What follows belongs to an exercise in optimizing a design on an open flow for small area, a short achievable clock period and few clock cycles per item; a production flow would make more cautious choices.
The RTL was checked by simulation tests, not by an equivalence proof against the original design.
Some runs may be left out. An edit can pass the tests and still lose a function that they never use.

## flow/design.v

```verilog
`timescale 1 ns / 1 ps
module float64_mul_countbkb_rom (
addr0, ce0, q0, clk);
parameter DWIDTH = 4;
parameter AWIDTH = 8;
parameter MEM_SIZE = 256;
input[AWIDTH-1:0] addr0;
input ce0;
output reg[DWIDTH-1:0] q0;
input clk;
reg [DWIDTH-1:0] ram[0:MEM_SIZE-1];
initial begin
    $readmemh("float64_mul_countbkb_rom.dat", ram);
end
always @(posedge clk)  
begin 
    if (ce0) 
    begin
        q0 <= ram[addr0];
    end
end
endmodule
`timescale 1 ns / 1 ps
module float64_mul_countbkb(
    reset,
    clk,
    address0,
    ce0,
    q0);
parameter DataWidth = 32'd4;
parameter AddressRange = 32'd256;
parameter AddressWidth = 32'd8;
input reset;
input clk;
input[AddressWidth - 1:0] address0;
input ce0;
output[DataWidth - 1:0] q0;
float64_mul_countbkb_rom float64_mul_countbkb_rom_U(
    .clk( clk ),
    .addr0( address0 ),
    .ce0( ce0 ),
    .q0( q0 ));
endmodule
`timescale 1 ns / 1 ps 
module roundAndPackFloat64 (
        ap_clk,
        ap_rst,
        ap_start,
        ap_done,
        ap_idle,
        ap_ready,
        zSign,
        zExp,
        zSig,
        float_exception_flag_i,
        float_exception_flag_o,
        float_exception_flag_o_ap_vld,
        ap_return
);
parameter    ap_ST_fsm_state1 = 4'd1;
parameter    ap_ST_fsm_state2 = 4'd2;
parameter    ap_ST_fsm_state3 = 4'd4;
parameter    ap_ST_fsm_state4 = 4'd8;
input   ap_clk;
input   ap_rst;
input   ap_start;
output   ap_done;
output   ap_idle;
output   ap_ready;
input  [0:0] zSign;
input  [12:0] zExp;
input  [63:0] zSig;
input  [31:0] float_exception_flag_i;
output  [31:0] float_exception_flag_o;
output   float_exception_flag_o_ap_vld;
output  [63:0] ap_return;
reg ap_done;
reg ap_idle;
reg ap_ready;
reg[31:0] float_exception_flag_o;
reg float_exception_flag_o_ap_vld;
reg[63:0] ap_return;
(* fsm_encoding = "none" *) reg   [3:0] ap_CS_fsm;
wire    ap_CS_fsm_state1;
wire   [9:0] roundBits_fu_145_p1;
wire   [0:0] tmp_s_fu_149_p2;
reg   [0:0] tmp_s_reg_456;
wire   [0:0] tmp_1_fu_155_p2;
reg   [0:0] tmp_1_reg_460;
wire   [0:0] tmp_2_fu_161_p2;
reg   [0:0] tmp_2_reg_464;
wire   [0:0] tmp_fu_173_p3;
reg   [0:0] tmp_reg_468;
wire   [12:0] count_assign_fu_189_p2;
reg   [12:0] count_assign_reg_475;
wire   [0:0] tmp_6_fu_181_p3;
wire   [0:0] icmp_fu_205_p2;
reg   [0:0] icmp_reg_480;
wire   [63:0] tmp_34_i9_fu_231_p2;
wire   [63:0] z_2_fu_300_p3;
wire    ap_CS_fsm_state2;
wire   [9:0] roundBits_2_fu_307_p1;
wire   [53:0] zSig_assign_2_fu_383_p2;
reg   [53:0] zSig_assign_2_reg_506;
wire    ap_CS_fsm_state3;
reg   [63:0] zSig_assign1_reg_96;
reg   [12:0] zExp_assign_1_reg_107;
reg   [9:0] roundBits_1_reg_121;
reg   [63:0] ap_phi_mux_p_0_phi_fu_135_p4;
reg   [63:0] p_0_reg_132;
wire   [63:0] tmp_34_i8_fu_422_p2;
wire    ap_CS_fsm_state4;
wire   [0:0] tmp_3_fu_311_p2;
wire   [0:0] tmp_5_fu_329_p2;
wire   [31:0] float_exception_flag_2_fu_211_p2;
wire   [31:0] float_exception_flag_4_fu_317_p2;
wire   [31:0] tmp_8_fu_335_p2;
wire   [63:0] tmp_4_fu_167_p2;
wire   [5:0] tmp_7_fu_195_p4;
wire   [63:0] tmp_i_fu_223_p3;
wire   [63:0] tmp_6_i_fu_237_p1;
wire   [5:0] tmp_15_fu_245_p1;
wire   [63:0] tmp_i3_fu_248_p1;
wire   [63:0] tmp_1_i_fu_252_p2;
wire   [63:0] tmp_7_i_fu_240_p2;
wire   [0:0] tmp_16_fu_263_p1;
wire   [0:0] tmp_2_i_fu_257_p2;
wire   [62:0] tmp_11_i_fu_273_p4;
wire   [0:0] tmp_10_i_fu_267_p2;
wire   [0:0] tmp_4_i_fu_291_p2;
wire   [63:0] z_fu_283_p3;
wire   [63:0] z_1_fu_296_p1;
wire   [63:0] tmp_9_fu_347_p2;
wire   [0:0] tmp_10_fu_363_p2;
wire   [31:0] tmp_11_fu_369_p1;
wire   [31:0] tmp_12_fu_373_p2;
wire   [53:0] zSig_assign_1_cast_fu_353_p4;
wire  signed [53:0] tmp_17_cast_fu_379_p1;
wire   [0:0] tmp_13_fu_389_p2;
wire   [11:0] tmp_18_fu_394_p1;
wire   [11:0] tmp_14_fu_398_p3;
wire   [63:0] tmp_33_i_fu_414_p4;
wire   [63:0] tmp_32_i_fu_406_p3;
reg   [63:0] ap_return_preg;
reg   [3:0] ap_NS_fsm;
always @ (posedge ap_clk) begin
    if (ap_rst == 1'b1) begin
        ap_CS_fsm <= ap_ST_fsm_state1;
    end else begin
        ap_CS_fsm <= ap_NS_fsm;
    end
end
always @ (posedge ap_clk) begin
    if (ap_rst == 1'b1) begin
        ap_return_preg <= 64'd0;
    end else begin
        if ((1'b1 == ap_CS_fsm_state4)) begin
            ap_return_preg <= ap_phi_mux_p_0_phi_fu_135_p4;
        end
    end
end
always @ (posedge ap_clk) begin
    if (((1'b1 == ap_CS_fsm_state4) & ((tmp_s_reg_456 == 1'd0) | (((tmp_2_reg_464 == 1'd0) & (tmp_1_reg_460 == 1'd0)) | ((tmp_reg_468 == 1'd0) & (tmp_1_reg_460 == 1'd0)))))) begin
        p_0_reg_132 <= tmp_34_i8_fu_422_p2;
    end else if (((ap_start == 1'b1) & (1'b1 == ap_CS_fsm_state1) & (((tmp_1_fu_155_p2 == 1'd1) & (tmp_s_fu_149_p2 == 1'd1)) | ((tmp_fu_173_p3 == 1'd1) & (tmp_2_fu_161_p2 == 1'd1) & (tmp_s_fu_149_p2 == 1'd1))))) begin
        p_0_reg_132 <= tmp_34_i9_fu_231_p2;
    end
end
always @ (posedge ap_clk) begin
    if ((((ap_start == 1'b1) & (tmp_s_fu_149_p2 == 1'd0) & (1'b1 == ap_CS_fsm_state1)) | ((ap_start == 1'b1) & (1'b1 == ap_CS_fsm_state1) & (((tmp_6_fu_181_p3 == 1'd0) & (tmp_2_fu_161_p2 == 1'd0) & (tmp_1_fu_155_p2 == 1'd0) & (tmp_s_fu_149_p2 == 1'd1)) | ((tmp_6_fu_181_p3 == 1'd0) & (tmp_fu_173_p3 == 1'd0) & (tmp_1_fu_155_p2 == 1'd0) & (tmp_s_fu_149_p2 == 1'd1)))))) begin
        roundBits_1_reg_121 <= roundBits_fu_145_p1;
    end else if ((1'b1 == ap_CS_fsm_state2)) begin
        roundBits_1_reg_121 <= roundBits_2_fu_307_p1;
    end
end
always @ (posedge ap_clk) begin
    if ((((ap_start == 1'b1) & (tmp_s_fu_149_p2 == 1'd0) & (1'b1 == ap_CS_fsm_state1)) | ((ap_start == 1'b1) & (1'b1 == ap_CS_fsm_state1) & (((tmp_6_fu_181_p3 == 1'd0) & (tmp_2_fu_161_p2 == 1'd0) & (tmp_1_fu_155_p2 == 1'd0) & (tmp_s_fu_149_p2 == 1'd1)) | ((tmp_6_fu_181_p3 == 1'd0) & (tmp_fu_173_p3 == 1'd0) & (tmp_1_fu_155_p2 == 1'd0) & (tmp_s_fu_149_p2 == 1'd1)))))) begin
        zExp_assign_1_reg_107 <= zExp;
    end else if ((1'b1 == ap_CS_fsm_state2)) begin
        zExp_assign_1_reg_107 <= 13'd0;
    end
end
always @ (posedge ap_clk) begin
    if ((((ap_start == 1'b1) & (tmp_s_fu_149_p2 == 1'd0) & (1'b1 == ap_CS_fsm_state1)) | ((ap_start == 1'b1) & (1'b1 == ap_CS_fsm_state1) & (((tmp_6_fu_181_p3 == 1'd0) & (tmp_2_fu_161_p2 == 1'd0) & (tmp_1_fu_155_p2 == 1'd0) & (tmp_s_fu_149_p2 == 1'd1)) | ((tmp_6_fu_181_p3 == 1'd0) & (tmp_fu_173_p3 == 1'd0) & (tmp_1_fu_155_p2 == 1'd0) & (tmp_s_fu_149_p2 == 1'd1)))))) begin
        zSig_assign1_reg_96 <= zSig;
    end else if ((1'b1 == ap_CS_fsm_state2)) begin
        zSig_assign1_reg_96 <= z_2_fu_300_p3;
    end
end
always @ (posedge ap_clk) begin
    if (((ap_start == 1'b1) & (1'b1 == ap_CS_fsm_state1) & (((tmp_2_fu_161_p2 == 1'd0) & (tmp_6_fu_181_p3 == 1'd1) & (tmp_1_fu_155_p2 == 1'd0) & (tmp_s_fu_149_p2 == 1'd1)) | ((tmp_fu_173_p3 == 1'd0) & (tmp_6_fu_181_p3 == 1'd1) & (tmp_1_fu_155_p2 == 1'd0) & (tmp_s_fu_149_p2 == 1'd1))))) begin
        count_assign_reg_475 <= count_assign_fu_189_p2;
        icmp_reg_480 <= icmp_fu_205_p2;
    end
end
always @ (posedge ap_clk) begin
    if (((ap_start == 1'b1) & (tmp_s_fu_149_p2 == 1'd1) & (1'b1 == ap_CS_fsm_state1))) begin
        tmp_1_reg_460 <= tmp_1_fu_155_p2;
    end
end
always @ (posedge ap_clk) begin
    if (((ap_start == 1'b1) & (tmp_1_fu_155_p2 == 1'd0) & (tmp_s_fu_149_p2 == 1'd1) & (1'b1 == ap_CS_fsm_state1))) begin
        tmp_2_reg_464 <= tmp_2_fu_161_p2;
    end
end
always @ (posedge ap_clk) begin
    if (((ap_start == 1'b1) & (tmp_2_fu_161_p2 == 1'd1) & (tmp_1_fu_155_p2 == 1'd0) & (tmp_s_fu_149_p2 == 1'd1) & (1'b1 == ap_CS_fsm_state1))) begin
        tmp_reg_468 <= tmp_4_fu_167_p2[32'd63];
    end
end
always @ (posedge ap_clk) begin
    if (((ap_start == 1'b1) & (1'b1 == ap_CS_fsm_state1))) begin
        tmp_s_reg_456 <= tmp_s_fu_149_p2;
    end
end
always @ (posedge ap_clk) begin
    if ((1'b1 == ap_CS_fsm_state3)) begin
        zSig_assign_2_reg_506 <= zSig_assign_2_fu_383_p2;
    end
end
always @ (*) begin
    if (((1'b1 == ap_CS_fsm_state4) | ((ap_start == 1'b0) & (1'b1 == ap_CS_fsm_state1)))) begin
        ap_done = 1'b1;
    end else begin
        ap_done = 1'b0;
    end
end
always @ (*) begin
    if (((ap_start == 1'b0) & (1'b1 == ap_CS_fsm_state1))) begin
        ap_idle = 1'b1;
    end else begin
        ap_idle = 1'b0;
    end
end
always @ (*) begin
    if (((1'b1 == ap_CS_fsm_state4) & ((tmp_s_reg_456 == 1'd0) | (((tmp_2_reg_464 == 1'd0) & (tmp_1_reg_460 == 1'd0)) | ((tmp_reg_468 == 1'd0) & (tmp_1_reg_460 == 1'd0)))))) begin
        ap_phi_mux_p_0_phi_fu_135_p4 = tmp_34_i8_fu_422_p2;
    end else begin
        ap_phi_mux_p_0_phi_fu_135_p4 = p_0_reg_132;
    end
end
always @ (*) begin
    if ((1'b1 == ap_CS_fsm_state4)) begin
        ap_ready = 1'b1;
    end else begin
        ap_ready = 1'b0;
    end
end
always @ (*) begin
    if ((1'b1 == ap_CS_fsm_state4)) begin
        ap_return = ap_phi_mux_p_0_phi_fu_135_p4;
    end else begin
        ap_return = ap_return_preg;
    end
end
always @ (*) begin
    if (((tmp_5_fu_329_p2 == 1'd0) & (1'b1 == ap_CS_fsm_state3))) begin
        float_exception_flag_o = tmp_8_fu_335_p2;
    end else if (((tmp_3_fu_311_p2 == 1'd0) & (1'b1 == ap_CS_fsm_state2))) begin
        float_exception_flag_o = float_exception_flag_4_fu_317_p2;
    end else if (((ap_start == 1'b1) & (1'b1 == ap_CS_fsm_state1) & (((tmp_1_fu_155_p2 == 1'd1) & (tmp_s_fu_149_p2 == 1'd1)) | ((tmp_fu_173_p3 == 1'd1) & (tmp_2_fu_161_p2 == 1'd1) & (tmp_s_fu_149_p2 == 1'd1))))) begin
        float_exception_flag_o = float_exception_flag_2_fu_211_p2;
    end else begin
        float_exception_flag_o = float_exception_flag_i;
    end
end
always @ (*) begin
    if ((((tmp_5_fu_329_p2 == 1'd0) & (1'b1 == ap_CS_fsm_state3)) | ((tmp_3_fu_311_p2 == 1'd0) & (1'b1 == ap_CS_fsm_state2)) | ((ap_start == 1'b1) & (1'b1 == ap_CS_fsm_state1) & (((tmp_1_fu_155_p2 == 1'd1) & (tmp_s_fu_149_p2 == 1'd1)) | ((tmp_fu_173_p3 == 1'd1) & (tmp_2_fu_161_p2 == 1'd1) & (tmp_s_fu_149_p2 == 1'd1)))))) begin
        float_exception_flag_o_ap_vld = 1'b1;
    end else begin
        float_exception_flag_o_ap_vld = 1'b0;
    end
end
always @ (*) begin
    case (ap_CS_fsm)
        ap_ST_fsm_state1 : begin
            if (((ap_start == 1'b1) & (1'b1 == ap_CS_fsm_state1) & (((tmp_1_fu_155_p2 == 1'd1) & (tmp_s_fu_149_p2 == 1'd1)) | ((tmp_fu_173_p3 == 1'd1) & (tmp_2_fu_161_p2 == 1'd1) & (tmp_s_fu_149_p2 == 1'd1))))) begin
                ap_NS_fsm = ap_ST_fsm_state4;
            end else if (((ap_start == 1'b1) & (1'b1 == ap_CS_fsm_state1) & (((tmp_2_fu_161_p2 == 1'd0) & (tmp_6_fu_181_p3 == 1'd1) & (tmp_1_fu_155_p2 == 1'd0) & (tmp_s_fu_149_p2 == 1'd1)) | ((tmp_fu_173_p3 == 1'd0) & (tmp_6_fu_181_p3 == 1'd1) & (tmp_1_fu_155_p2 == 1'd0) & (tmp_s_fu_149_p2 == 1'd1))))) begin
                ap_NS_fsm = ap_ST_fsm_state2;
            end else if (((ap_start == 1'b1) & (1'b1 == ap_CS_fsm_state1) & ((tmp_s_fu_149_p2 == 1'd0) | (((tmp_6_fu_181_p3 == 1'd0) & (tmp_2_fu_161_p2 == 1'd0) & (tmp_1_fu_155_p2 == 1'd0)) | ((tmp_6_fu_181_p3 == 1'd0) & (tmp_fu_173_p3 == 1'd0) & (tmp_1_fu_155_p2 == 1'd0)))))) begin
                ap_NS_fsm = ap_ST_fsm_state3;
            end else begin
                ap_NS_fsm = ap_ST_fsm_state1;
            end
        end
        ap_ST_fsm_state2 : begin
            ap_NS_fsm = ap_ST_fsm_state3;
        end
        ap_ST_fsm_state3 : begin
            ap_NS_fsm = ap_ST_fsm_state4;
        end
        ap_ST_fsm_state4 : begin
            ap_NS_fsm = ap_ST_fsm_state1;
        end
        default : begin
            ap_NS_fsm = 'bx;
        end
    endcase
end
assign ap_CS_fsm_state1 = ap_CS_fsm[32'd0];
assign ap_CS_fsm_state2 = ap_CS_fsm[32'd1];
assign ap_CS_fsm_state3 = ap_CS_fsm[32'd2];
assign ap_CS_fsm_state4 = ap_CS_fsm[32'd3];
assign count_assign_fu_189_p2 = (13'd0 - zExp);
assign float_exception_flag_2_fu_211_p2 = (float_exception_flag_i | 32'd9);
assign float_exception_flag_4_fu_317_p2 = (float_exception_flag_i | 32'd4);
assign icmp_fu_205_p2 = (($signed(tmp_7_fu_195_p4) < $signed(6'd1)) ? 1'b1 : 1'b0);
assign roundBits_2_fu_307_p1 = z_2_fu_300_p3[9:0];
assign roundBits_fu_145_p1 = zSig[9:0];
assign tmp_10_fu_363_p2 = ((roundBits_1_reg_121 == 10'd512) ? 1'b1 : 1'b0);
assign tmp_10_i_fu_267_p2 = (tmp_2_i_fu_257_p2 | tmp_16_fu_263_p1);
assign tmp_11_fu_369_p1 = tmp_10_fu_363_p2;
assign tmp_11_i_fu_273_p4 = {{tmp_7_i_fu_240_p2[63:1]}};
assign tmp_12_fu_373_p2 = (tmp_11_fu_369_p1 ^ 32'd4294967295);
assign tmp_13_fu_389_p2 = ((zSig_assign_2_reg_506 == 54'd0) ? 1'b1 : 1'b0);
assign tmp_14_fu_398_p3 = ((tmp_13_fu_389_p2[0:0] === 1'b1) ? 12'd0 : tmp_18_fu_394_p1);
assign tmp_15_fu_245_p1 = zExp[5:0];
assign tmp_16_fu_263_p1 = tmp_7_i_fu_240_p2[0:0];
assign tmp_17_cast_fu_379_p1 = $signed(tmp_12_fu_373_p2);
assign tmp_18_fu_394_p1 = zExp_assign_1_reg_107[11:0];
assign tmp_1_fu_155_p2 = (($signed(zExp) > $signed(13'd2045)) ? 1'b1 : 1'b0);
assign tmp_1_i_fu_252_p2 = zSig << tmp_i3_fu_248_p1;
assign tmp_2_fu_161_p2 = ((zExp == 13'd2045) ? 1'b1 : 1'b0);
assign tmp_2_i_fu_257_p2 = ((tmp_1_i_fu_252_p2 != 64'd0) ? 1'b1 : 1'b0);
assign tmp_32_i_fu_406_p3 = {{tmp_14_fu_398_p3}, {52'd0}};
assign tmp_33_i_fu_414_p4 = {{{zSign}, {9'd0}}, {zSig_assign_2_reg_506}};
assign tmp_34_i8_fu_422_p2 = (tmp_33_i_fu_414_p4 + tmp_32_i_fu_406_p3);
assign tmp_34_i9_fu_231_p2 = (tmp_i_fu_223_p3 | 64'd9218868437227405312);
assign tmp_3_fu_311_p2 = ((roundBits_2_fu_307_p1 == 10'd0) ? 1'b1 : 1'b0);
assign tmp_4_fu_167_p2 = (zSig + 64'd512);
assign tmp_4_i_fu_291_p2 = ((zSig != 64'd0) ? 1'b1 : 1'b0);
assign tmp_5_fu_329_p2 = ((roundBits_1_reg_121 == 10'd0) ? 1'b1 : 1'b0);
assign tmp_6_fu_181_p3 = zExp[32'd12];
assign tmp_6_i_fu_237_p1 = count_assign_reg_475;
assign tmp_7_fu_195_p4 = {{count_assign_fu_189_p2[11:6]}};
assign tmp_7_i_fu_240_p2 = zSig >> tmp_6_i_fu_237_p1;
assign tmp_8_fu_335_p2 = (float_exception_flag_i | 32'd1);
assign tmp_9_fu_347_p2 = (64'd512 + zSig_assign1_reg_96);
assign tmp_fu_173_p3 = tmp_4_fu_167_p2[32'd63];
assign tmp_i3_fu_248_p1 = tmp_15_fu_245_p1;
assign tmp_i_fu_223_p3 = {{zSign}, {63'd0}};
assign tmp_s_fu_149_p2 = ((zExp > 13'd2044) ? 1'b1 : 1'b0);
assign zSig_assign_1_cast_fu_353_p4 = {{tmp_9_fu_347_p2[63:10]}};
assign zSig_assign_2_fu_383_p2 = (zSig_assign_1_cast_fu_353_p4 & tmp_17_cast_fu_379_p1);
assign z_1_fu_296_p1 = tmp_4_i_fu_291_p2;
assign z_2_fu_300_p3 = ((icmp_reg_480[0:0] === 1'b1) ? z_fu_283_p3 : z_1_fu_296_p1);
assign z_fu_283_p3 = {{tmp_11_i_fu_273_p4}, {tmp_10_i_fu_267_p2}};
endmodule  
`timescale 1 ns / 1 ps 
module float64_mul (
        ap_clk,
        ap_rst,
        ap_start,
        ap_done,
        ap_idle,
        ap_ready,
        a,
        b,
        ap_return
);
parameter    ap_ST_fsm_state1 = 13'd1;
parameter    ap_ST_fsm_state2 = 13'd2;
parameter    ap_ST_fsm_state3 = 13'd4;
parameter    ap_ST_fsm_state4 = 13'd8;
parameter    ap_ST_fsm_state5 = 13'd16;
parameter    ap_ST_fsm_state6 = 13'd32;
parameter    ap_ST_fsm_state7 = 13'd64;
parameter    ap_ST_fsm_state8 = 13'd128;
parameter    ap_ST_fsm_state9 = 13'd256;
parameter    ap_ST_fsm_state10 = 13'd512;
parameter    ap_ST_fsm_state11 = 13'd1024;
parameter    ap_ST_fsm_state12 = 13'd2048;
parameter    ap_ST_fsm_state13 = 13'd4096;
input   ap_clk;
input   ap_rst;
input   ap_start;
output   ap_done;
output   ap_idle;
output   ap_ready;
input  [63:0] a;
input  [63:0] b;
output  [63:0] ap_return;
reg ap_done;
reg ap_idle;
reg ap_ready;
reg[63:0] ap_return;
(* fsm_encoding = "none" *) reg   [12:0] ap_CS_fsm;
wire    ap_CS_fsm_state1;
reg   [31:0] float_exception_flag;
reg   [7:0] countLeadingZerosHig_address0;
reg    countLeadingZerosHig_ce0;
wire   [3:0] countLeadingZerosHig_q0;
wire   [63:0] aSig_1_cast_fu_304_p1;
reg   [63:0] aSig_1_cast_reg_1366;
wire   [11:0] aExp_cast_fu_318_p1;
wire   [51:0] bSig_fu_330_p1;
reg   [51:0] bSig_reg_1377;
wire   [63:0] bSig_1_cast_fu_335_p1;
reg   [63:0] bSig_1_cast_reg_1382;
wire   [10:0] bExp_fu_339_p4;
reg   [10:0] bExp_reg_1388;
wire   [11:0] bExp_cast_fu_349_p1;
reg   [11:0] bExp_cast_reg_1393;
wire   [0:0] zSign_fu_361_p2;
reg   [0:0] zSign_reg_1398;
wire   [0:0] tmp_fu_367_p2;
reg   [0:0] tmp_reg_1404;
wire   [0:0] tmp_15_fu_373_p2;
reg   [0:0] tmp_15_reg_1408;
wire   [0:0] tmp_19_fu_379_p2;
reg   [0:0] tmp_19_reg_1412;
wire   [0:0] grp_fu_241_p2;
reg   [0:0] tmp_25_reg_1416;
wire   [0:0] icmp_fu_395_p2;
reg   [0:0] icmp_reg_1420;
wire   [0:0] icmp6_fu_437_p2;
reg   [0:0] icmp6_reg_1425;
reg   [7:0] tmp_59_reg_1431;
reg   [7:0] tmp_46_reg_1436;
reg   [7:0] tmp_47_reg_1441;
wire   [63:0] tmp_i6_fu_487_p3;
wire   [63:0] tmp_i1_fu_589_p3;
wire   [0:0] grp_fu_246_p2;
wire   [63:0] tmp_34_i1_fu_639_p2;
wire   [0:0] tmp_24_fu_625_p2;
wire   [63:0] tmp_i_fu_751_p3;
wire   [0:0] or_cond_fu_651_p2;
wire   [63:0] tmp_34_i_fu_801_p2;
wire   [0:0] tmp_20_fu_787_p2;
wire   [0:0] icmp9_fu_807_p2;
reg   [0:0] icmp9_reg_1492;
wire    ap_CS_fsm_state2;
wire   [6:0] shiftCount_1_fu_859_p2;
reg   [6:0] shiftCount_1_reg_1502;
wire    ap_CS_fsm_state3;
wire  signed [12:0] aExp2_cast_fu_894_p1;
reg  signed [12:0] aExp2_cast_reg_1508;
wire    ap_CS_fsm_state4;
wire   [0:0] tmp_28_fu_898_p2;
reg   [0:0] tmp_28_reg_1513;
reg   [0:0] tmp_29_reg_1517;
wire   [0:0] icmp1_fu_912_p2;
reg   [0:0] icmp1_reg_1521;
wire   [0:0] icmp2_fu_952_p2;
reg   [0:0] icmp2_reg_1526;
reg   [7:0] tmp_64_reg_1532;
reg   [7:0] tmp_50_reg_1537;
reg   [7:0] tmp_51_reg_1542;
wire   [63:0] tmp_i8_fu_1002_p3;
wire   [0:0] icmp3_fu_1009_p2;
reg   [0:0] icmp3_reg_1552;
wire    ap_CS_fsm_state5;
wire   [6:0] shiftCount_4_fu_1061_p2;
reg   [6:0] shiftCount_4_reg_1562;
wire    ap_CS_fsm_state6;
wire   [63:0] zSigPtr_temp_1_fu_1080_p2;
wire    ap_CS_fsm_state7;
wire  signed [11:0] zExpPtr_temp_1_cast_fu_1090_p1;
wire   [21:0] tmp_65_fu_1094_p1;
reg   [21:0] tmp_65_reg_1578;
reg   [31:0] tmp_4_reg_1583;
wire   [63:0] z1_fu_1156_p2;
reg   [63:0] z1_reg_1588;
wire    ap_CS_fsm_state8;
wire   [63:0] zMiddleA_fu_1166_p2;
reg   [63:0] zMiddleA_reg_1593;
wire   [63:0] zMiddleB_fu_1176_p2;
reg   [63:0] zMiddleB_reg_1598;
wire   [63:0] z0_fu_1182_p2;
reg   [63:0] z0_reg_1604;
wire   [0:0] tmp_39_i_fu_1192_p2;
reg   [0:0] tmp_39_i_reg_1609;
wire    ap_CS_fsm_state9;
reg   [31:0] tmp_54_reg_1614;
wire   [63:0] zMiddleA_2_fu_1207_p2;
reg   [63:0] zMiddleA_2_reg_1619;
wire   [63:0] z1_2_fu_1213_p2;
reg   [63:0] z1_2_reg_1624;
wire   [0:0] tmp_70_fu_1300_p3;
reg   [0:0] tmp_70_reg_1630;
wire    ap_CS_fsm_state10;
wire   [63:0] zSig0_3_fu_1328_p3;
reg   [63:0] zSig0_3_reg_1635;
wire   [12:0] zExp_fu_1353_p2;
reg   [12:0] zExp_reg_1640;
wire    ap_CS_fsm_state11;
wire   [63:0] grp_roundAndPackFloat64_fu_232_ap_return;
reg   [63:0] tmp_37_reg_1645;
wire    ap_CS_fsm_state12;
wire    grp_roundAndPackFloat64_fu_232_ap_ready;
wire    grp_roundAndPackFloat64_fu_232_ap_done;
wire    grp_roundAndPackFloat64_fu_232_ap_start;
wire    grp_roundAndPackFloat64_fu_232_ap_idle;
wire   [31:0] grp_roundAndPackFloat64_fu_232_float_exception_flag_o;
wire    grp_roundAndPackFloat64_fu_232_float_exception_flag_o_ap_vld;
wire   [63:0] zSigPtr_temp_fu_878_p2;
reg   [63:0] aSig2_reg_169;
wire  signed [11:0] zExpPtr_temp_cast_fu_889_p1;
reg   [11:0] ap_phi_mux_aExp2_phi_fu_182_p4;
reg   [11:0] aExp2_reg_179;
reg   [63:0] bSig2_reg_188;
reg   [11:0] bExp2_reg_197;
reg   [63:0] ap_phi_mux_p_0_phi_fu_210_p18;
reg   [63:0] p_0_reg_206;
wire    ap_CS_fsm_state13;
reg    grp_roundAndPackFloat64_fu_232_ap_start_reg;
wire   [63:0] tmp_80_i_i_i_fu_818_p1;
wire   [63:0] tmp_80_i_i_i1_fu_1020_p1;
wire   [31:0] grp_fu_287_p2;
wire   [0:0] tmp_i2_fu_567_p2;
wire   [0:0] tmp_i9_fu_729_p2;
wire   [51:0] aSig_fu_299_p1;
reg   [51:0] grp_fu_246_p0;
wire   [10:0] aExp_fu_308_p4;
wire   [0:0] tmp_34_fu_353_p3;
wire   [0:0] tmp_30_fu_322_p3;
wire   [19:0] tmp_53_fu_385_p4;
wire   [19:0] tmp_44_fu_405_p4;
wire   [31:0] tmp_55_fu_401_p1;
wire   [31:0] tmp_27_fu_415_p1;
wire   [31:0] a_assign_s_fu_419_p3;
wire   [15:0] tmp_57_fu_427_p4;
wire   [31:0] tmp_58_fu_443_p2;
wire   [31:0] p_a_i_i_i_fu_449_p3;
wire   [11:0] grp_fu_251_p4;
wire   [62:0] tmp_i_i2_fu_495_p3;
wire   [50:0] tmp_45_fu_509_p1;
wire   [0:0] tmp_i_i1_fu_503_p2;
wire   [0:0] tmp_74_i_i1_fu_513_p2;
wire   [63:0] tmp_49_fu_525_p2;
wire   [11:0] grp_fu_261_p4;
wire   [62:0] tmp_i3_i1_fu_537_p3;
wire   [50:0] tmp_52_fu_551_p1;
wire   [0:0] tmp_i4_i1_fu_545_p2;
wire   [0:0] tmp_74_i6_i1_fu_555_p2;
wire   [0:0] tmp_75_i7_i1_fu_561_p2;
wire   [0:0] tmp_75_i_i1_fu_519_p2;
wire   [63:0] grp_fu_277_p2;
wire   [63:0] grp_fu_271_p2;
wire   [0:0] tmp_i2_i1_fu_531_p2;
wire   [63:0] b_assign_mux_i1_fu_573_p3;
wire   [63:0] a_assign_6_fu_581_p3;
wire   [10:0] tmp_42_fu_597_p1;
wire   [40:0] tmp_22_fu_607_p4;
wire   [10:0] tmp_21_fu_601_p2;
wire   [51:0] tmp_23_fu_617_p3;
wire   [63:0] tmp_i5_fu_631_p3;
wire   [0:0] tmp_16_fu_645_p2;
wire   [62:0] tmp_i_i3_fu_657_p3;
wire   [50:0] tmp_36_fu_671_p1;
wire   [0:0] tmp_i_i_fu_665_p2;
wire   [0:0] tmp_74_i_i_fu_675_p2;
wire   [63:0] tmp_38_fu_687_p2;
wire   [62:0] tmp_i3_i_fu_699_p3;
wire   [50:0] tmp_39_fu_713_p1;
wire   [0:0] tmp_i4_i_fu_707_p2;
wire   [0:0] tmp_74_i6_i_fu_717_p2;
wire   [0:0] tmp_75_i7_i_fu_723_p2;
wire   [0:0] tmp_75_i_i_fu_681_p2;
wire   [0:0] tmp_i2_i_fu_693_p2;
wire   [63:0] b_assign_mux_i_fu_735_p3;
wire   [63:0] a_assign_1_fu_743_p3;
wire   [10:0] tmp_40_fu_759_p1;
wire   [40:0] tmp_9_fu_769_p4;
wire   [10:0] tmp_8_fu_763_p2;
wire   [51:0] tmp_10_fu_779_p3;
wire   [63:0] tmp_i4_fu_793_p3;
wire   [7:0] p_v1_fu_812_p3;
wire   [4:0] shiftCount_fu_830_p3;
wire   [4:0] p_i_i_i_fu_823_p3;
wire   [4:0] shiftCount_1_i_i_i_fu_837_p3;
wire   [5:0] tmp29_fu_848_p3;
wire   [6:0] countLeadingZerosHig_3_fu_844_p1;
wire   [6:0] tmp32_cast_fu_855_p1;
wire   [6:0] shiftCount_2_fu_865_p2;
wire  signed [31:0] shiftCount_3_cast_fu_870_p1;
wire   [63:0] tmp_i7_fu_874_p1;
wire   [6:0] zExpPtr_temp_fu_884_p2;
wire   [19:0] tmp_60_fu_903_p4;
wire   [19:0] tmp_48_fu_921_p4;
wire   [31:0] tmp_61_fu_918_p1;
wire   [31:0] tmp_31_fu_930_p1;
wire   [31:0] a_assign_2_fu_934_p3;
wire   [15:0] tmp_62_fu_942_p4;
wire   [31:0] tmp_63_fu_958_p2;
wire   [31:0] p_a_i_i_i1_fu_964_p3;
wire   [7:0] p_v_fu_1014_p3;
wire   [4:0] shiftCount_3_fu_1032_p3;
wire   [4:0] p_i_i_i1_fu_1025_p3;
wire   [4:0] shiftCount_1_i_i_i1_fu_1039_p3;
wire   [5:0] tmp33_fu_1050_p3;
wire   [6:0] countLeadingZerosHig_6_fu_1046_p1;
wire   [6:0] tmp33_cast_fu_1057_p1;
wire   [6:0] shiftCount_5_fu_1067_p2;
wire  signed [31:0] shiftCount_7_cast_fu_1072_p1;
wire   [63:0] tmp_i9_12_fu_1076_p1;
wire   [6:0] zExpPtr_temp_1_fu_1085_p2;
wire   [20:0] tmp_66_fu_1120_p1;
wire   [31:0] tmp_6_fu_1132_p4;
wire   [31:0] aLow_fu_1108_p3;
wire   [31:0] bLow_fu_1124_p3;
wire   [31:0] z1_fu_1156_p0;
wire   [63:0] tmp_35_i_fu_1148_p1;
wire   [31:0] z1_fu_1156_p1;
wire   [63:0] tmp_36_i_fu_1152_p1;
wire   [31:0] bHigh_fu_1142_p2;
wire   [31:0] zMiddleA_fu_1166_p0;
wire   [31:0] zMiddleA_fu_1166_p1;
wire   [63:0] tmp_37_i_fu_1162_p1;
wire   [31:0] aHigh_fu_1115_p2;
wire   [31:0] zMiddleB_fu_1176_p0;
wire   [31:0] zMiddleB_fu_1176_p1;
wire   [63:0] tmp_38_i_fu_1172_p1;
wire   [31:0] z0_fu_1182_p0;
wire   [31:0] z0_fu_1182_p1;
wire   [63:0] zMiddleA_1_fu_1188_p2;
wire   [32:0] tmp_43_i_fu_1218_p3;
wire   [0:0] tmp_44_i_fu_1228_p2;
wire   [63:0] tmp_43_i_cast_fu_1224_p1;
wire   [63:0] z0_1_i_fu_1236_p2;
wire   [63:0] tmp_45_i_fu_1232_p1;
wire   [62:0] tmp_69_fu_1249_p1;
wire   [62:0] tmp_35_fu_1245_p1;
wire   [0:0] tmp_68_fu_1241_p1;
wire   [0:0] tmp_12_fu_1270_p2;
wire   [0:0] tmp_32_fu_1265_p2;
wire   [63:0] z0_2_fu_1253_p2;
wire   [62:0] tmp_14_fu_1282_p4;
wire   [0:0] tmp_13_fu_1276_p2;
wire   [62:0] z0_2_cast_fu_1259_p2;
wire   [61:0] tmp_56_fu_1308_p4;
wire   [63:0] zSig0_1_fu_1292_p3;
wire   [63:0] zSig0_2_fu_1318_p4;
wire   [11:0] zExp2_v_cast_cast_fu_1336_p3;
wire   [11:0] tmp34_fu_1343_p2;
wire  signed [12:0] tmp34_cast_fu_1349_p1;
reg   [63:0] ap_return_preg;
reg   [12:0] ap_NS_fsm;
float64_mul_countbkb #(
    .DataWidth( 4 ),
    .AddressRange( 256 ),
    .AddressWidth( 8 ))
countLeadingZerosHig_U(
    .clk(ap_clk),
    .reset(ap_rst),
    .address0(countLeadingZerosHig_address0),
    .ce0(countLeadingZerosHig_ce0),
    .q0(countLeadingZerosHig_q0)
);
roundAndPackFloat64 grp_roundAndPackFloat64_fu_232(
    .ap_clk(ap_clk),
    .ap_rst(ap_rst),
    .ap_start(grp_roundAndPackFloat64_fu_232_ap_start),
    .ap_done(grp_roundAndPackFloat64_fu_232_ap_done),
    .ap_idle(grp_roundAndPackFloat64_fu_232_ap_idle),
    .ap_ready(grp_roundAndPackFloat64_fu_232_ap_ready),
    .zSign(zSign_reg_1398),
    .zExp(zExp_reg_1640),
    .zSig(zSig0_3_reg_1635),
    .float_exception_flag_i(float_exception_flag),
    .float_exception_flag_o(grp_roundAndPackFloat64_fu_232_float_exception_flag_o),
    .float_exception_flag_o_ap_vld(grp_roundAndPackFloat64_fu_232_float_exception_flag_o_ap_vld),
    .ap_return(grp_roundAndPackFloat64_fu_232_ap_return)
);
always @ (posedge ap_clk) begin
    if (ap_rst == 1'b1) begin
        ap_CS_fsm <= ap_ST_fsm_state1;
    end else begin
        ap_CS_fsm <= ap_NS_fsm;
    end
end
always @ (posedge ap_clk) begin
    if (ap_rst == 1'b1) begin
        ap_return_preg <= 64'd0;
    end else begin
        if ((1'b1 == ap_CS_fsm_state13)) begin
            ap_return_preg <= ap_phi_mux_p_0_phi_fu_210_p18;
        end
    end
end
always @ (posedge ap_clk) begin
    if (ap_rst == 1'b1) begin
        grp_roundAndPackFloat64_fu_232_ap_start_reg <= 1'b0;
    end else begin
        if ((1'b1 == ap_CS_fsm_state11)) begin
            grp_roundAndPackFloat64_fu_232_ap_start_reg <= 1'b1;
        end else if ((grp_roundAndPackFloat64_fu_232_ap_ready == 1'b1)) begin
            grp_roundAndPackFloat64_fu_232_ap_start_reg <= 1'b0;
        end
    end
end
always @ (posedge ap_clk) begin
    if (((tmp_19_fu_379_p2 == 1'd0) & (tmp_15_fu_373_p2 == 1'd0) & (tmp_fu_367_p2 == 1'd0) & (1'b1 == ap_CS_fsm_state1) & (ap_start == 1'b1))) begin
        aExp2_reg_179 <= aExp_cast_fu_318_p1;
    end else if (((tmp_19_reg_1412 == 1'd1) & (1'b1 == ap_CS_fsm_state4))) begin
        aExp2_reg_179 <= zExpPtr_temp_cast_fu_889_p1;
    end
end
always @ (posedge ap_clk) begin
    if (((tmp_19_fu_379_p2 == 1'd0) & (tmp_15_fu_373_p2 == 1'd0) & (tmp_fu_367_p2 == 1'd0) & (1'b1 == ap_CS_fsm_state1) & (ap_start == 1'b1))) begin
        aSig2_reg_169 <= aSig_1_cast_fu_304_p1;
    end else if (((tmp_19_reg_1412 == 1'd1) & (1'b1 == ap_CS_fsm_state4))) begin
        aSig2_reg_169 <= zSigPtr_temp_fu_878_p2;
    end
end
always @ (posedge ap_clk) begin
    if (((tmp_28_fu_898_p2 == 1'd0) & (1'b1 == ap_CS_fsm_state4))) begin
        bExp2_reg_197 <= bExp_cast_reg_1393;
    end else if (((tmp_28_reg_1513 == 1'd1) & (1'b1 == ap_CS_fsm_state7))) begin
        bExp2_reg_197 <= zExpPtr_temp_1_cast_fu_1090_p1;
    end
end
always @ (posedge ap_clk) begin
    if (((tmp_28_fu_898_p2 == 1'd0) & (1'b1 == ap_CS_fsm_state4))) begin
        bSig2_reg_188 <= bSig_1_cast_reg_1382;
    end else if (((tmp_28_reg_1513 == 1'd1) & (1'b1 == ap_CS_fsm_state7))) begin
        bSig2_reg_188 <= zSigPtr_temp_1_fu_1080_p2;
    end
end
always @ (posedge ap_clk) begin
    if ((((tmp_20_fu_787_p2 == 1'd1) & (or_cond_fu_651_p2 == 1'd1) & (grp_fu_241_p2 == 1'd1) & (tmp_fu_367_p2 == 1'd1) & (1'b1 == ap_CS_fsm_state1) & (ap_start == 1'b1)) | ((tmp_24_fu_625_p2 == 1'd1) & (grp_fu_246_p2 == 1'd1) & (tmp_15_fu_373_p2 == 1'd1) & (tmp_fu_367_p2 == 1'd0) & (1'b1 == ap_CS_fsm_state1) & (ap_start == 1'b1)) | ((tmp_i2_fu_567_p2 == 1'd1) & (grp_fu_246_p2 == 1'd0) & (tmp_15_fu_373_p2 == 1'd1) & (tmp_fu_367_p2 == 1'd0) & (1'b1 == ap_CS_fsm_state1) & (ap_start == 1'b1)) | ((1'b1 == ap_CS_fsm_state1) & (ap_start == 1'b1) & (((tmp_i9_fu_729_p2 == 1'd1) & (grp_fu_241_p2 == 1'd0) & (tmp_fu_367_p2 == 1'd1)) | ((tmp_i9_fu_729_p2 == 1'd1) & (or_cond_fu_651_p2 == 1'd0) & (tmp_fu_367_p2 == 1'd1)))))) begin
        float_exception_flag <= grp_fu_287_p2;
    end else if (((grp_roundAndPackFloat64_fu_232_float_exception_flag_o_ap_vld == 1'b1) & (1'b1 == ap_CS_fsm_state12))) begin
        float_exception_flag <= grp_roundAndPackFloat64_fu_232_float_exception_flag_o;
    end
end
always @ (posedge ap_clk) begin
    if (((1'b1 == ap_CS_fsm_state13) & (((((tmp_25_reg_1416 == 1'd0) & (tmp_28_reg_1513 == 1'd0) & (tmp_15_reg_1408 == 1'd0) & (tmp_reg_1404 == 1'd0)) | ((tmp_25_reg_1416 == 1'd0) & (tmp_29_reg_1517 == 1'd0) & (tmp_15_reg_1408 == 1'd0) & (tmp_reg_1404 == 1'd0))) | ((tmp_19_reg_1412 == 1'd0) & (tmp_29_reg_1517 == 1'd0) & (tmp_15_reg_1408 == 1'd0) & (tmp_reg_1404 == 1'd0))) | ((tmp_19_reg_1412 == 1'd0) & (tmp_28_reg_1513 == 1'd0) & (tmp_15_reg_1408 == 1'd0) & (tmp_reg_1404 == 1'd0))))) begin
        p_0_reg_206 <= tmp_37_reg_1645;
    end else if (((tmp_28_fu_898_p2 == 1'd1) & (grp_fu_246_p2 == 1'd1) & (1'b1 == ap_CS_fsm_state4))) begin
        p_0_reg_206 <= tmp_i8_fu_1002_p3;
    end else if (((grp_fu_241_p2 == 1'd1) & (tmp_19_fu_379_p2 == 1'd1) & (tmp_15_fu_373_p2 == 1'd0) & (tmp_fu_367_p2 == 1'd0) & (1'b1 == ap_CS_fsm_state1) & (ap_start == 1'b1))) begin
        p_0_reg_206 <= tmp_i6_fu_487_p3;
    end else if (((grp_fu_246_p2 == 1'd1) & (tmp_24_fu_625_p2 == 1'd0) & (tmp_15_fu_373_p2 == 1'd1) & (tmp_fu_367_p2 == 1'd0) & (1'b1 == ap_CS_fsm_state1) & (ap_start == 1'b1))) begin
        p_0_reg_206 <= tmp_34_i1_fu_639_p2;
    end else if (((grp_fu_246_p2 == 1'd0) & (tmp_15_fu_373_p2 == 1'd1) & (tmp_fu_367_p2 == 1'd0) & (1'b1 == ap_CS_fsm_state1) & (ap_start == 1'b1))) begin
        p_0_reg_206 <= tmp_i1_fu_589_p3;
    end else if (((or_cond_fu_651_p2 == 1'd1) & (grp_fu_241_p2 == 1'd1) & (tmp_20_fu_787_p2 == 1'd0) & (tmp_fu_367_p2 == 1'd1) & (1'b1 == ap_CS_fsm_state1) & (ap_start == 1'b1))) begin
        p_0_reg_206 <= tmp_34_i_fu_801_p2;
    end else if ((((tmp_20_fu_787_p2 == 1'd1) & (or_cond_fu_651_p2 == 1'd1) & (grp_fu_241_p2 == 1'd1) & (tmp_fu_367_p2 == 1'd1) & (1'b1 == ap_CS_fsm_state1) & (ap_start == 1'b1)) | ((tmp_24_fu_625_p2 == 1'd1) & (grp_fu_246_p2 == 1'd1) & (tmp_15_fu_373_p2 == 1'd1) & (tmp_fu_367_p2 == 1'd0) & (1'b1 == ap_CS_fsm_state1) & (ap_start == 1'b1)))) begin
        p_0_reg_206 <= 64'd9223372036854775807;
    end else if (((1'b1 == ap_CS_fsm_state1) & (ap_start == 1'b1) & (((grp_fu_241_p2 == 1'd0) & (tmp_fu_367_p2 == 1'd1)) | ((or_cond_fu_651_p2 == 1'd0) & (tmp_fu_367_p2 == 1'd1))))) begin
        p_0_reg_206 <= tmp_i_fu_751_p3;
    end
end
always @ (posedge ap_clk) begin
    if ((1'b1 == ap_CS_fsm_state4)) begin
        aExp2_cast_reg_1508 <= aExp2_cast_fu_894_p1;
        tmp_28_reg_1513 <= tmp_28_fu_898_p2;
    end
end
always @ (posedge ap_clk) begin
    if (((1'b1 == ap_CS_fsm_state1) & (ap_start == 1'b1))) begin
        aSig_1_cast_reg_1366[51 : 0] <= aSig_1_cast_fu_304_p1[51 : 0];
        bExp_cast_reg_1393[10 : 0] <= bExp_cast_fu_349_p1[10 : 0];
        bExp_reg_1388 <= {{b[62:52]}};
        bSig_1_cast_reg_1382[51 : 0] <= bSig_1_cast_fu_335_p1[51 : 0];
        bSig_reg_1377 <= bSig_fu_330_p1;
        tmp_reg_1404 <= tmp_fu_367_p2;
        zSign_reg_1398 <= zSign_fu_361_p2;
    end
end
always @ (posedge ap_clk) begin
    if (((tmp_28_fu_898_p2 == 1'd1) & (grp_fu_246_p2 == 1'd0) & (1'b1 == ap_CS_fsm_state4))) begin
        icmp1_reg_1521 <= icmp1_fu_912_p2;
        icmp2_reg_1526 <= icmp2_fu_952_p2;
        tmp_50_reg_1537 <= {{p_a_i_i_i1_fu_964_p3[23:16]}};
        tmp_51_reg_1542 <= {{p_a_i_i_i1_fu_964_p3[31:24]}};
        tmp_64_reg_1532 <= {{p_a_i_i_i1_fu_964_p3[31:24]}};
    end
end
always @ (posedge ap_clk) begin
    if ((1'b1 == ap_CS_fsm_state5)) begin
        icmp3_reg_1552 <= icmp3_fu_1009_p2;
    end
end
always @ (posedge ap_clk) begin
    if (((tmp_19_fu_379_p2 == 1'd1) & (grp_fu_241_p2 == 1'd0) & (tmp_15_fu_373_p2 == 1'd0) & (tmp_fu_367_p2 == 1'd0) & (1'b1 == ap_CS_fsm_state1) & (ap_start == 1'b1))) begin
        icmp6_reg_1425 <= icmp6_fu_437_p2;
        icmp_reg_1420 <= icmp_fu_395_p2;
        tmp_46_reg_1436 <= {{p_a_i_i_i_fu_449_p3[23:16]}};
        tmp_47_reg_1441 <= {{p_a_i_i_i_fu_449_p3[31:24]}};
        tmp_59_reg_1431 <= {{p_a_i_i_i_fu_449_p3[31:24]}};
    end
end
always @ (posedge ap_clk) begin
    if ((1'b1 == ap_CS_fsm_state2)) begin
        icmp9_reg_1492 <= icmp9_fu_807_p2;
    end
end
always @ (posedge ap_clk) begin
    if ((1'b1 == ap_CS_fsm_state3)) begin
        shiftCount_1_reg_1502 <= shiftCount_1_fu_859_p2;
    end
end
always @ (posedge ap_clk) begin
    if ((1'b1 == ap_CS_fsm_state6)) begin
        shiftCount_4_reg_1562 <= shiftCount_4_fu_1061_p2;
    end
end
always @ (posedge ap_clk) begin
    if (((tmp_fu_367_p2 == 1'd0) & (1'b1 == ap_CS_fsm_state1) & (ap_start == 1'b1))) begin
        tmp_15_reg_1408 <= tmp_15_fu_373_p2;
    end
end
always @ (posedge ap_clk) begin
    if (((tmp_15_fu_373_p2 == 1'd0) & (tmp_fu_367_p2 == 1'd0) & (1'b1 == ap_CS_fsm_state1) & (ap_start == 1'b1))) begin
        tmp_19_reg_1412 <= tmp_19_fu_379_p2;
    end
end
always @ (posedge ap_clk) begin
    if (((tmp_19_fu_379_p2 == 1'd1) & (tmp_15_fu_373_p2 == 1'd0) & (tmp_fu_367_p2 == 1'd0) & (1'b1 == ap_CS_fsm_state1) & (ap_start == 1'b1))) begin
        tmp_25_reg_1416 <= grp_fu_241_p2;
    end
end
always @ (posedge ap_clk) begin
    if (((tmp_28_fu_898_p2 == 1'd1) & (1'b1 == ap_CS_fsm_state4))) begin
        tmp_29_reg_1517 <= grp_fu_246_p2;
    end
end
always @ (posedge ap_clk) begin
    if (((grp_roundAndPackFloat64_fu_232_ap_done == 1'b1) & (1'b1 == ap_CS_fsm_state12))) begin
        tmp_37_reg_1645 <= grp_roundAndPackFloat64_fu_232_ap_return;
    end
end
always @ (posedge ap_clk) begin
    if ((1'b1 == ap_CS_fsm_state9)) begin
        tmp_39_i_reg_1609 <= tmp_39_i_fu_1192_p2;
        tmp_54_reg_1614 <= {{zMiddleA_1_fu_1188_p2[63:32]}};
        z1_2_reg_1624[63 : 11] <= z1_2_fu_1213_p2[63 : 11];
        zMiddleA_2_reg_1619[63 : 32] <= zMiddleA_2_fu_1207_p2[63 : 32];
    end
end
always @ (posedge ap_clk) begin
    if ((1'b1 == ap_CS_fsm_state7)) begin
        tmp_4_reg_1583 <= {{aSig2_reg_169[53:22]}};
        tmp_65_reg_1578 <= tmp_65_fu_1094_p1;
    end
end
always @ (posedge ap_clk) begin
    if ((1'b1 == ap_CS_fsm_state10)) begin
        tmp_70_reg_1630 <= z0_2_cast_fu_1259_p2[32'd62];
        zSig0_3_reg_1635 <= zSig0_3_fu_1328_p3;
    end
end
always @ (posedge ap_clk) begin
    if ((1'b1 == ap_CS_fsm_state8)) begin
        z0_reg_1604 <= z0_fu_1182_p2;
        z1_reg_1588[63 : 11] <= z1_fu_1156_p2[63 : 11];
        zMiddleA_reg_1593 <= zMiddleA_fu_1166_p2;
        zMiddleB_reg_1598 <= zMiddleB_fu_1176_p2;
    end
end
always @ (posedge ap_clk) begin
    if ((1'b1 == ap_CS_fsm_state11)) begin
        zExp_reg_1640 <= zExp_fu_1353_p2;
    end
end
always @ (*) begin
    if (((1'b1 == ap_CS_fsm_state13) | ((ap_start == 1'b0) & (1'b1 == ap_CS_fsm_state1)))) begin
        ap_done = 1'b1;
    end else begin
        ap_done = 1'b0;
    end
end
always @ (*) begin
    if (((ap_start == 1'b0) & (1'b1 == ap_CS_fsm_state1))) begin
        ap_idle = 1'b1;
    end else begin
        ap_idle = 1'b0;
    end
end
always @ (*) begin
    if (((tmp_19_reg_1412 == 1'd1) & (1'b1 == ap_CS_fsm_state4))) begin
        ap_phi_mux_aExp2_phi_fu_182_p4 = zExpPtr_temp_cast_fu_889_p1;
    end else begin
        ap_phi_mux_aExp2_phi_fu_182_p4 = aExp2_reg_179;
    end
end
always @ (*) begin
    if (((1'b1 == ap_CS_fsm_state13) & (((((tmp_25_reg_1416 == 1'd0) & (tmp_28_reg_1513 == 1'd0) & (tmp_15_reg_1408 == 1'd0) & (tmp_reg_1404 == 1'd0)) | ((tmp_25_reg_1416 == 1'd0) & (tmp_29_reg_1517 == 1'd0) & (tmp_15_reg_1408 == 1'd0) & (tmp_reg_1404 == 1'd0))) | ((tmp_19_reg_1412 == 1'd0) & (tmp_29_reg_1517 == 1'd0) & (tmp_15_reg_1408 == 1'd0) & (tmp_reg_1404 == 1'd0))) | ((tmp_19_reg_1412 == 1'd0) & (tmp_28_reg_1513 == 1'd0) & (tmp_15_reg_1408 == 1'd0) & (tmp_reg_1404 == 1'd0))))) begin
        ap_phi_mux_p_0_phi_fu_210_p18 = tmp_37_reg_1645;
    end else begin
        ap_phi_mux_p_0_phi_fu_210_p18 = p_0_reg_206;
    end
end
always @ (*) begin
    if ((1'b1 == ap_CS_fsm_state13)) begin
        ap_ready = 1'b1;
    end else begin
        ap_ready = 1'b0;
    end
end
always @ (*) begin
    if ((1'b1 == ap_CS_fsm_state13)) begin
        ap_return = ap_phi_mux_p_0_phi_fu_210_p18;
    end else begin
        ap_return = ap_return_preg;
    end
end
always @ (*) begin
    if ((1'b1 == ap_CS_fsm_state5)) begin
        countLeadingZerosHig_address0 = tmp_80_i_i_i1_fu_1020_p1;
    end else if ((1'b1 == ap_CS_fsm_state2)) begin
        countLeadingZerosHig_address0 = tmp_80_i_i_i_fu_818_p1;
    end else begin
        countLeadingZerosHig_address0 = 'bx;
    end
end
always @ (*) begin
    if (((1'b1 == ap_CS_fsm_state5) | (1'b1 == ap_CS_fsm_state2))) begin
        countLeadingZerosHig_ce0 = 1'b1;
    end else begin
        countLeadingZerosHig_ce0 = 1'b0;
    end
end
always @ (*) begin
    if ((1'b1 == ap_CS_fsm_state4)) begin
        grp_fu_246_p0 = bSig_reg_1377;
    end else if ((((grp_fu_241_p2 == 1'd1) & (tmp_fu_367_p2 == 1'd1) & (1'b1 == ap_CS_fsm_state1)) | ((tmp_15_fu_373_p2 == 1'd1) & (tmp_fu_367_p2 == 1'd0) & (1'b1 == ap_CS_fsm_state1)))) begin
        grp_fu_246_p0 = bSig_fu_330_p1;
    end else begin
        grp_fu_246_p0 = 'bx;
    end
end
always @ (*) begin
    case (ap_CS_fsm)
        ap_ST_fsm_state1 : begin
            if (((1'b1 == ap_CS_fsm_state1) & (ap_start == 1'b1) & ((tmp_fu_367_p2 == 1'd1) | ((tmp_15_fu_373_p2 == 1'd1) | ((grp_fu_241_p2 == 1'd1) & (tmp_19_fu_379_p2 == 1'd1)))))) begin
                ap_NS_fsm = ap_ST_fsm_state13;
            end else if (((tmp_19_fu_379_p2 == 1'd1) & (grp_fu_241_p2 == 1'd0) & (tmp_15_fu_373_p2 == 1'd0) & (tmp_fu_367_p2 == 1'd0) & (1'b1 == ap_CS_fsm_state1) & (ap_start == 1'b1))) begin
                ap_NS_fsm = ap_ST_fsm_state2;
            end else if (((tmp_19_fu_379_p2 == 1'd0) & (tmp_15_fu_373_p2 == 1'd0) & (tmp_fu_367_p2 == 1'd0) & (1'b1 == ap_CS_fsm_state1) & (ap_start == 1'b1))) begin
                ap_NS_fsm = ap_ST_fsm_state4;
            end else begin
                ap_NS_fsm = ap_ST_fsm_state1;
            end
        end
        ap_ST_fsm_state2 : begin
            ap_NS_fsm = ap_ST_fsm_state3;
        end
        ap_ST_fsm_state3 : begin
            ap_NS_fsm = ap_ST_fsm_state4;
        end
        ap_ST_fsm_state4 : begin
            if (((tmp_28_fu_898_p2 == 1'd1) & (grp_fu_246_p2 == 1'd1) & (1'b1 == ap_CS_fsm_state4))) begin
                ap_NS_fsm = ap_ST_fsm_state13;
            end else if (((tmp_28_fu_898_p2 == 1'd1) & (grp_fu_246_p2 == 1'd0) & (1'b1 == ap_CS_fsm_state4))) begin
                ap_NS_fsm = ap_ST_fsm_state5;
            end else begin
                ap_NS_fsm = ap_ST_fsm_state7;
            end
        end
        ap_ST_fsm_state5 : begin
            ap_NS_fsm = ap_ST_fsm_state6;
        end
        ap_ST_fsm_state6 : begin
            ap_NS_fsm = ap_ST_fsm_state7;
        end
        ap_ST_fsm_state7 : begin
            ap_NS_fsm = ap_ST_fsm_state8;
        end
        ap_ST_fsm_state8 : begin
            ap_NS_fsm = ap_ST_fsm_state9;
        end
        ap_ST_fsm_state9 : begin
            ap_NS_fsm = ap_ST_fsm_state10;
        end
        ap_ST_fsm_state10 : begin
            ap_NS_fsm = ap_ST_fsm_state11;
        end
        ap_ST_fsm_state11 : begin
            ap_NS_fsm = ap_ST_fsm_state12;
        end
        ap_ST_fsm_state12 : begin
            if (((grp_roundAndPackFloat64_fu_232_ap_done == 1'b1) & (1'b1 == ap_CS_fsm_state12))) begin
                ap_NS_fsm = ap_ST_fsm_state13;
            end else begin
                ap_NS_fsm = ap_ST_fsm_state12;
            end
        end
        ap_ST_fsm_state13 : begin
            ap_NS_fsm = ap_ST_fsm_state1;
        end
        default : begin
            ap_NS_fsm = 'bx;
        end
    endcase
end
assign aExp2_cast_fu_894_p1 = $signed(ap_phi_mux_aExp2_phi_fu_182_p4);
assign aExp_cast_fu_318_p1 = aExp_fu_308_p4;
assign aExp_fu_308_p4 = {{a[62:52]}};
assign aHigh_fu_1115_p2 = (tmp_4_reg_1583 | 32'd1073741824);
assign aLow_fu_1108_p3 = {{tmp_65_reg_1578}, {10'd0}};
assign aSig_1_cast_fu_304_p1 = aSig_fu_299_p1;
assign aSig_fu_299_p1 = a[51:0];
assign a_assign_1_fu_743_p3 = ((tmp_i2_i_fu_693_p2[0:0] === 1'b1) ? grp_fu_277_p2 : grp_fu_271_p2);
assign a_assign_2_fu_934_p3 = ((icmp1_fu_912_p2[0:0] === 1'b1) ? tmp_61_fu_918_p1 : tmp_31_fu_930_p1);
assign a_assign_6_fu_581_p3 = ((tmp_i2_i1_fu_531_p2[0:0] === 1'b1) ? grp_fu_277_p2 : grp_fu_271_p2);
assign a_assign_s_fu_419_p3 = ((icmp_fu_395_p2[0:0] === 1'b1) ? tmp_55_fu_401_p1 : tmp_27_fu_415_p1);
assign ap_CS_fsm_state1 = ap_CS_fsm[32'd0];
assign ap_CS_fsm_state10 = ap_CS_fsm[32'd9];
assign ap_CS_fsm_state11 = ap_CS_fsm[32'd10];
assign ap_CS_fsm_state12 = ap_CS_fsm[32'd11];
assign ap_CS_fsm_state13 = ap_CS_fsm[32'd12];
assign ap_CS_fsm_state2 = ap_CS_fsm[32'd1];
assign ap_CS_fsm_state3 = ap_CS_fsm[32'd2];
assign ap_CS_fsm_state4 = ap_CS_fsm[32'd3];
assign ap_CS_fsm_state5 = ap_CS_fsm[32'd4];
assign ap_CS_fsm_state6 = ap_CS_fsm[32'd5];
assign ap_CS_fsm_state7 = ap_CS_fsm[32'd6];
assign ap_CS_fsm_state8 = ap_CS_fsm[32'd7];
assign ap_CS_fsm_state9 = ap_CS_fsm[32'd8];
assign bExp_cast_fu_349_p1 = bExp_fu_339_p4;
assign bExp_fu_339_p4 = {{b[62:52]}};
assign bHigh_fu_1142_p2 = (tmp_6_fu_1132_p4 | 32'd2147483648);
assign bLow_fu_1124_p3 = {{tmp_66_fu_1120_p1}, {11'd0}};
assign bSig_1_cast_fu_335_p1 = bSig_fu_330_p1;
assign bSig_fu_330_p1 = b[51:0];
assign b_assign_mux_i1_fu_573_p3 = ((tmp_75_i7_i1_fu_561_p2[0:0] === 1'b1) ? grp_fu_277_p2 : grp_fu_271_p2);
assign b_assign_mux_i_fu_735_p3 = ((tmp_75_i7_i_fu_723_p2[0:0] === 1'b1) ? grp_fu_277_p2 : grp_fu_271_p2);
assign countLeadingZerosHig_3_fu_844_p1 = countLeadingZerosHig_q0;
assign countLeadingZerosHig_6_fu_1046_p1 = countLeadingZerosHig_q0;
assign grp_fu_241_p2 = ((aSig_fu_299_p1 == 52'd0) ? 1'b1 : 1'b0);
assign grp_fu_246_p2 = ((grp_fu_246_p0 == 52'd0) ? 1'b1 : 1'b0);
assign grp_fu_251_p4 = {{a[62:51]}};
assign grp_fu_261_p4 = {{b[62:51]}};
assign grp_fu_271_p2 = (64'd2251799813685248 | a);
assign grp_fu_277_p2 = (b | 64'd2251799813685248);
assign grp_fu_287_p2 = (float_exception_flag | 32'd16);
assign grp_roundAndPackFloat64_fu_232_ap_start = grp_roundAndPackFloat64_fu_232_ap_start_reg;
assign icmp1_fu_912_p2 = ((tmp_60_fu_903_p4 == 20'd0) ? 1'b1 : 1'b0);
assign icmp2_fu_952_p2 = ((tmp_62_fu_942_p4 == 16'd0) ? 1'b1 : 1'b0);
assign icmp3_fu_1009_p2 = ((tmp_64_reg_1532 == 8'd0) ? 1'b1 : 1'b0);
assign icmp6_fu_437_p2 = ((tmp_57_fu_427_p4 == 16'd0) ? 1'b1 : 1'b0);
assign icmp9_fu_807_p2 = ((tmp_59_reg_1431 == 8'd0) ? 1'b1 : 1'b0);
assign icmp_fu_395_p2 = ((tmp_53_fu_385_p4 == 20'd0) ? 1'b1 : 1'b0);
assign or_cond_fu_651_p2 = (tmp_16_fu_645_p2 | grp_fu_246_p2);
assign p_a_i_i_i1_fu_964_p3 = ((icmp2_fu_952_p2[0:0] === 1'b1) ? tmp_63_fu_958_p2 : a_assign_2_fu_934_p3);
assign p_a_i_i_i_fu_449_p3 = ((icmp6_fu_437_p2[0:0] === 1'b1) ? tmp_58_fu_443_p2 : a_assign_s_fu_419_p3);
assign p_i_i_i1_fu_1025_p3 = ((icmp2_reg_1526[0:0] === 1'b1) ? 5'd16 : 5'd0);
assign p_i_i_i_fu_823_p3 = ((icmp6_reg_1425[0:0] === 1'b1) ? 5'd16 : 5'd0);
assign p_v1_fu_812_p3 = ((icmp9_fu_807_p2[0:0] === 1'b1) ? tmp_46_reg_1436 : tmp_47_reg_1441);
assign p_v_fu_1014_p3 = ((icmp3_fu_1009_p2[0:0] === 1'b1) ? tmp_50_reg_1537 : tmp_51_reg_1542);
assign shiftCount_1_fu_859_p2 = (countLeadingZerosHig_3_fu_844_p1 + tmp32_cast_fu_855_p1);
assign shiftCount_1_i_i_i1_fu_1039_p3 = ((icmp3_reg_1552[0:0] === 1'b1) ? shiftCount_3_fu_1032_p3 : p_i_i_i1_fu_1025_p3);
assign shiftCount_1_i_i_i_fu_837_p3 = ((icmp9_reg_1492[0:0] === 1'b1) ? shiftCount_fu_830_p3 : p_i_i_i_fu_823_p3);
assign shiftCount_2_fu_865_p2 = ($signed(7'd117) + $signed(shiftCount_1_reg_1502));
assign shiftCount_3_cast_fu_870_p1 = $signed(shiftCount_2_fu_865_p2);
assign shiftCount_3_fu_1032_p3 = ((icmp2_reg_1526[0:0] === 1'b1) ? 5'd24 : 5'd8);
assign shiftCount_4_fu_1061_p2 = (countLeadingZerosHig_6_fu_1046_p1 + tmp33_cast_fu_1057_p1);
assign shiftCount_5_fu_1067_p2 = ($signed(7'd117) + $signed(shiftCount_4_reg_1562));
assign shiftCount_7_cast_fu_1072_p1 = $signed(shiftCount_5_fu_1067_p2);
assign shiftCount_fu_830_p3 = ((icmp6_reg_1425[0:0] === 1'b1) ? 5'd24 : 5'd8);
assign tmp29_fu_848_p3 = {{icmp_reg_1420}, {shiftCount_1_i_i_i_fu_837_p3}};
assign tmp32_cast_fu_855_p1 = tmp29_fu_848_p3;
assign tmp33_cast_fu_1057_p1 = tmp33_fu_1050_p3;
assign tmp33_fu_1050_p3 = {{icmp1_reg_1521}, {shiftCount_1_i_i_i1_fu_1039_p3}};
assign tmp34_cast_fu_1349_p1 = $signed(tmp34_fu_1343_p2);
assign tmp34_fu_1343_p2 = (zExp2_v_cast_cast_fu_1336_p3 + bExp2_reg_197);
assign tmp_10_fu_779_p3 = {{tmp_9_fu_769_p4}, {tmp_8_fu_763_p2}};
assign tmp_12_fu_1270_p2 = (tmp_68_fu_1241_p1 ^ tmp_44_i_fu_1228_p2);
assign tmp_13_fu_1276_p2 = (tmp_32_fu_1265_p2 | tmp_12_fu_1270_p2);
assign tmp_14_fu_1282_p4 = {{z0_2_fu_1253_p2[63:1]}};
assign tmp_15_fu_373_p2 = ((bExp_fu_339_p4 == 11'd2047) ? 1'b1 : 1'b0);
assign tmp_16_fu_645_p2 = ((bExp_fu_339_p4 != 11'd2047) ? 1'b1 : 1'b0);
assign tmp_19_fu_379_p2 = ((aExp_fu_308_p4 == 11'd0) ? 1'b1 : 1'b0);
assign tmp_20_fu_787_p2 = ((tmp_10_fu_779_p3 == 52'd0) ? 1'b1 : 1'b0);
assign tmp_21_fu_601_p2 = (tmp_42_fu_597_p1 | aExp_fu_308_p4);
assign tmp_22_fu_607_p4 = {{a[51:11]}};
assign tmp_23_fu_617_p3 = {{tmp_22_fu_607_p4}, {tmp_21_fu_601_p2}};
assign tmp_24_fu_625_p2 = ((tmp_23_fu_617_p3 == 52'd0) ? 1'b1 : 1'b0);
assign tmp_27_fu_415_p1 = tmp_44_fu_405_p4;
assign tmp_28_fu_898_p2 = ((bExp_reg_1388 == 11'd0) ? 1'b1 : 1'b0);
assign tmp_30_fu_322_p3 = a[32'd63];
assign tmp_31_fu_930_p1 = tmp_48_fu_921_p4;
assign tmp_32_fu_1265_p2 = ((z1_2_reg_1624 != 64'd0) ? 1'b1 : 1'b0);
assign tmp_34_fu_353_p3 = b[32'd63];
assign tmp_34_i1_fu_639_p2 = (tmp_i5_fu_631_p3 | 64'd9218868437227405312);
assign tmp_34_i_fu_801_p2 = (tmp_i4_fu_793_p3 | 64'd9218868437227405312);
assign tmp_35_fu_1245_p1 = tmp_44_i_fu_1228_p2;
assign tmp_35_i_fu_1148_p1 = aLow_fu_1108_p3;
assign tmp_36_fu_671_p1 = a[50:0];
assign tmp_36_i_fu_1152_p1 = bLow_fu_1124_p3;
assign tmp_37_i_fu_1162_p1 = bHigh_fu_1142_p2;
assign tmp_38_fu_687_p2 = b << 64'd1;
assign tmp_38_i_fu_1172_p1 = aHigh_fu_1115_p2;
assign tmp_39_fu_713_p1 = b[50:0];
assign tmp_39_i_fu_1192_p2 = ((zMiddleA_1_fu_1188_p2 < zMiddleB_reg_1598) ? 1'b1 : 1'b0);
assign tmp_40_fu_759_p1 = b[10:0];
assign tmp_42_fu_597_p1 = a[10:0];
assign tmp_43_i_cast_fu_1224_p1 = tmp_43_i_fu_1218_p3;
assign tmp_43_i_fu_1218_p3 = {{tmp_39_i_reg_1609}, {tmp_54_reg_1614}};
assign tmp_44_fu_405_p4 = {{a[51:32]}};
assign tmp_44_i_fu_1228_p2 = ((z1_2_reg_1624 < zMiddleA_2_reg_1619) ? 1'b1 : 1'b0);
assign tmp_45_fu_509_p1 = a[50:0];
assign tmp_45_i_fu_1232_p1 = tmp_44_i_fu_1228_p2;
assign tmp_48_fu_921_p4 = {{b[51:32]}};
assign tmp_49_fu_525_p2 = b << 64'd1;
assign tmp_52_fu_551_p1 = b[50:0];
assign tmp_53_fu_385_p4 = {{a[51:32]}};
assign tmp_55_fu_401_p1 = a[31:0];
assign tmp_56_fu_1308_p4 = {{z0_2_fu_1253_p2[62:1]}};
assign tmp_57_fu_427_p4 = {{a_assign_s_fu_419_p3[31:16]}};
assign tmp_58_fu_443_p2 = a_assign_s_fu_419_p3 << 32'd16;
assign tmp_60_fu_903_p4 = {{b[51:32]}};
assign tmp_61_fu_918_p1 = b[31:0];
assign tmp_62_fu_942_p4 = {{a_assign_2_fu_934_p3[31:16]}};
assign tmp_63_fu_958_p2 = a_assign_2_fu_934_p3 << 32'd16;
assign tmp_65_fu_1094_p1 = aSig2_reg_169[21:0];
assign tmp_66_fu_1120_p1 = bSig2_reg_188[20:0];
assign tmp_68_fu_1241_p1 = z0_1_i_fu_1236_p2[0:0];
assign tmp_69_fu_1249_p1 = z0_1_i_fu_1236_p2[62:0];
assign tmp_6_fu_1132_p4 = {{bSig2_reg_188[52:21]}};
assign tmp_70_fu_1300_p3 = z0_2_cast_fu_1259_p2[32'd62];
assign tmp_74_i6_i1_fu_555_p2 = ((tmp_52_fu_551_p1 != 51'd0) ? 1'b1 : 1'b0);
assign tmp_74_i6_i_fu_717_p2 = ((tmp_39_fu_713_p1 != 51'd0) ? 1'b1 : 1'b0);
assign tmp_74_i_i1_fu_513_p2 = ((tmp_45_fu_509_p1 != 51'd0) ? 1'b1 : 1'b0);
assign tmp_74_i_i_fu_675_p2 = ((tmp_36_fu_671_p1 != 51'd0) ? 1'b1 : 1'b0);
assign tmp_75_i7_i1_fu_561_p2 = (tmp_i4_i1_fu_545_p2 & tmp_74_i6_i1_fu_555_p2);
assign tmp_75_i7_i_fu_723_p2 = (tmp_i4_i_fu_707_p2 & tmp_74_i6_i_fu_717_p2);
assign tmp_75_i_i1_fu_519_p2 = (tmp_i_i1_fu_503_p2 & tmp_74_i_i1_fu_513_p2);
assign tmp_75_i_i_fu_681_p2 = (tmp_i_i_fu_665_p2 & tmp_74_i_i_fu_675_p2);
assign tmp_80_i_i_i1_fu_1020_p1 = p_v_fu_1014_p3;
assign tmp_80_i_i_i_fu_818_p1 = p_v1_fu_812_p3;
assign tmp_8_fu_763_p2 = (tmp_40_fu_759_p1 | bExp_fu_339_p4);
assign tmp_9_fu_769_p4 = {{b[51:11]}};
assign tmp_fu_367_p2 = ((aExp_fu_308_p4 == 11'd2047) ? 1'b1 : 1'b0);
assign tmp_i1_fu_589_p3 = ((tmp_i2_fu_567_p2[0:0] === 1'b1) ? b_assign_mux_i1_fu_573_p3 : a_assign_6_fu_581_p3);
assign tmp_i2_fu_567_p2 = (tmp_75_i_i1_fu_519_p2 | tmp_75_i7_i1_fu_561_p2);
assign tmp_i2_i1_fu_531_p2 = ((tmp_49_fu_525_p2 > 64'd18437736874454810624) ? 1'b1 : 1'b0);
assign tmp_i2_i_fu_693_p2 = ((tmp_38_fu_687_p2 > 64'd18437736874454810624) ? 1'b1 : 1'b0);
assign tmp_i3_i1_fu_537_p3 = {{grp_fu_261_p4}, {51'd0}};
assign tmp_i3_i_fu_699_p3 = {{grp_fu_261_p4}, {51'd0}};
assign tmp_i4_fu_793_p3 = {{zSign_fu_361_p2}, {63'd0}};
assign tmp_i4_i1_fu_545_p2 = ((tmp_i3_i1_fu_537_p3 == 63'd9218868437227405312) ? 1'b1 : 1'b0);
assign tmp_i4_i_fu_707_p2 = ((tmp_i3_i_fu_699_p3 == 63'd9218868437227405312) ? 1'b1 : 1'b0);
assign tmp_i5_fu_631_p3 = {{zSign_fu_361_p2}, {63'd0}};
assign tmp_i6_fu_487_p3 = {{zSign_fu_361_p2}, {63'd0}};
assign tmp_i7_fu_874_p1 = $unsigned(shiftCount_3_cast_fu_870_p1);
assign tmp_i8_fu_1002_p3 = {{zSign_reg_1398}, {63'd0}};
assign tmp_i9_12_fu_1076_p1 = $unsigned(shiftCount_7_cast_fu_1072_p1);
assign tmp_i9_fu_729_p2 = (tmp_75_i_i_fu_681_p2 | tmp_75_i7_i_fu_723_p2);
assign tmp_i_fu_751_p3 = ((tmp_i9_fu_729_p2[0:0] === 1'b1) ? b_assign_mux_i_fu_735_p3 : a_assign_1_fu_743_p3);
assign tmp_i_i1_fu_503_p2 = ((tmp_i_i2_fu_495_p3 == 63'd9218868437227405312) ? 1'b1 : 1'b0);
assign tmp_i_i2_fu_495_p3 = {{grp_fu_251_p4}, {51'd0}};
assign tmp_i_i3_fu_657_p3 = {{grp_fu_251_p4}, {51'd0}};
assign tmp_i_i_fu_665_p2 = ((tmp_i_i3_fu_657_p3 == 63'd9218868437227405312) ? 1'b1 : 1'b0);
assign z0_1_i_fu_1236_p2 = (z0_reg_1604 + tmp_43_i_cast_fu_1224_p1);
assign z0_2_cast_fu_1259_p2 = (tmp_69_fu_1249_p1 + tmp_35_fu_1245_p1);
assign z0_2_fu_1253_p2 = (tmp_45_i_fu_1232_p1 + z0_1_i_fu_1236_p2);
assign z0_fu_1182_p0 = tmp_38_i_fu_1172_p1;
assign z0_fu_1182_p1 = tmp_37_i_fu_1162_p1;
assign z0_fu_1182_p2 = (z0_fu_1182_p0 * z0_fu_1182_p1);
assign z1_2_fu_1213_p2 = (z1_reg_1588 + zMiddleA_2_fu_1207_p2);
assign z1_fu_1156_p0 = tmp_35_i_fu_1148_p1;
assign z1_fu_1156_p1 = tmp_36_i_fu_1152_p1;
assign z1_fu_1156_p2 = (z1_fu_1156_p0 * z1_fu_1156_p1);
assign zExp2_v_cast_cast_fu_1336_p3 = ((tmp_70_reg_1630[0:0] === 1'b1) ? 12'd3073 : 12'd3072);
assign zExpPtr_temp_1_cast_fu_1090_p1 = $signed(zExpPtr_temp_1_fu_1085_p2);
assign zExpPtr_temp_1_fu_1085_p2 = (7'd12 - shiftCount_4_reg_1562);
assign zExpPtr_temp_cast_fu_889_p1 = $signed(zExpPtr_temp_fu_884_p2);
assign zExpPtr_temp_fu_884_p2 = (7'd12 - shiftCount_1_reg_1502);
assign zExp_fu_1353_p2 = ($signed(aExp2_cast_reg_1508) + $signed(tmp34_cast_fu_1349_p1));
assign zMiddleA_1_fu_1188_p2 = (zMiddleB_reg_1598 + zMiddleA_reg_1593);
assign zMiddleA_2_fu_1207_p2 = zMiddleA_1_fu_1188_p2 << 64'd32;
assign zMiddleA_fu_1166_p0 = tmp_35_i_fu_1148_p1;
assign zMiddleA_fu_1166_p1 = tmp_37_i_fu_1162_p1;
assign zMiddleA_fu_1166_p2 = (zMiddleA_fu_1166_p0 * zMiddleA_fu_1166_p1);
assign zMiddleB_fu_1176_p0 = tmp_36_i_fu_1152_p1;
assign zMiddleB_fu_1176_p1 = tmp_38_i_fu_1172_p1;
assign zMiddleB_fu_1176_p2 = (zMiddleB_fu_1176_p0 * zMiddleB_fu_1176_p1);
assign zSig0_1_fu_1292_p3 = {{tmp_14_fu_1282_p4}, {tmp_13_fu_1276_p2}};
assign zSig0_2_fu_1318_p4 = {{{tmp_56_fu_1308_p4}, {tmp_13_fu_1276_p2}}, {1'd0}};
assign zSig0_3_fu_1328_p3 = ((tmp_70_fu_1300_p3[0:0] === 1'b1) ? zSig0_1_fu_1292_p3 : zSig0_2_fu_1318_p4);
assign zSigPtr_temp_1_fu_1080_p2 = bSig_1_cast_reg_1382 << tmp_i9_12_fu_1076_p1;
assign zSigPtr_temp_fu_878_p2 = aSig_1_cast_reg_1366 << tmp_i7_fu_874_p1;
assign zSign_fu_361_p2 = (tmp_34_fu_353_p3 ^ tmp_30_fu_322_p3);
always @ (posedge ap_clk) begin
    aSig_1_cast_reg_1366[63:52] <= 12'b000000000000;
    bSig_1_cast_reg_1382[63:52] <= 12'b000000000000;
    bExp_cast_reg_1393[11] <= 1'b0;
    z1_reg_1588[10:0] <= 11'b00000000000;
    zMiddleA_2_reg_1619[31:0] <= 32'b00000000000000000000000000000000;
    z1_2_reg_1624[10:0] <= 11'b00000000000;
end
endmodule  
```

## flow/config.mk

```make
export PLATFORM = sky130hd
export DESIGN_NAME = float64_mul
export DESIGN_NICKNAME = float64_mul
export VERILOG_FILES = /design/flow/design.v
export SDC_FILE = /design/flow/constraint.sdc
export NUM_CORES = 4
export LEC_CHECK = 0
export CAP_MARGIN = 20
export CORE_MARGIN = 2
export CORE_UTILIZATION = 40
export SLEW_MARGIN = 20
```

## flow/run.sh

```bash
#!/bin/bash
# synth_recipe.tcl (not shown) runs the flow's synth.tcl, then flattens the netlist and writes it again
# the make line also repeats each setting of config.mk as NAME=value (left out here)
make -C /OpenROAD-flow-scripts/flow DESIGN_CONFIG=/design/flow/config.mk WORK_HOME=/design/flow/orfs CLKGATE_MAP_FILE= SYNTH_SCRIPT=/design/flow/synth_recipe.tcl finish
```

## flow/constraint.sdc

```tcl
create_clock -name core_clock -period 10.0 [get_ports {ap_clk}]
set_input_delay 2.0000 -clock core_clock [delete_from_list [all_inputs] [get_ports {ap_clk}]]
set_output_delay 2.0000 -clock core_clock [all_outputs]
set_load 0.01 [all_outputs]
```

## flow/float64_mul_countbkb_rom.dat

```
8
7
6
6
5
5
5
5
4
4
4
4
4
4
4
4
3
3
3
3
3
3
3
3
3
3
3
3
3
3
3
3
2
2
2
2
2
2
2
2
2
2
2
2
2
2
2
2
2
2
2
2
2
2
2
2
2
2
2
2
2
2
2
2
1
1
1
1
1
1
1
1
1
1
1
1
1
1
1
1
1
1
1
1
1
1
1
1
1
1
1
1
1
1
1
1
1
1
1
1
1
1
1
1
1
1
1
1
1
1
1
1
1
1
1
1
1
1
1
1
1
1
1
1
1
1
1
1
0
0
0
0
0
0
0
0
0
0
0
0
0
0
0
0
0
0
0
0
0
0
0
0
0
0
0
0
0
0
0
0
0
0
0
0
0
0
0
0
0
0
0
0
0
0
0
0
0
0
0
0
0
0
0
0
0
0
0
0
0
0
0
0
0
0
0
0
0
0
0
0
0
0
0
0
0
0
0
0
0
0
0
0
0
0
0
0
0
0
0
0
0
0
0
0
0
0
0
0
0
0
0
0
0
0
0
0
0
0
0
0
0
0
0
0
0
0
0
0
0
0
0
0
0
0
0
0

```

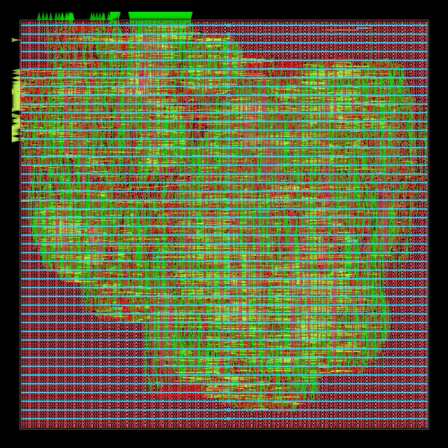
run_1/final_all.png
Non-Filler Instances: 21,858
boundary pin count: 198
die height: 637 µm
Die ar.: 0.405 mm²

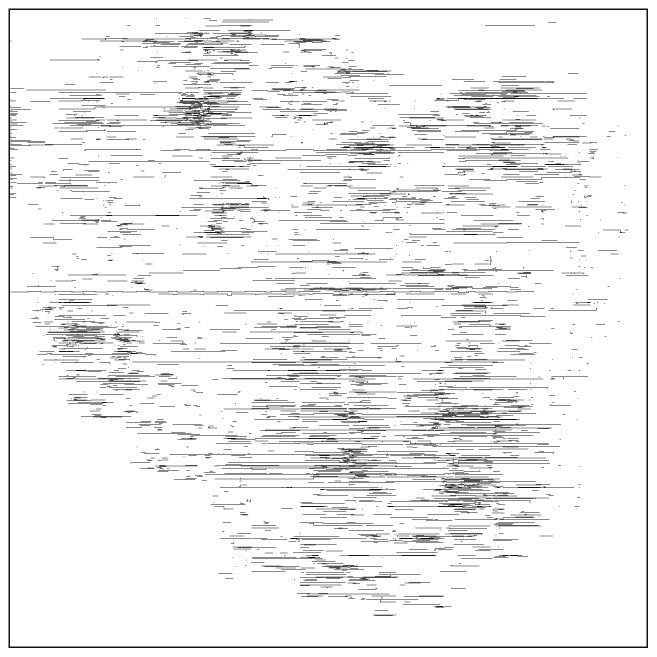
run_1/met3.png
Scale: 1 px per µm.
share of all routed wire: 9.3%
longest straight run: 365 µm
nets with wire on the layer: 1,555
main direction: horizontal
wire length on this layer: 50.8 mm
DRT Wirelength: 547,000 µm
DR vias: 122,066
met3 Resource Use GR: 0.0517

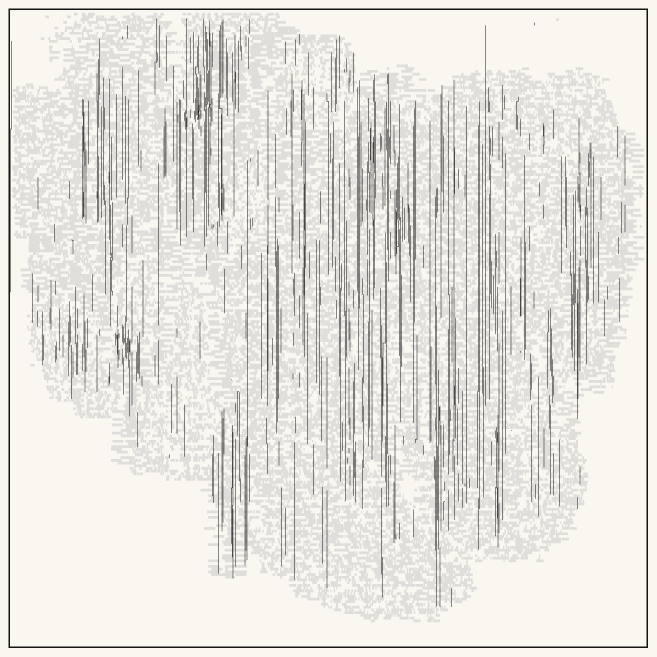
run_1/met4.png
Scale: 1 px per µm. Cells faint in the background.
wire length on this layer: 35.0 mm
main direction: vertical

==> results.json, run 1 <==
{
  "post-cts-setup-buffers": 0,
  "grt_use_total": 0.268,
  "flops_and_latches": 1248,
  "busiest_layer": "met2",
  "clkCellAreaFrac": 0.0285,
  "syn_inst": 16755,
  "dp_hpwl_um": 419000,
  "inverters": 2609,
  "min_from": "z1_reg_1588[21]",
  "synth_top_area_frac": 0.305,
  "synthXorXnorAreaFrac": 0.0276,
  "met1_usage": 0.354,
  "status": "complete, no violations",
  "areaGrowthSynthToFinish_pct": 8.19,
  "nonClkBufAreaFrac": 0.0291,
  "fin_crit_sh": 0.931,
  "synthesis.area_mm2": 0.160,
  "first_global_vias": 123153,
  "hold_buffers": 0,
  "r2r_slack_ps": 690,
  "fin_worst_skew_ps": 115,
  "slowest_stage": "fa_1",
  "multi_input_gates": 11913,
  "dp_slack_ps": 770,
  "cts_tree": "built",
  "firstDrtPassIters": 11,
  "cts_sinks": 1248,
  "dpl-instance-area_mm2": 0.168,
  "crit_top_cell": "fa_1",
  "top_layer": "met5",
  "synth.avg_cell_area_um2": 9.55,
  "max_cap_viol_count": 0,
  "synth-edff-count": 1088,
  "multi_input_area_mm2": 0.111,
  "worstSetupEndpoint": "z0_reg_1604[63]",
  "register_area_mm2": 0.0359,
  "synth_compound_area_frac": 0.0781,
  "largestClassByArea": "multi-input gates",
  "drive_gt1_frac": 0.0507,
  "synth_area_leaders": "fa_1 (31%), edfxtp_1 (20%), ha_1 (7.5%)",
  "ctsResizeCount": 0,
  "fmax_ghz": 0.107,
  "synth_top_family_by_area": "adder cells",
  "cts.path.max_buffers": 4
}
Testbench counts for the RTL of run 1, summed over its fixed seeds: cycles 22,479, items 2,048.
run 1: synthesized netlist by cell type (all sizes together), types with 127 or more instances:
cell,number
nand2,2448
edfxtp,1088
fa,2441
and2,1084
o21ai,382
xor2,163
and3,161
xnor2,341
a21o,166
nand3,246
nor2b,227
dfxtp,160
nor2,810
ha,957
nor4,127
a21oi,606
clkbuf,879
mux2i,383
inv,2598
run 1: worst max-delay path: cells and delay by family (launching register included):
family                   cells  cell delay, ps
AO/OA/AOI/OAI               11            2260
XOR/XNOR                     1             130
adder cells (fa/ha/maj)      9            4520
buffers and inverters        7            1220
flip-flops                   1             420
AND/OR/NAND/NOR              2             460
run 1: cell usage in the layout, fill, tap and decap left out, types with 108 or more instances in the layout:
master and n:
inv_1 2590, nand2_1 2445, fa_1 2441, edfxtp_1 1088
and2_1 1081, ha_1 955, nor2_1 807, a21oi_1 606
mux2i_1 383, o21ai_0 372, xnor2_1 335, buf_4 309
nand3_1 243, nor2b_1 226, clkdlybuf4s50_1 196, a21o_1 165
and3_1 161, xor2_1 155, dfxtp_1 153, clkbuf_16 151
nor4_1 123, a211oi_1 121, a22o_1 117, nor3_1 109
a31oi_1 108
--- run 2: outline of the changes from run 1 ---
flow/design.v: 1188 -> 3148 lines; modules unchanged: 0
  float64_mul: edited, 838 -> 3148 lines
  removed: float64_mul_countbkb_rom, float64_mul_countbkb, roundAndPackFloat64
removed: flow/float64_mul_countbkb_rom.dat
==> run 2 against run 1 <==
Against the previous run: now fails the layout checks on negative setup slack; synthesized cell count decreased by 67%; cell count decreased by 67%; first-iteration DRC count decreased by 69%; non-clock buffer count decreased by 118; count of clock-buffer cells in the layout decreased by 136; critical path type unchanged.
==> results.json, run 2 <==
{
  "status": "failed layout checks",
  "check-failures": "negative setup slack",
  "synthMostInstantiatedCell": "fa_1",
  "io-pin-count": 198,
  "cts_tree": "built",
  "dp_hpwl_um": 143000,
  "synth_top_area_frac": 0.381,
  "met1_usage": 0.399,
  "synth-edff-count": 143,
  "layoutNonFillerInstCount": 7260,
  "worstSetupEndpoint": "S[51]",
  "setup_slack_ps": -1.78,
  "hold_viol_final": 0,
  "cp_max_fo": 5,
  "dpl-instance-area_mm2": 0.0535,
  "r2r-end": "S[51]",
  "slowest_stage": "edfxtp_1",
  "fmax_ghz": 0.100,
  "drc": 0,
  "grt_use_total": 0.292,
  "met2WireLength_um": 84800,
  "min_from": "OUT[63]",
  "syn_inst": 5537,
  "final_cell_mix": "fa_1 (895), inv_1 (821), nand2_1 (624), and2_1 (606), o21ai_0 (308)",
  "startpoint": "ar[35]",
  "fin_crit_sh": 1.00,
  "r2r_slack_ps": -2,
  "yosysSeqAreaShare": 0.138,
  "holdPathStages": 2,
  "busiest_layer": "met2",
  "areaGrowthSynthToFinish_pct": 11.7,
  "dp_cells": 7180,
  "finalSetupViolCount": 1,
  "crit_top_cell": "fa_2",
  "synth_common_cells": "fa_1 (939), inv_1 (833), nand2_1 (627), and2_1 (616), clkbuf_1 (361)",
  "drive_gt1_frac": 0.0800,
  "cts.path.max_buffers": 3,
  "first_global_vias": 42444,
  "synth_area_leaders": "fa_1 (38%), edfxtp_1 (8.7%), and2_1 (7.8%)",
  "firstDrtPassIters": 6,
  "cts_sinks": 269,
  "synth.avg_cell_area_um2": 8.90,
  "hold_buffers": 0,
  "synthesis.area_mm2": 0.0493,
  "max_cap_viol_count": 0,
  "fin_crit_ps": 10000,
  "cp-start-kind": "flop",
  "top_layer": "met4",
  "maxSlewHeadroom": 0.143,
  "diodes": 0,
  "mostFrequentLayoutCell": "fa_1",
  "fin_worst_skew_ps": 20.7
}
Testbench counts for the RTL of run 2, summed over its fixed seeds: cycles 12,538, items 2,048.
## run 2: cell types whose count changed in the layout (fill, tap and decap cells not counted), sizes merged, moves of 213 or more
cell    change
nor2b     -213
nor2      -571
and2      -467
a21oi     -440
ha        -846
inv      -1771
edfxtp    -945
fa       -1502
mux2i     -288
xnor2     -242
nand2    -1821
## run 2: cell type report
type	count	area, µm²
tap	1625	2030
clock buffer	48	1070
inverter	836	3140
multi-input combinational	4042	38100
timing repair buffer	425	3760
clock inverter	15	131
fill	11938	67000
sequential	269	6840
## run 2: worst max-delay path, delay by kind of cell, from the launching register on
kind / cells / cell delay [ps]
adder cells (fa/ha/maj): 23 / 8410
flip-flops: 1 / 490
buffers and inverters: 7 / 480
AO/OA/AOI/OAI: 1 / 250
AND/OR/NAND/NOR: 1 / 150
## run 2: timing repair
action	4_1_cts	5_1_grt
pin swaps	13	14
resized for setup	33	41
setup endpoints to repair	2	65
endpoints found under the hold margin	0	0
buffers inserted	6	11
## run 2: logic make-up after synthesis
kind of cell,count (synthesis),synth area share
simple gates,1923,0.201
buf+inv,1226,0.0941
fa+ha+maj,1051,0.410
compound gates,789,0.101
flops,269,0.138
xor+xnor,162,0.0289
mux,117,0.0275
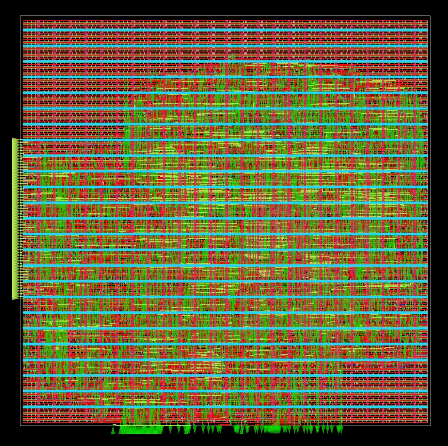
run_2/final_all.png
Die Wd: 355 µm
Die ar.: 0.126 mm²

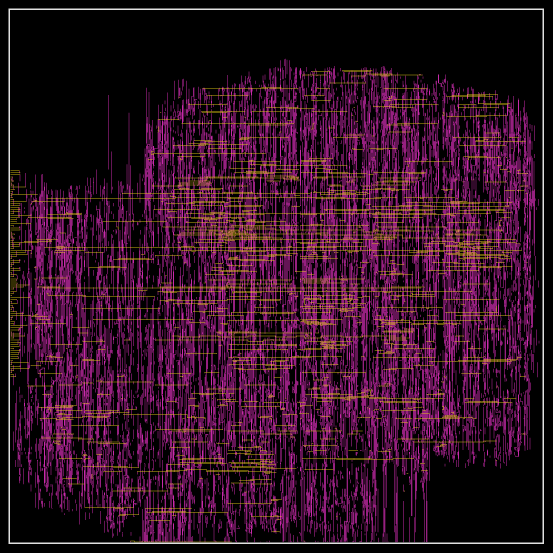
run_2/metal_stack.png
Scale: 1.5 px per µm. Only two layers are drawn.
legend:
  met3:
    colour: yellow
    wire_length: 14,100 µm
  met2:
    colour: magenta
    wire_length: 84.8 mm
DR vias: 40,941
post-DR wirelength/cell: 25.3 µm

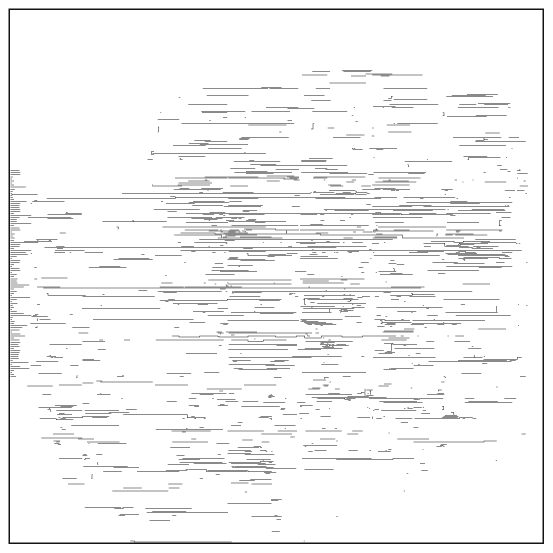
run_2/met3.png
Scale: 1.5 px per µm.
wire length on this layer: 14,100 µm
share of all routed wire: 7.7%
main direction: horizontal
longest straight run: 252 µm
nets with wire on the layer: 604
met3 Resource Use GR: 0.0416
DRT Wirelength: 184,000 µm

==> port drivers added, routing unchanged <==
The results above use ideal ports. As a check the final layouts listed here were re-extracted and re-timed, cells and wires unchanged.
Step 1: set_driving_cell puts a clkbuf_16 on ap_clk and a buf_2 on each other input, an assumption about the parent block.
Step 2 adds t to the input delays and takes it off the output delays; t is the mean of the earliest and latest rising clock arrival at the registers after step 1. Input paths then give back, and output paths get back, about the clock's delay inside the block.
Three values: no drivers, after step 1, after step 2; two values: the first two.
run	shift t [ns]	setup WS [ns]	hold slack, ns	latest minus earliest clock arrival (ns)	worst slew at a driven data input, ns
run 1	0.921	0.687 / 0.687 / 0.687	0.415 / 0.415 / 0.415	0.123 / 0.122	0.09
run 2	0.634	-0.002 / -0.002 / -0.002	0.473 / 0.473 / 0.473	0.022 / 0.022	0.06
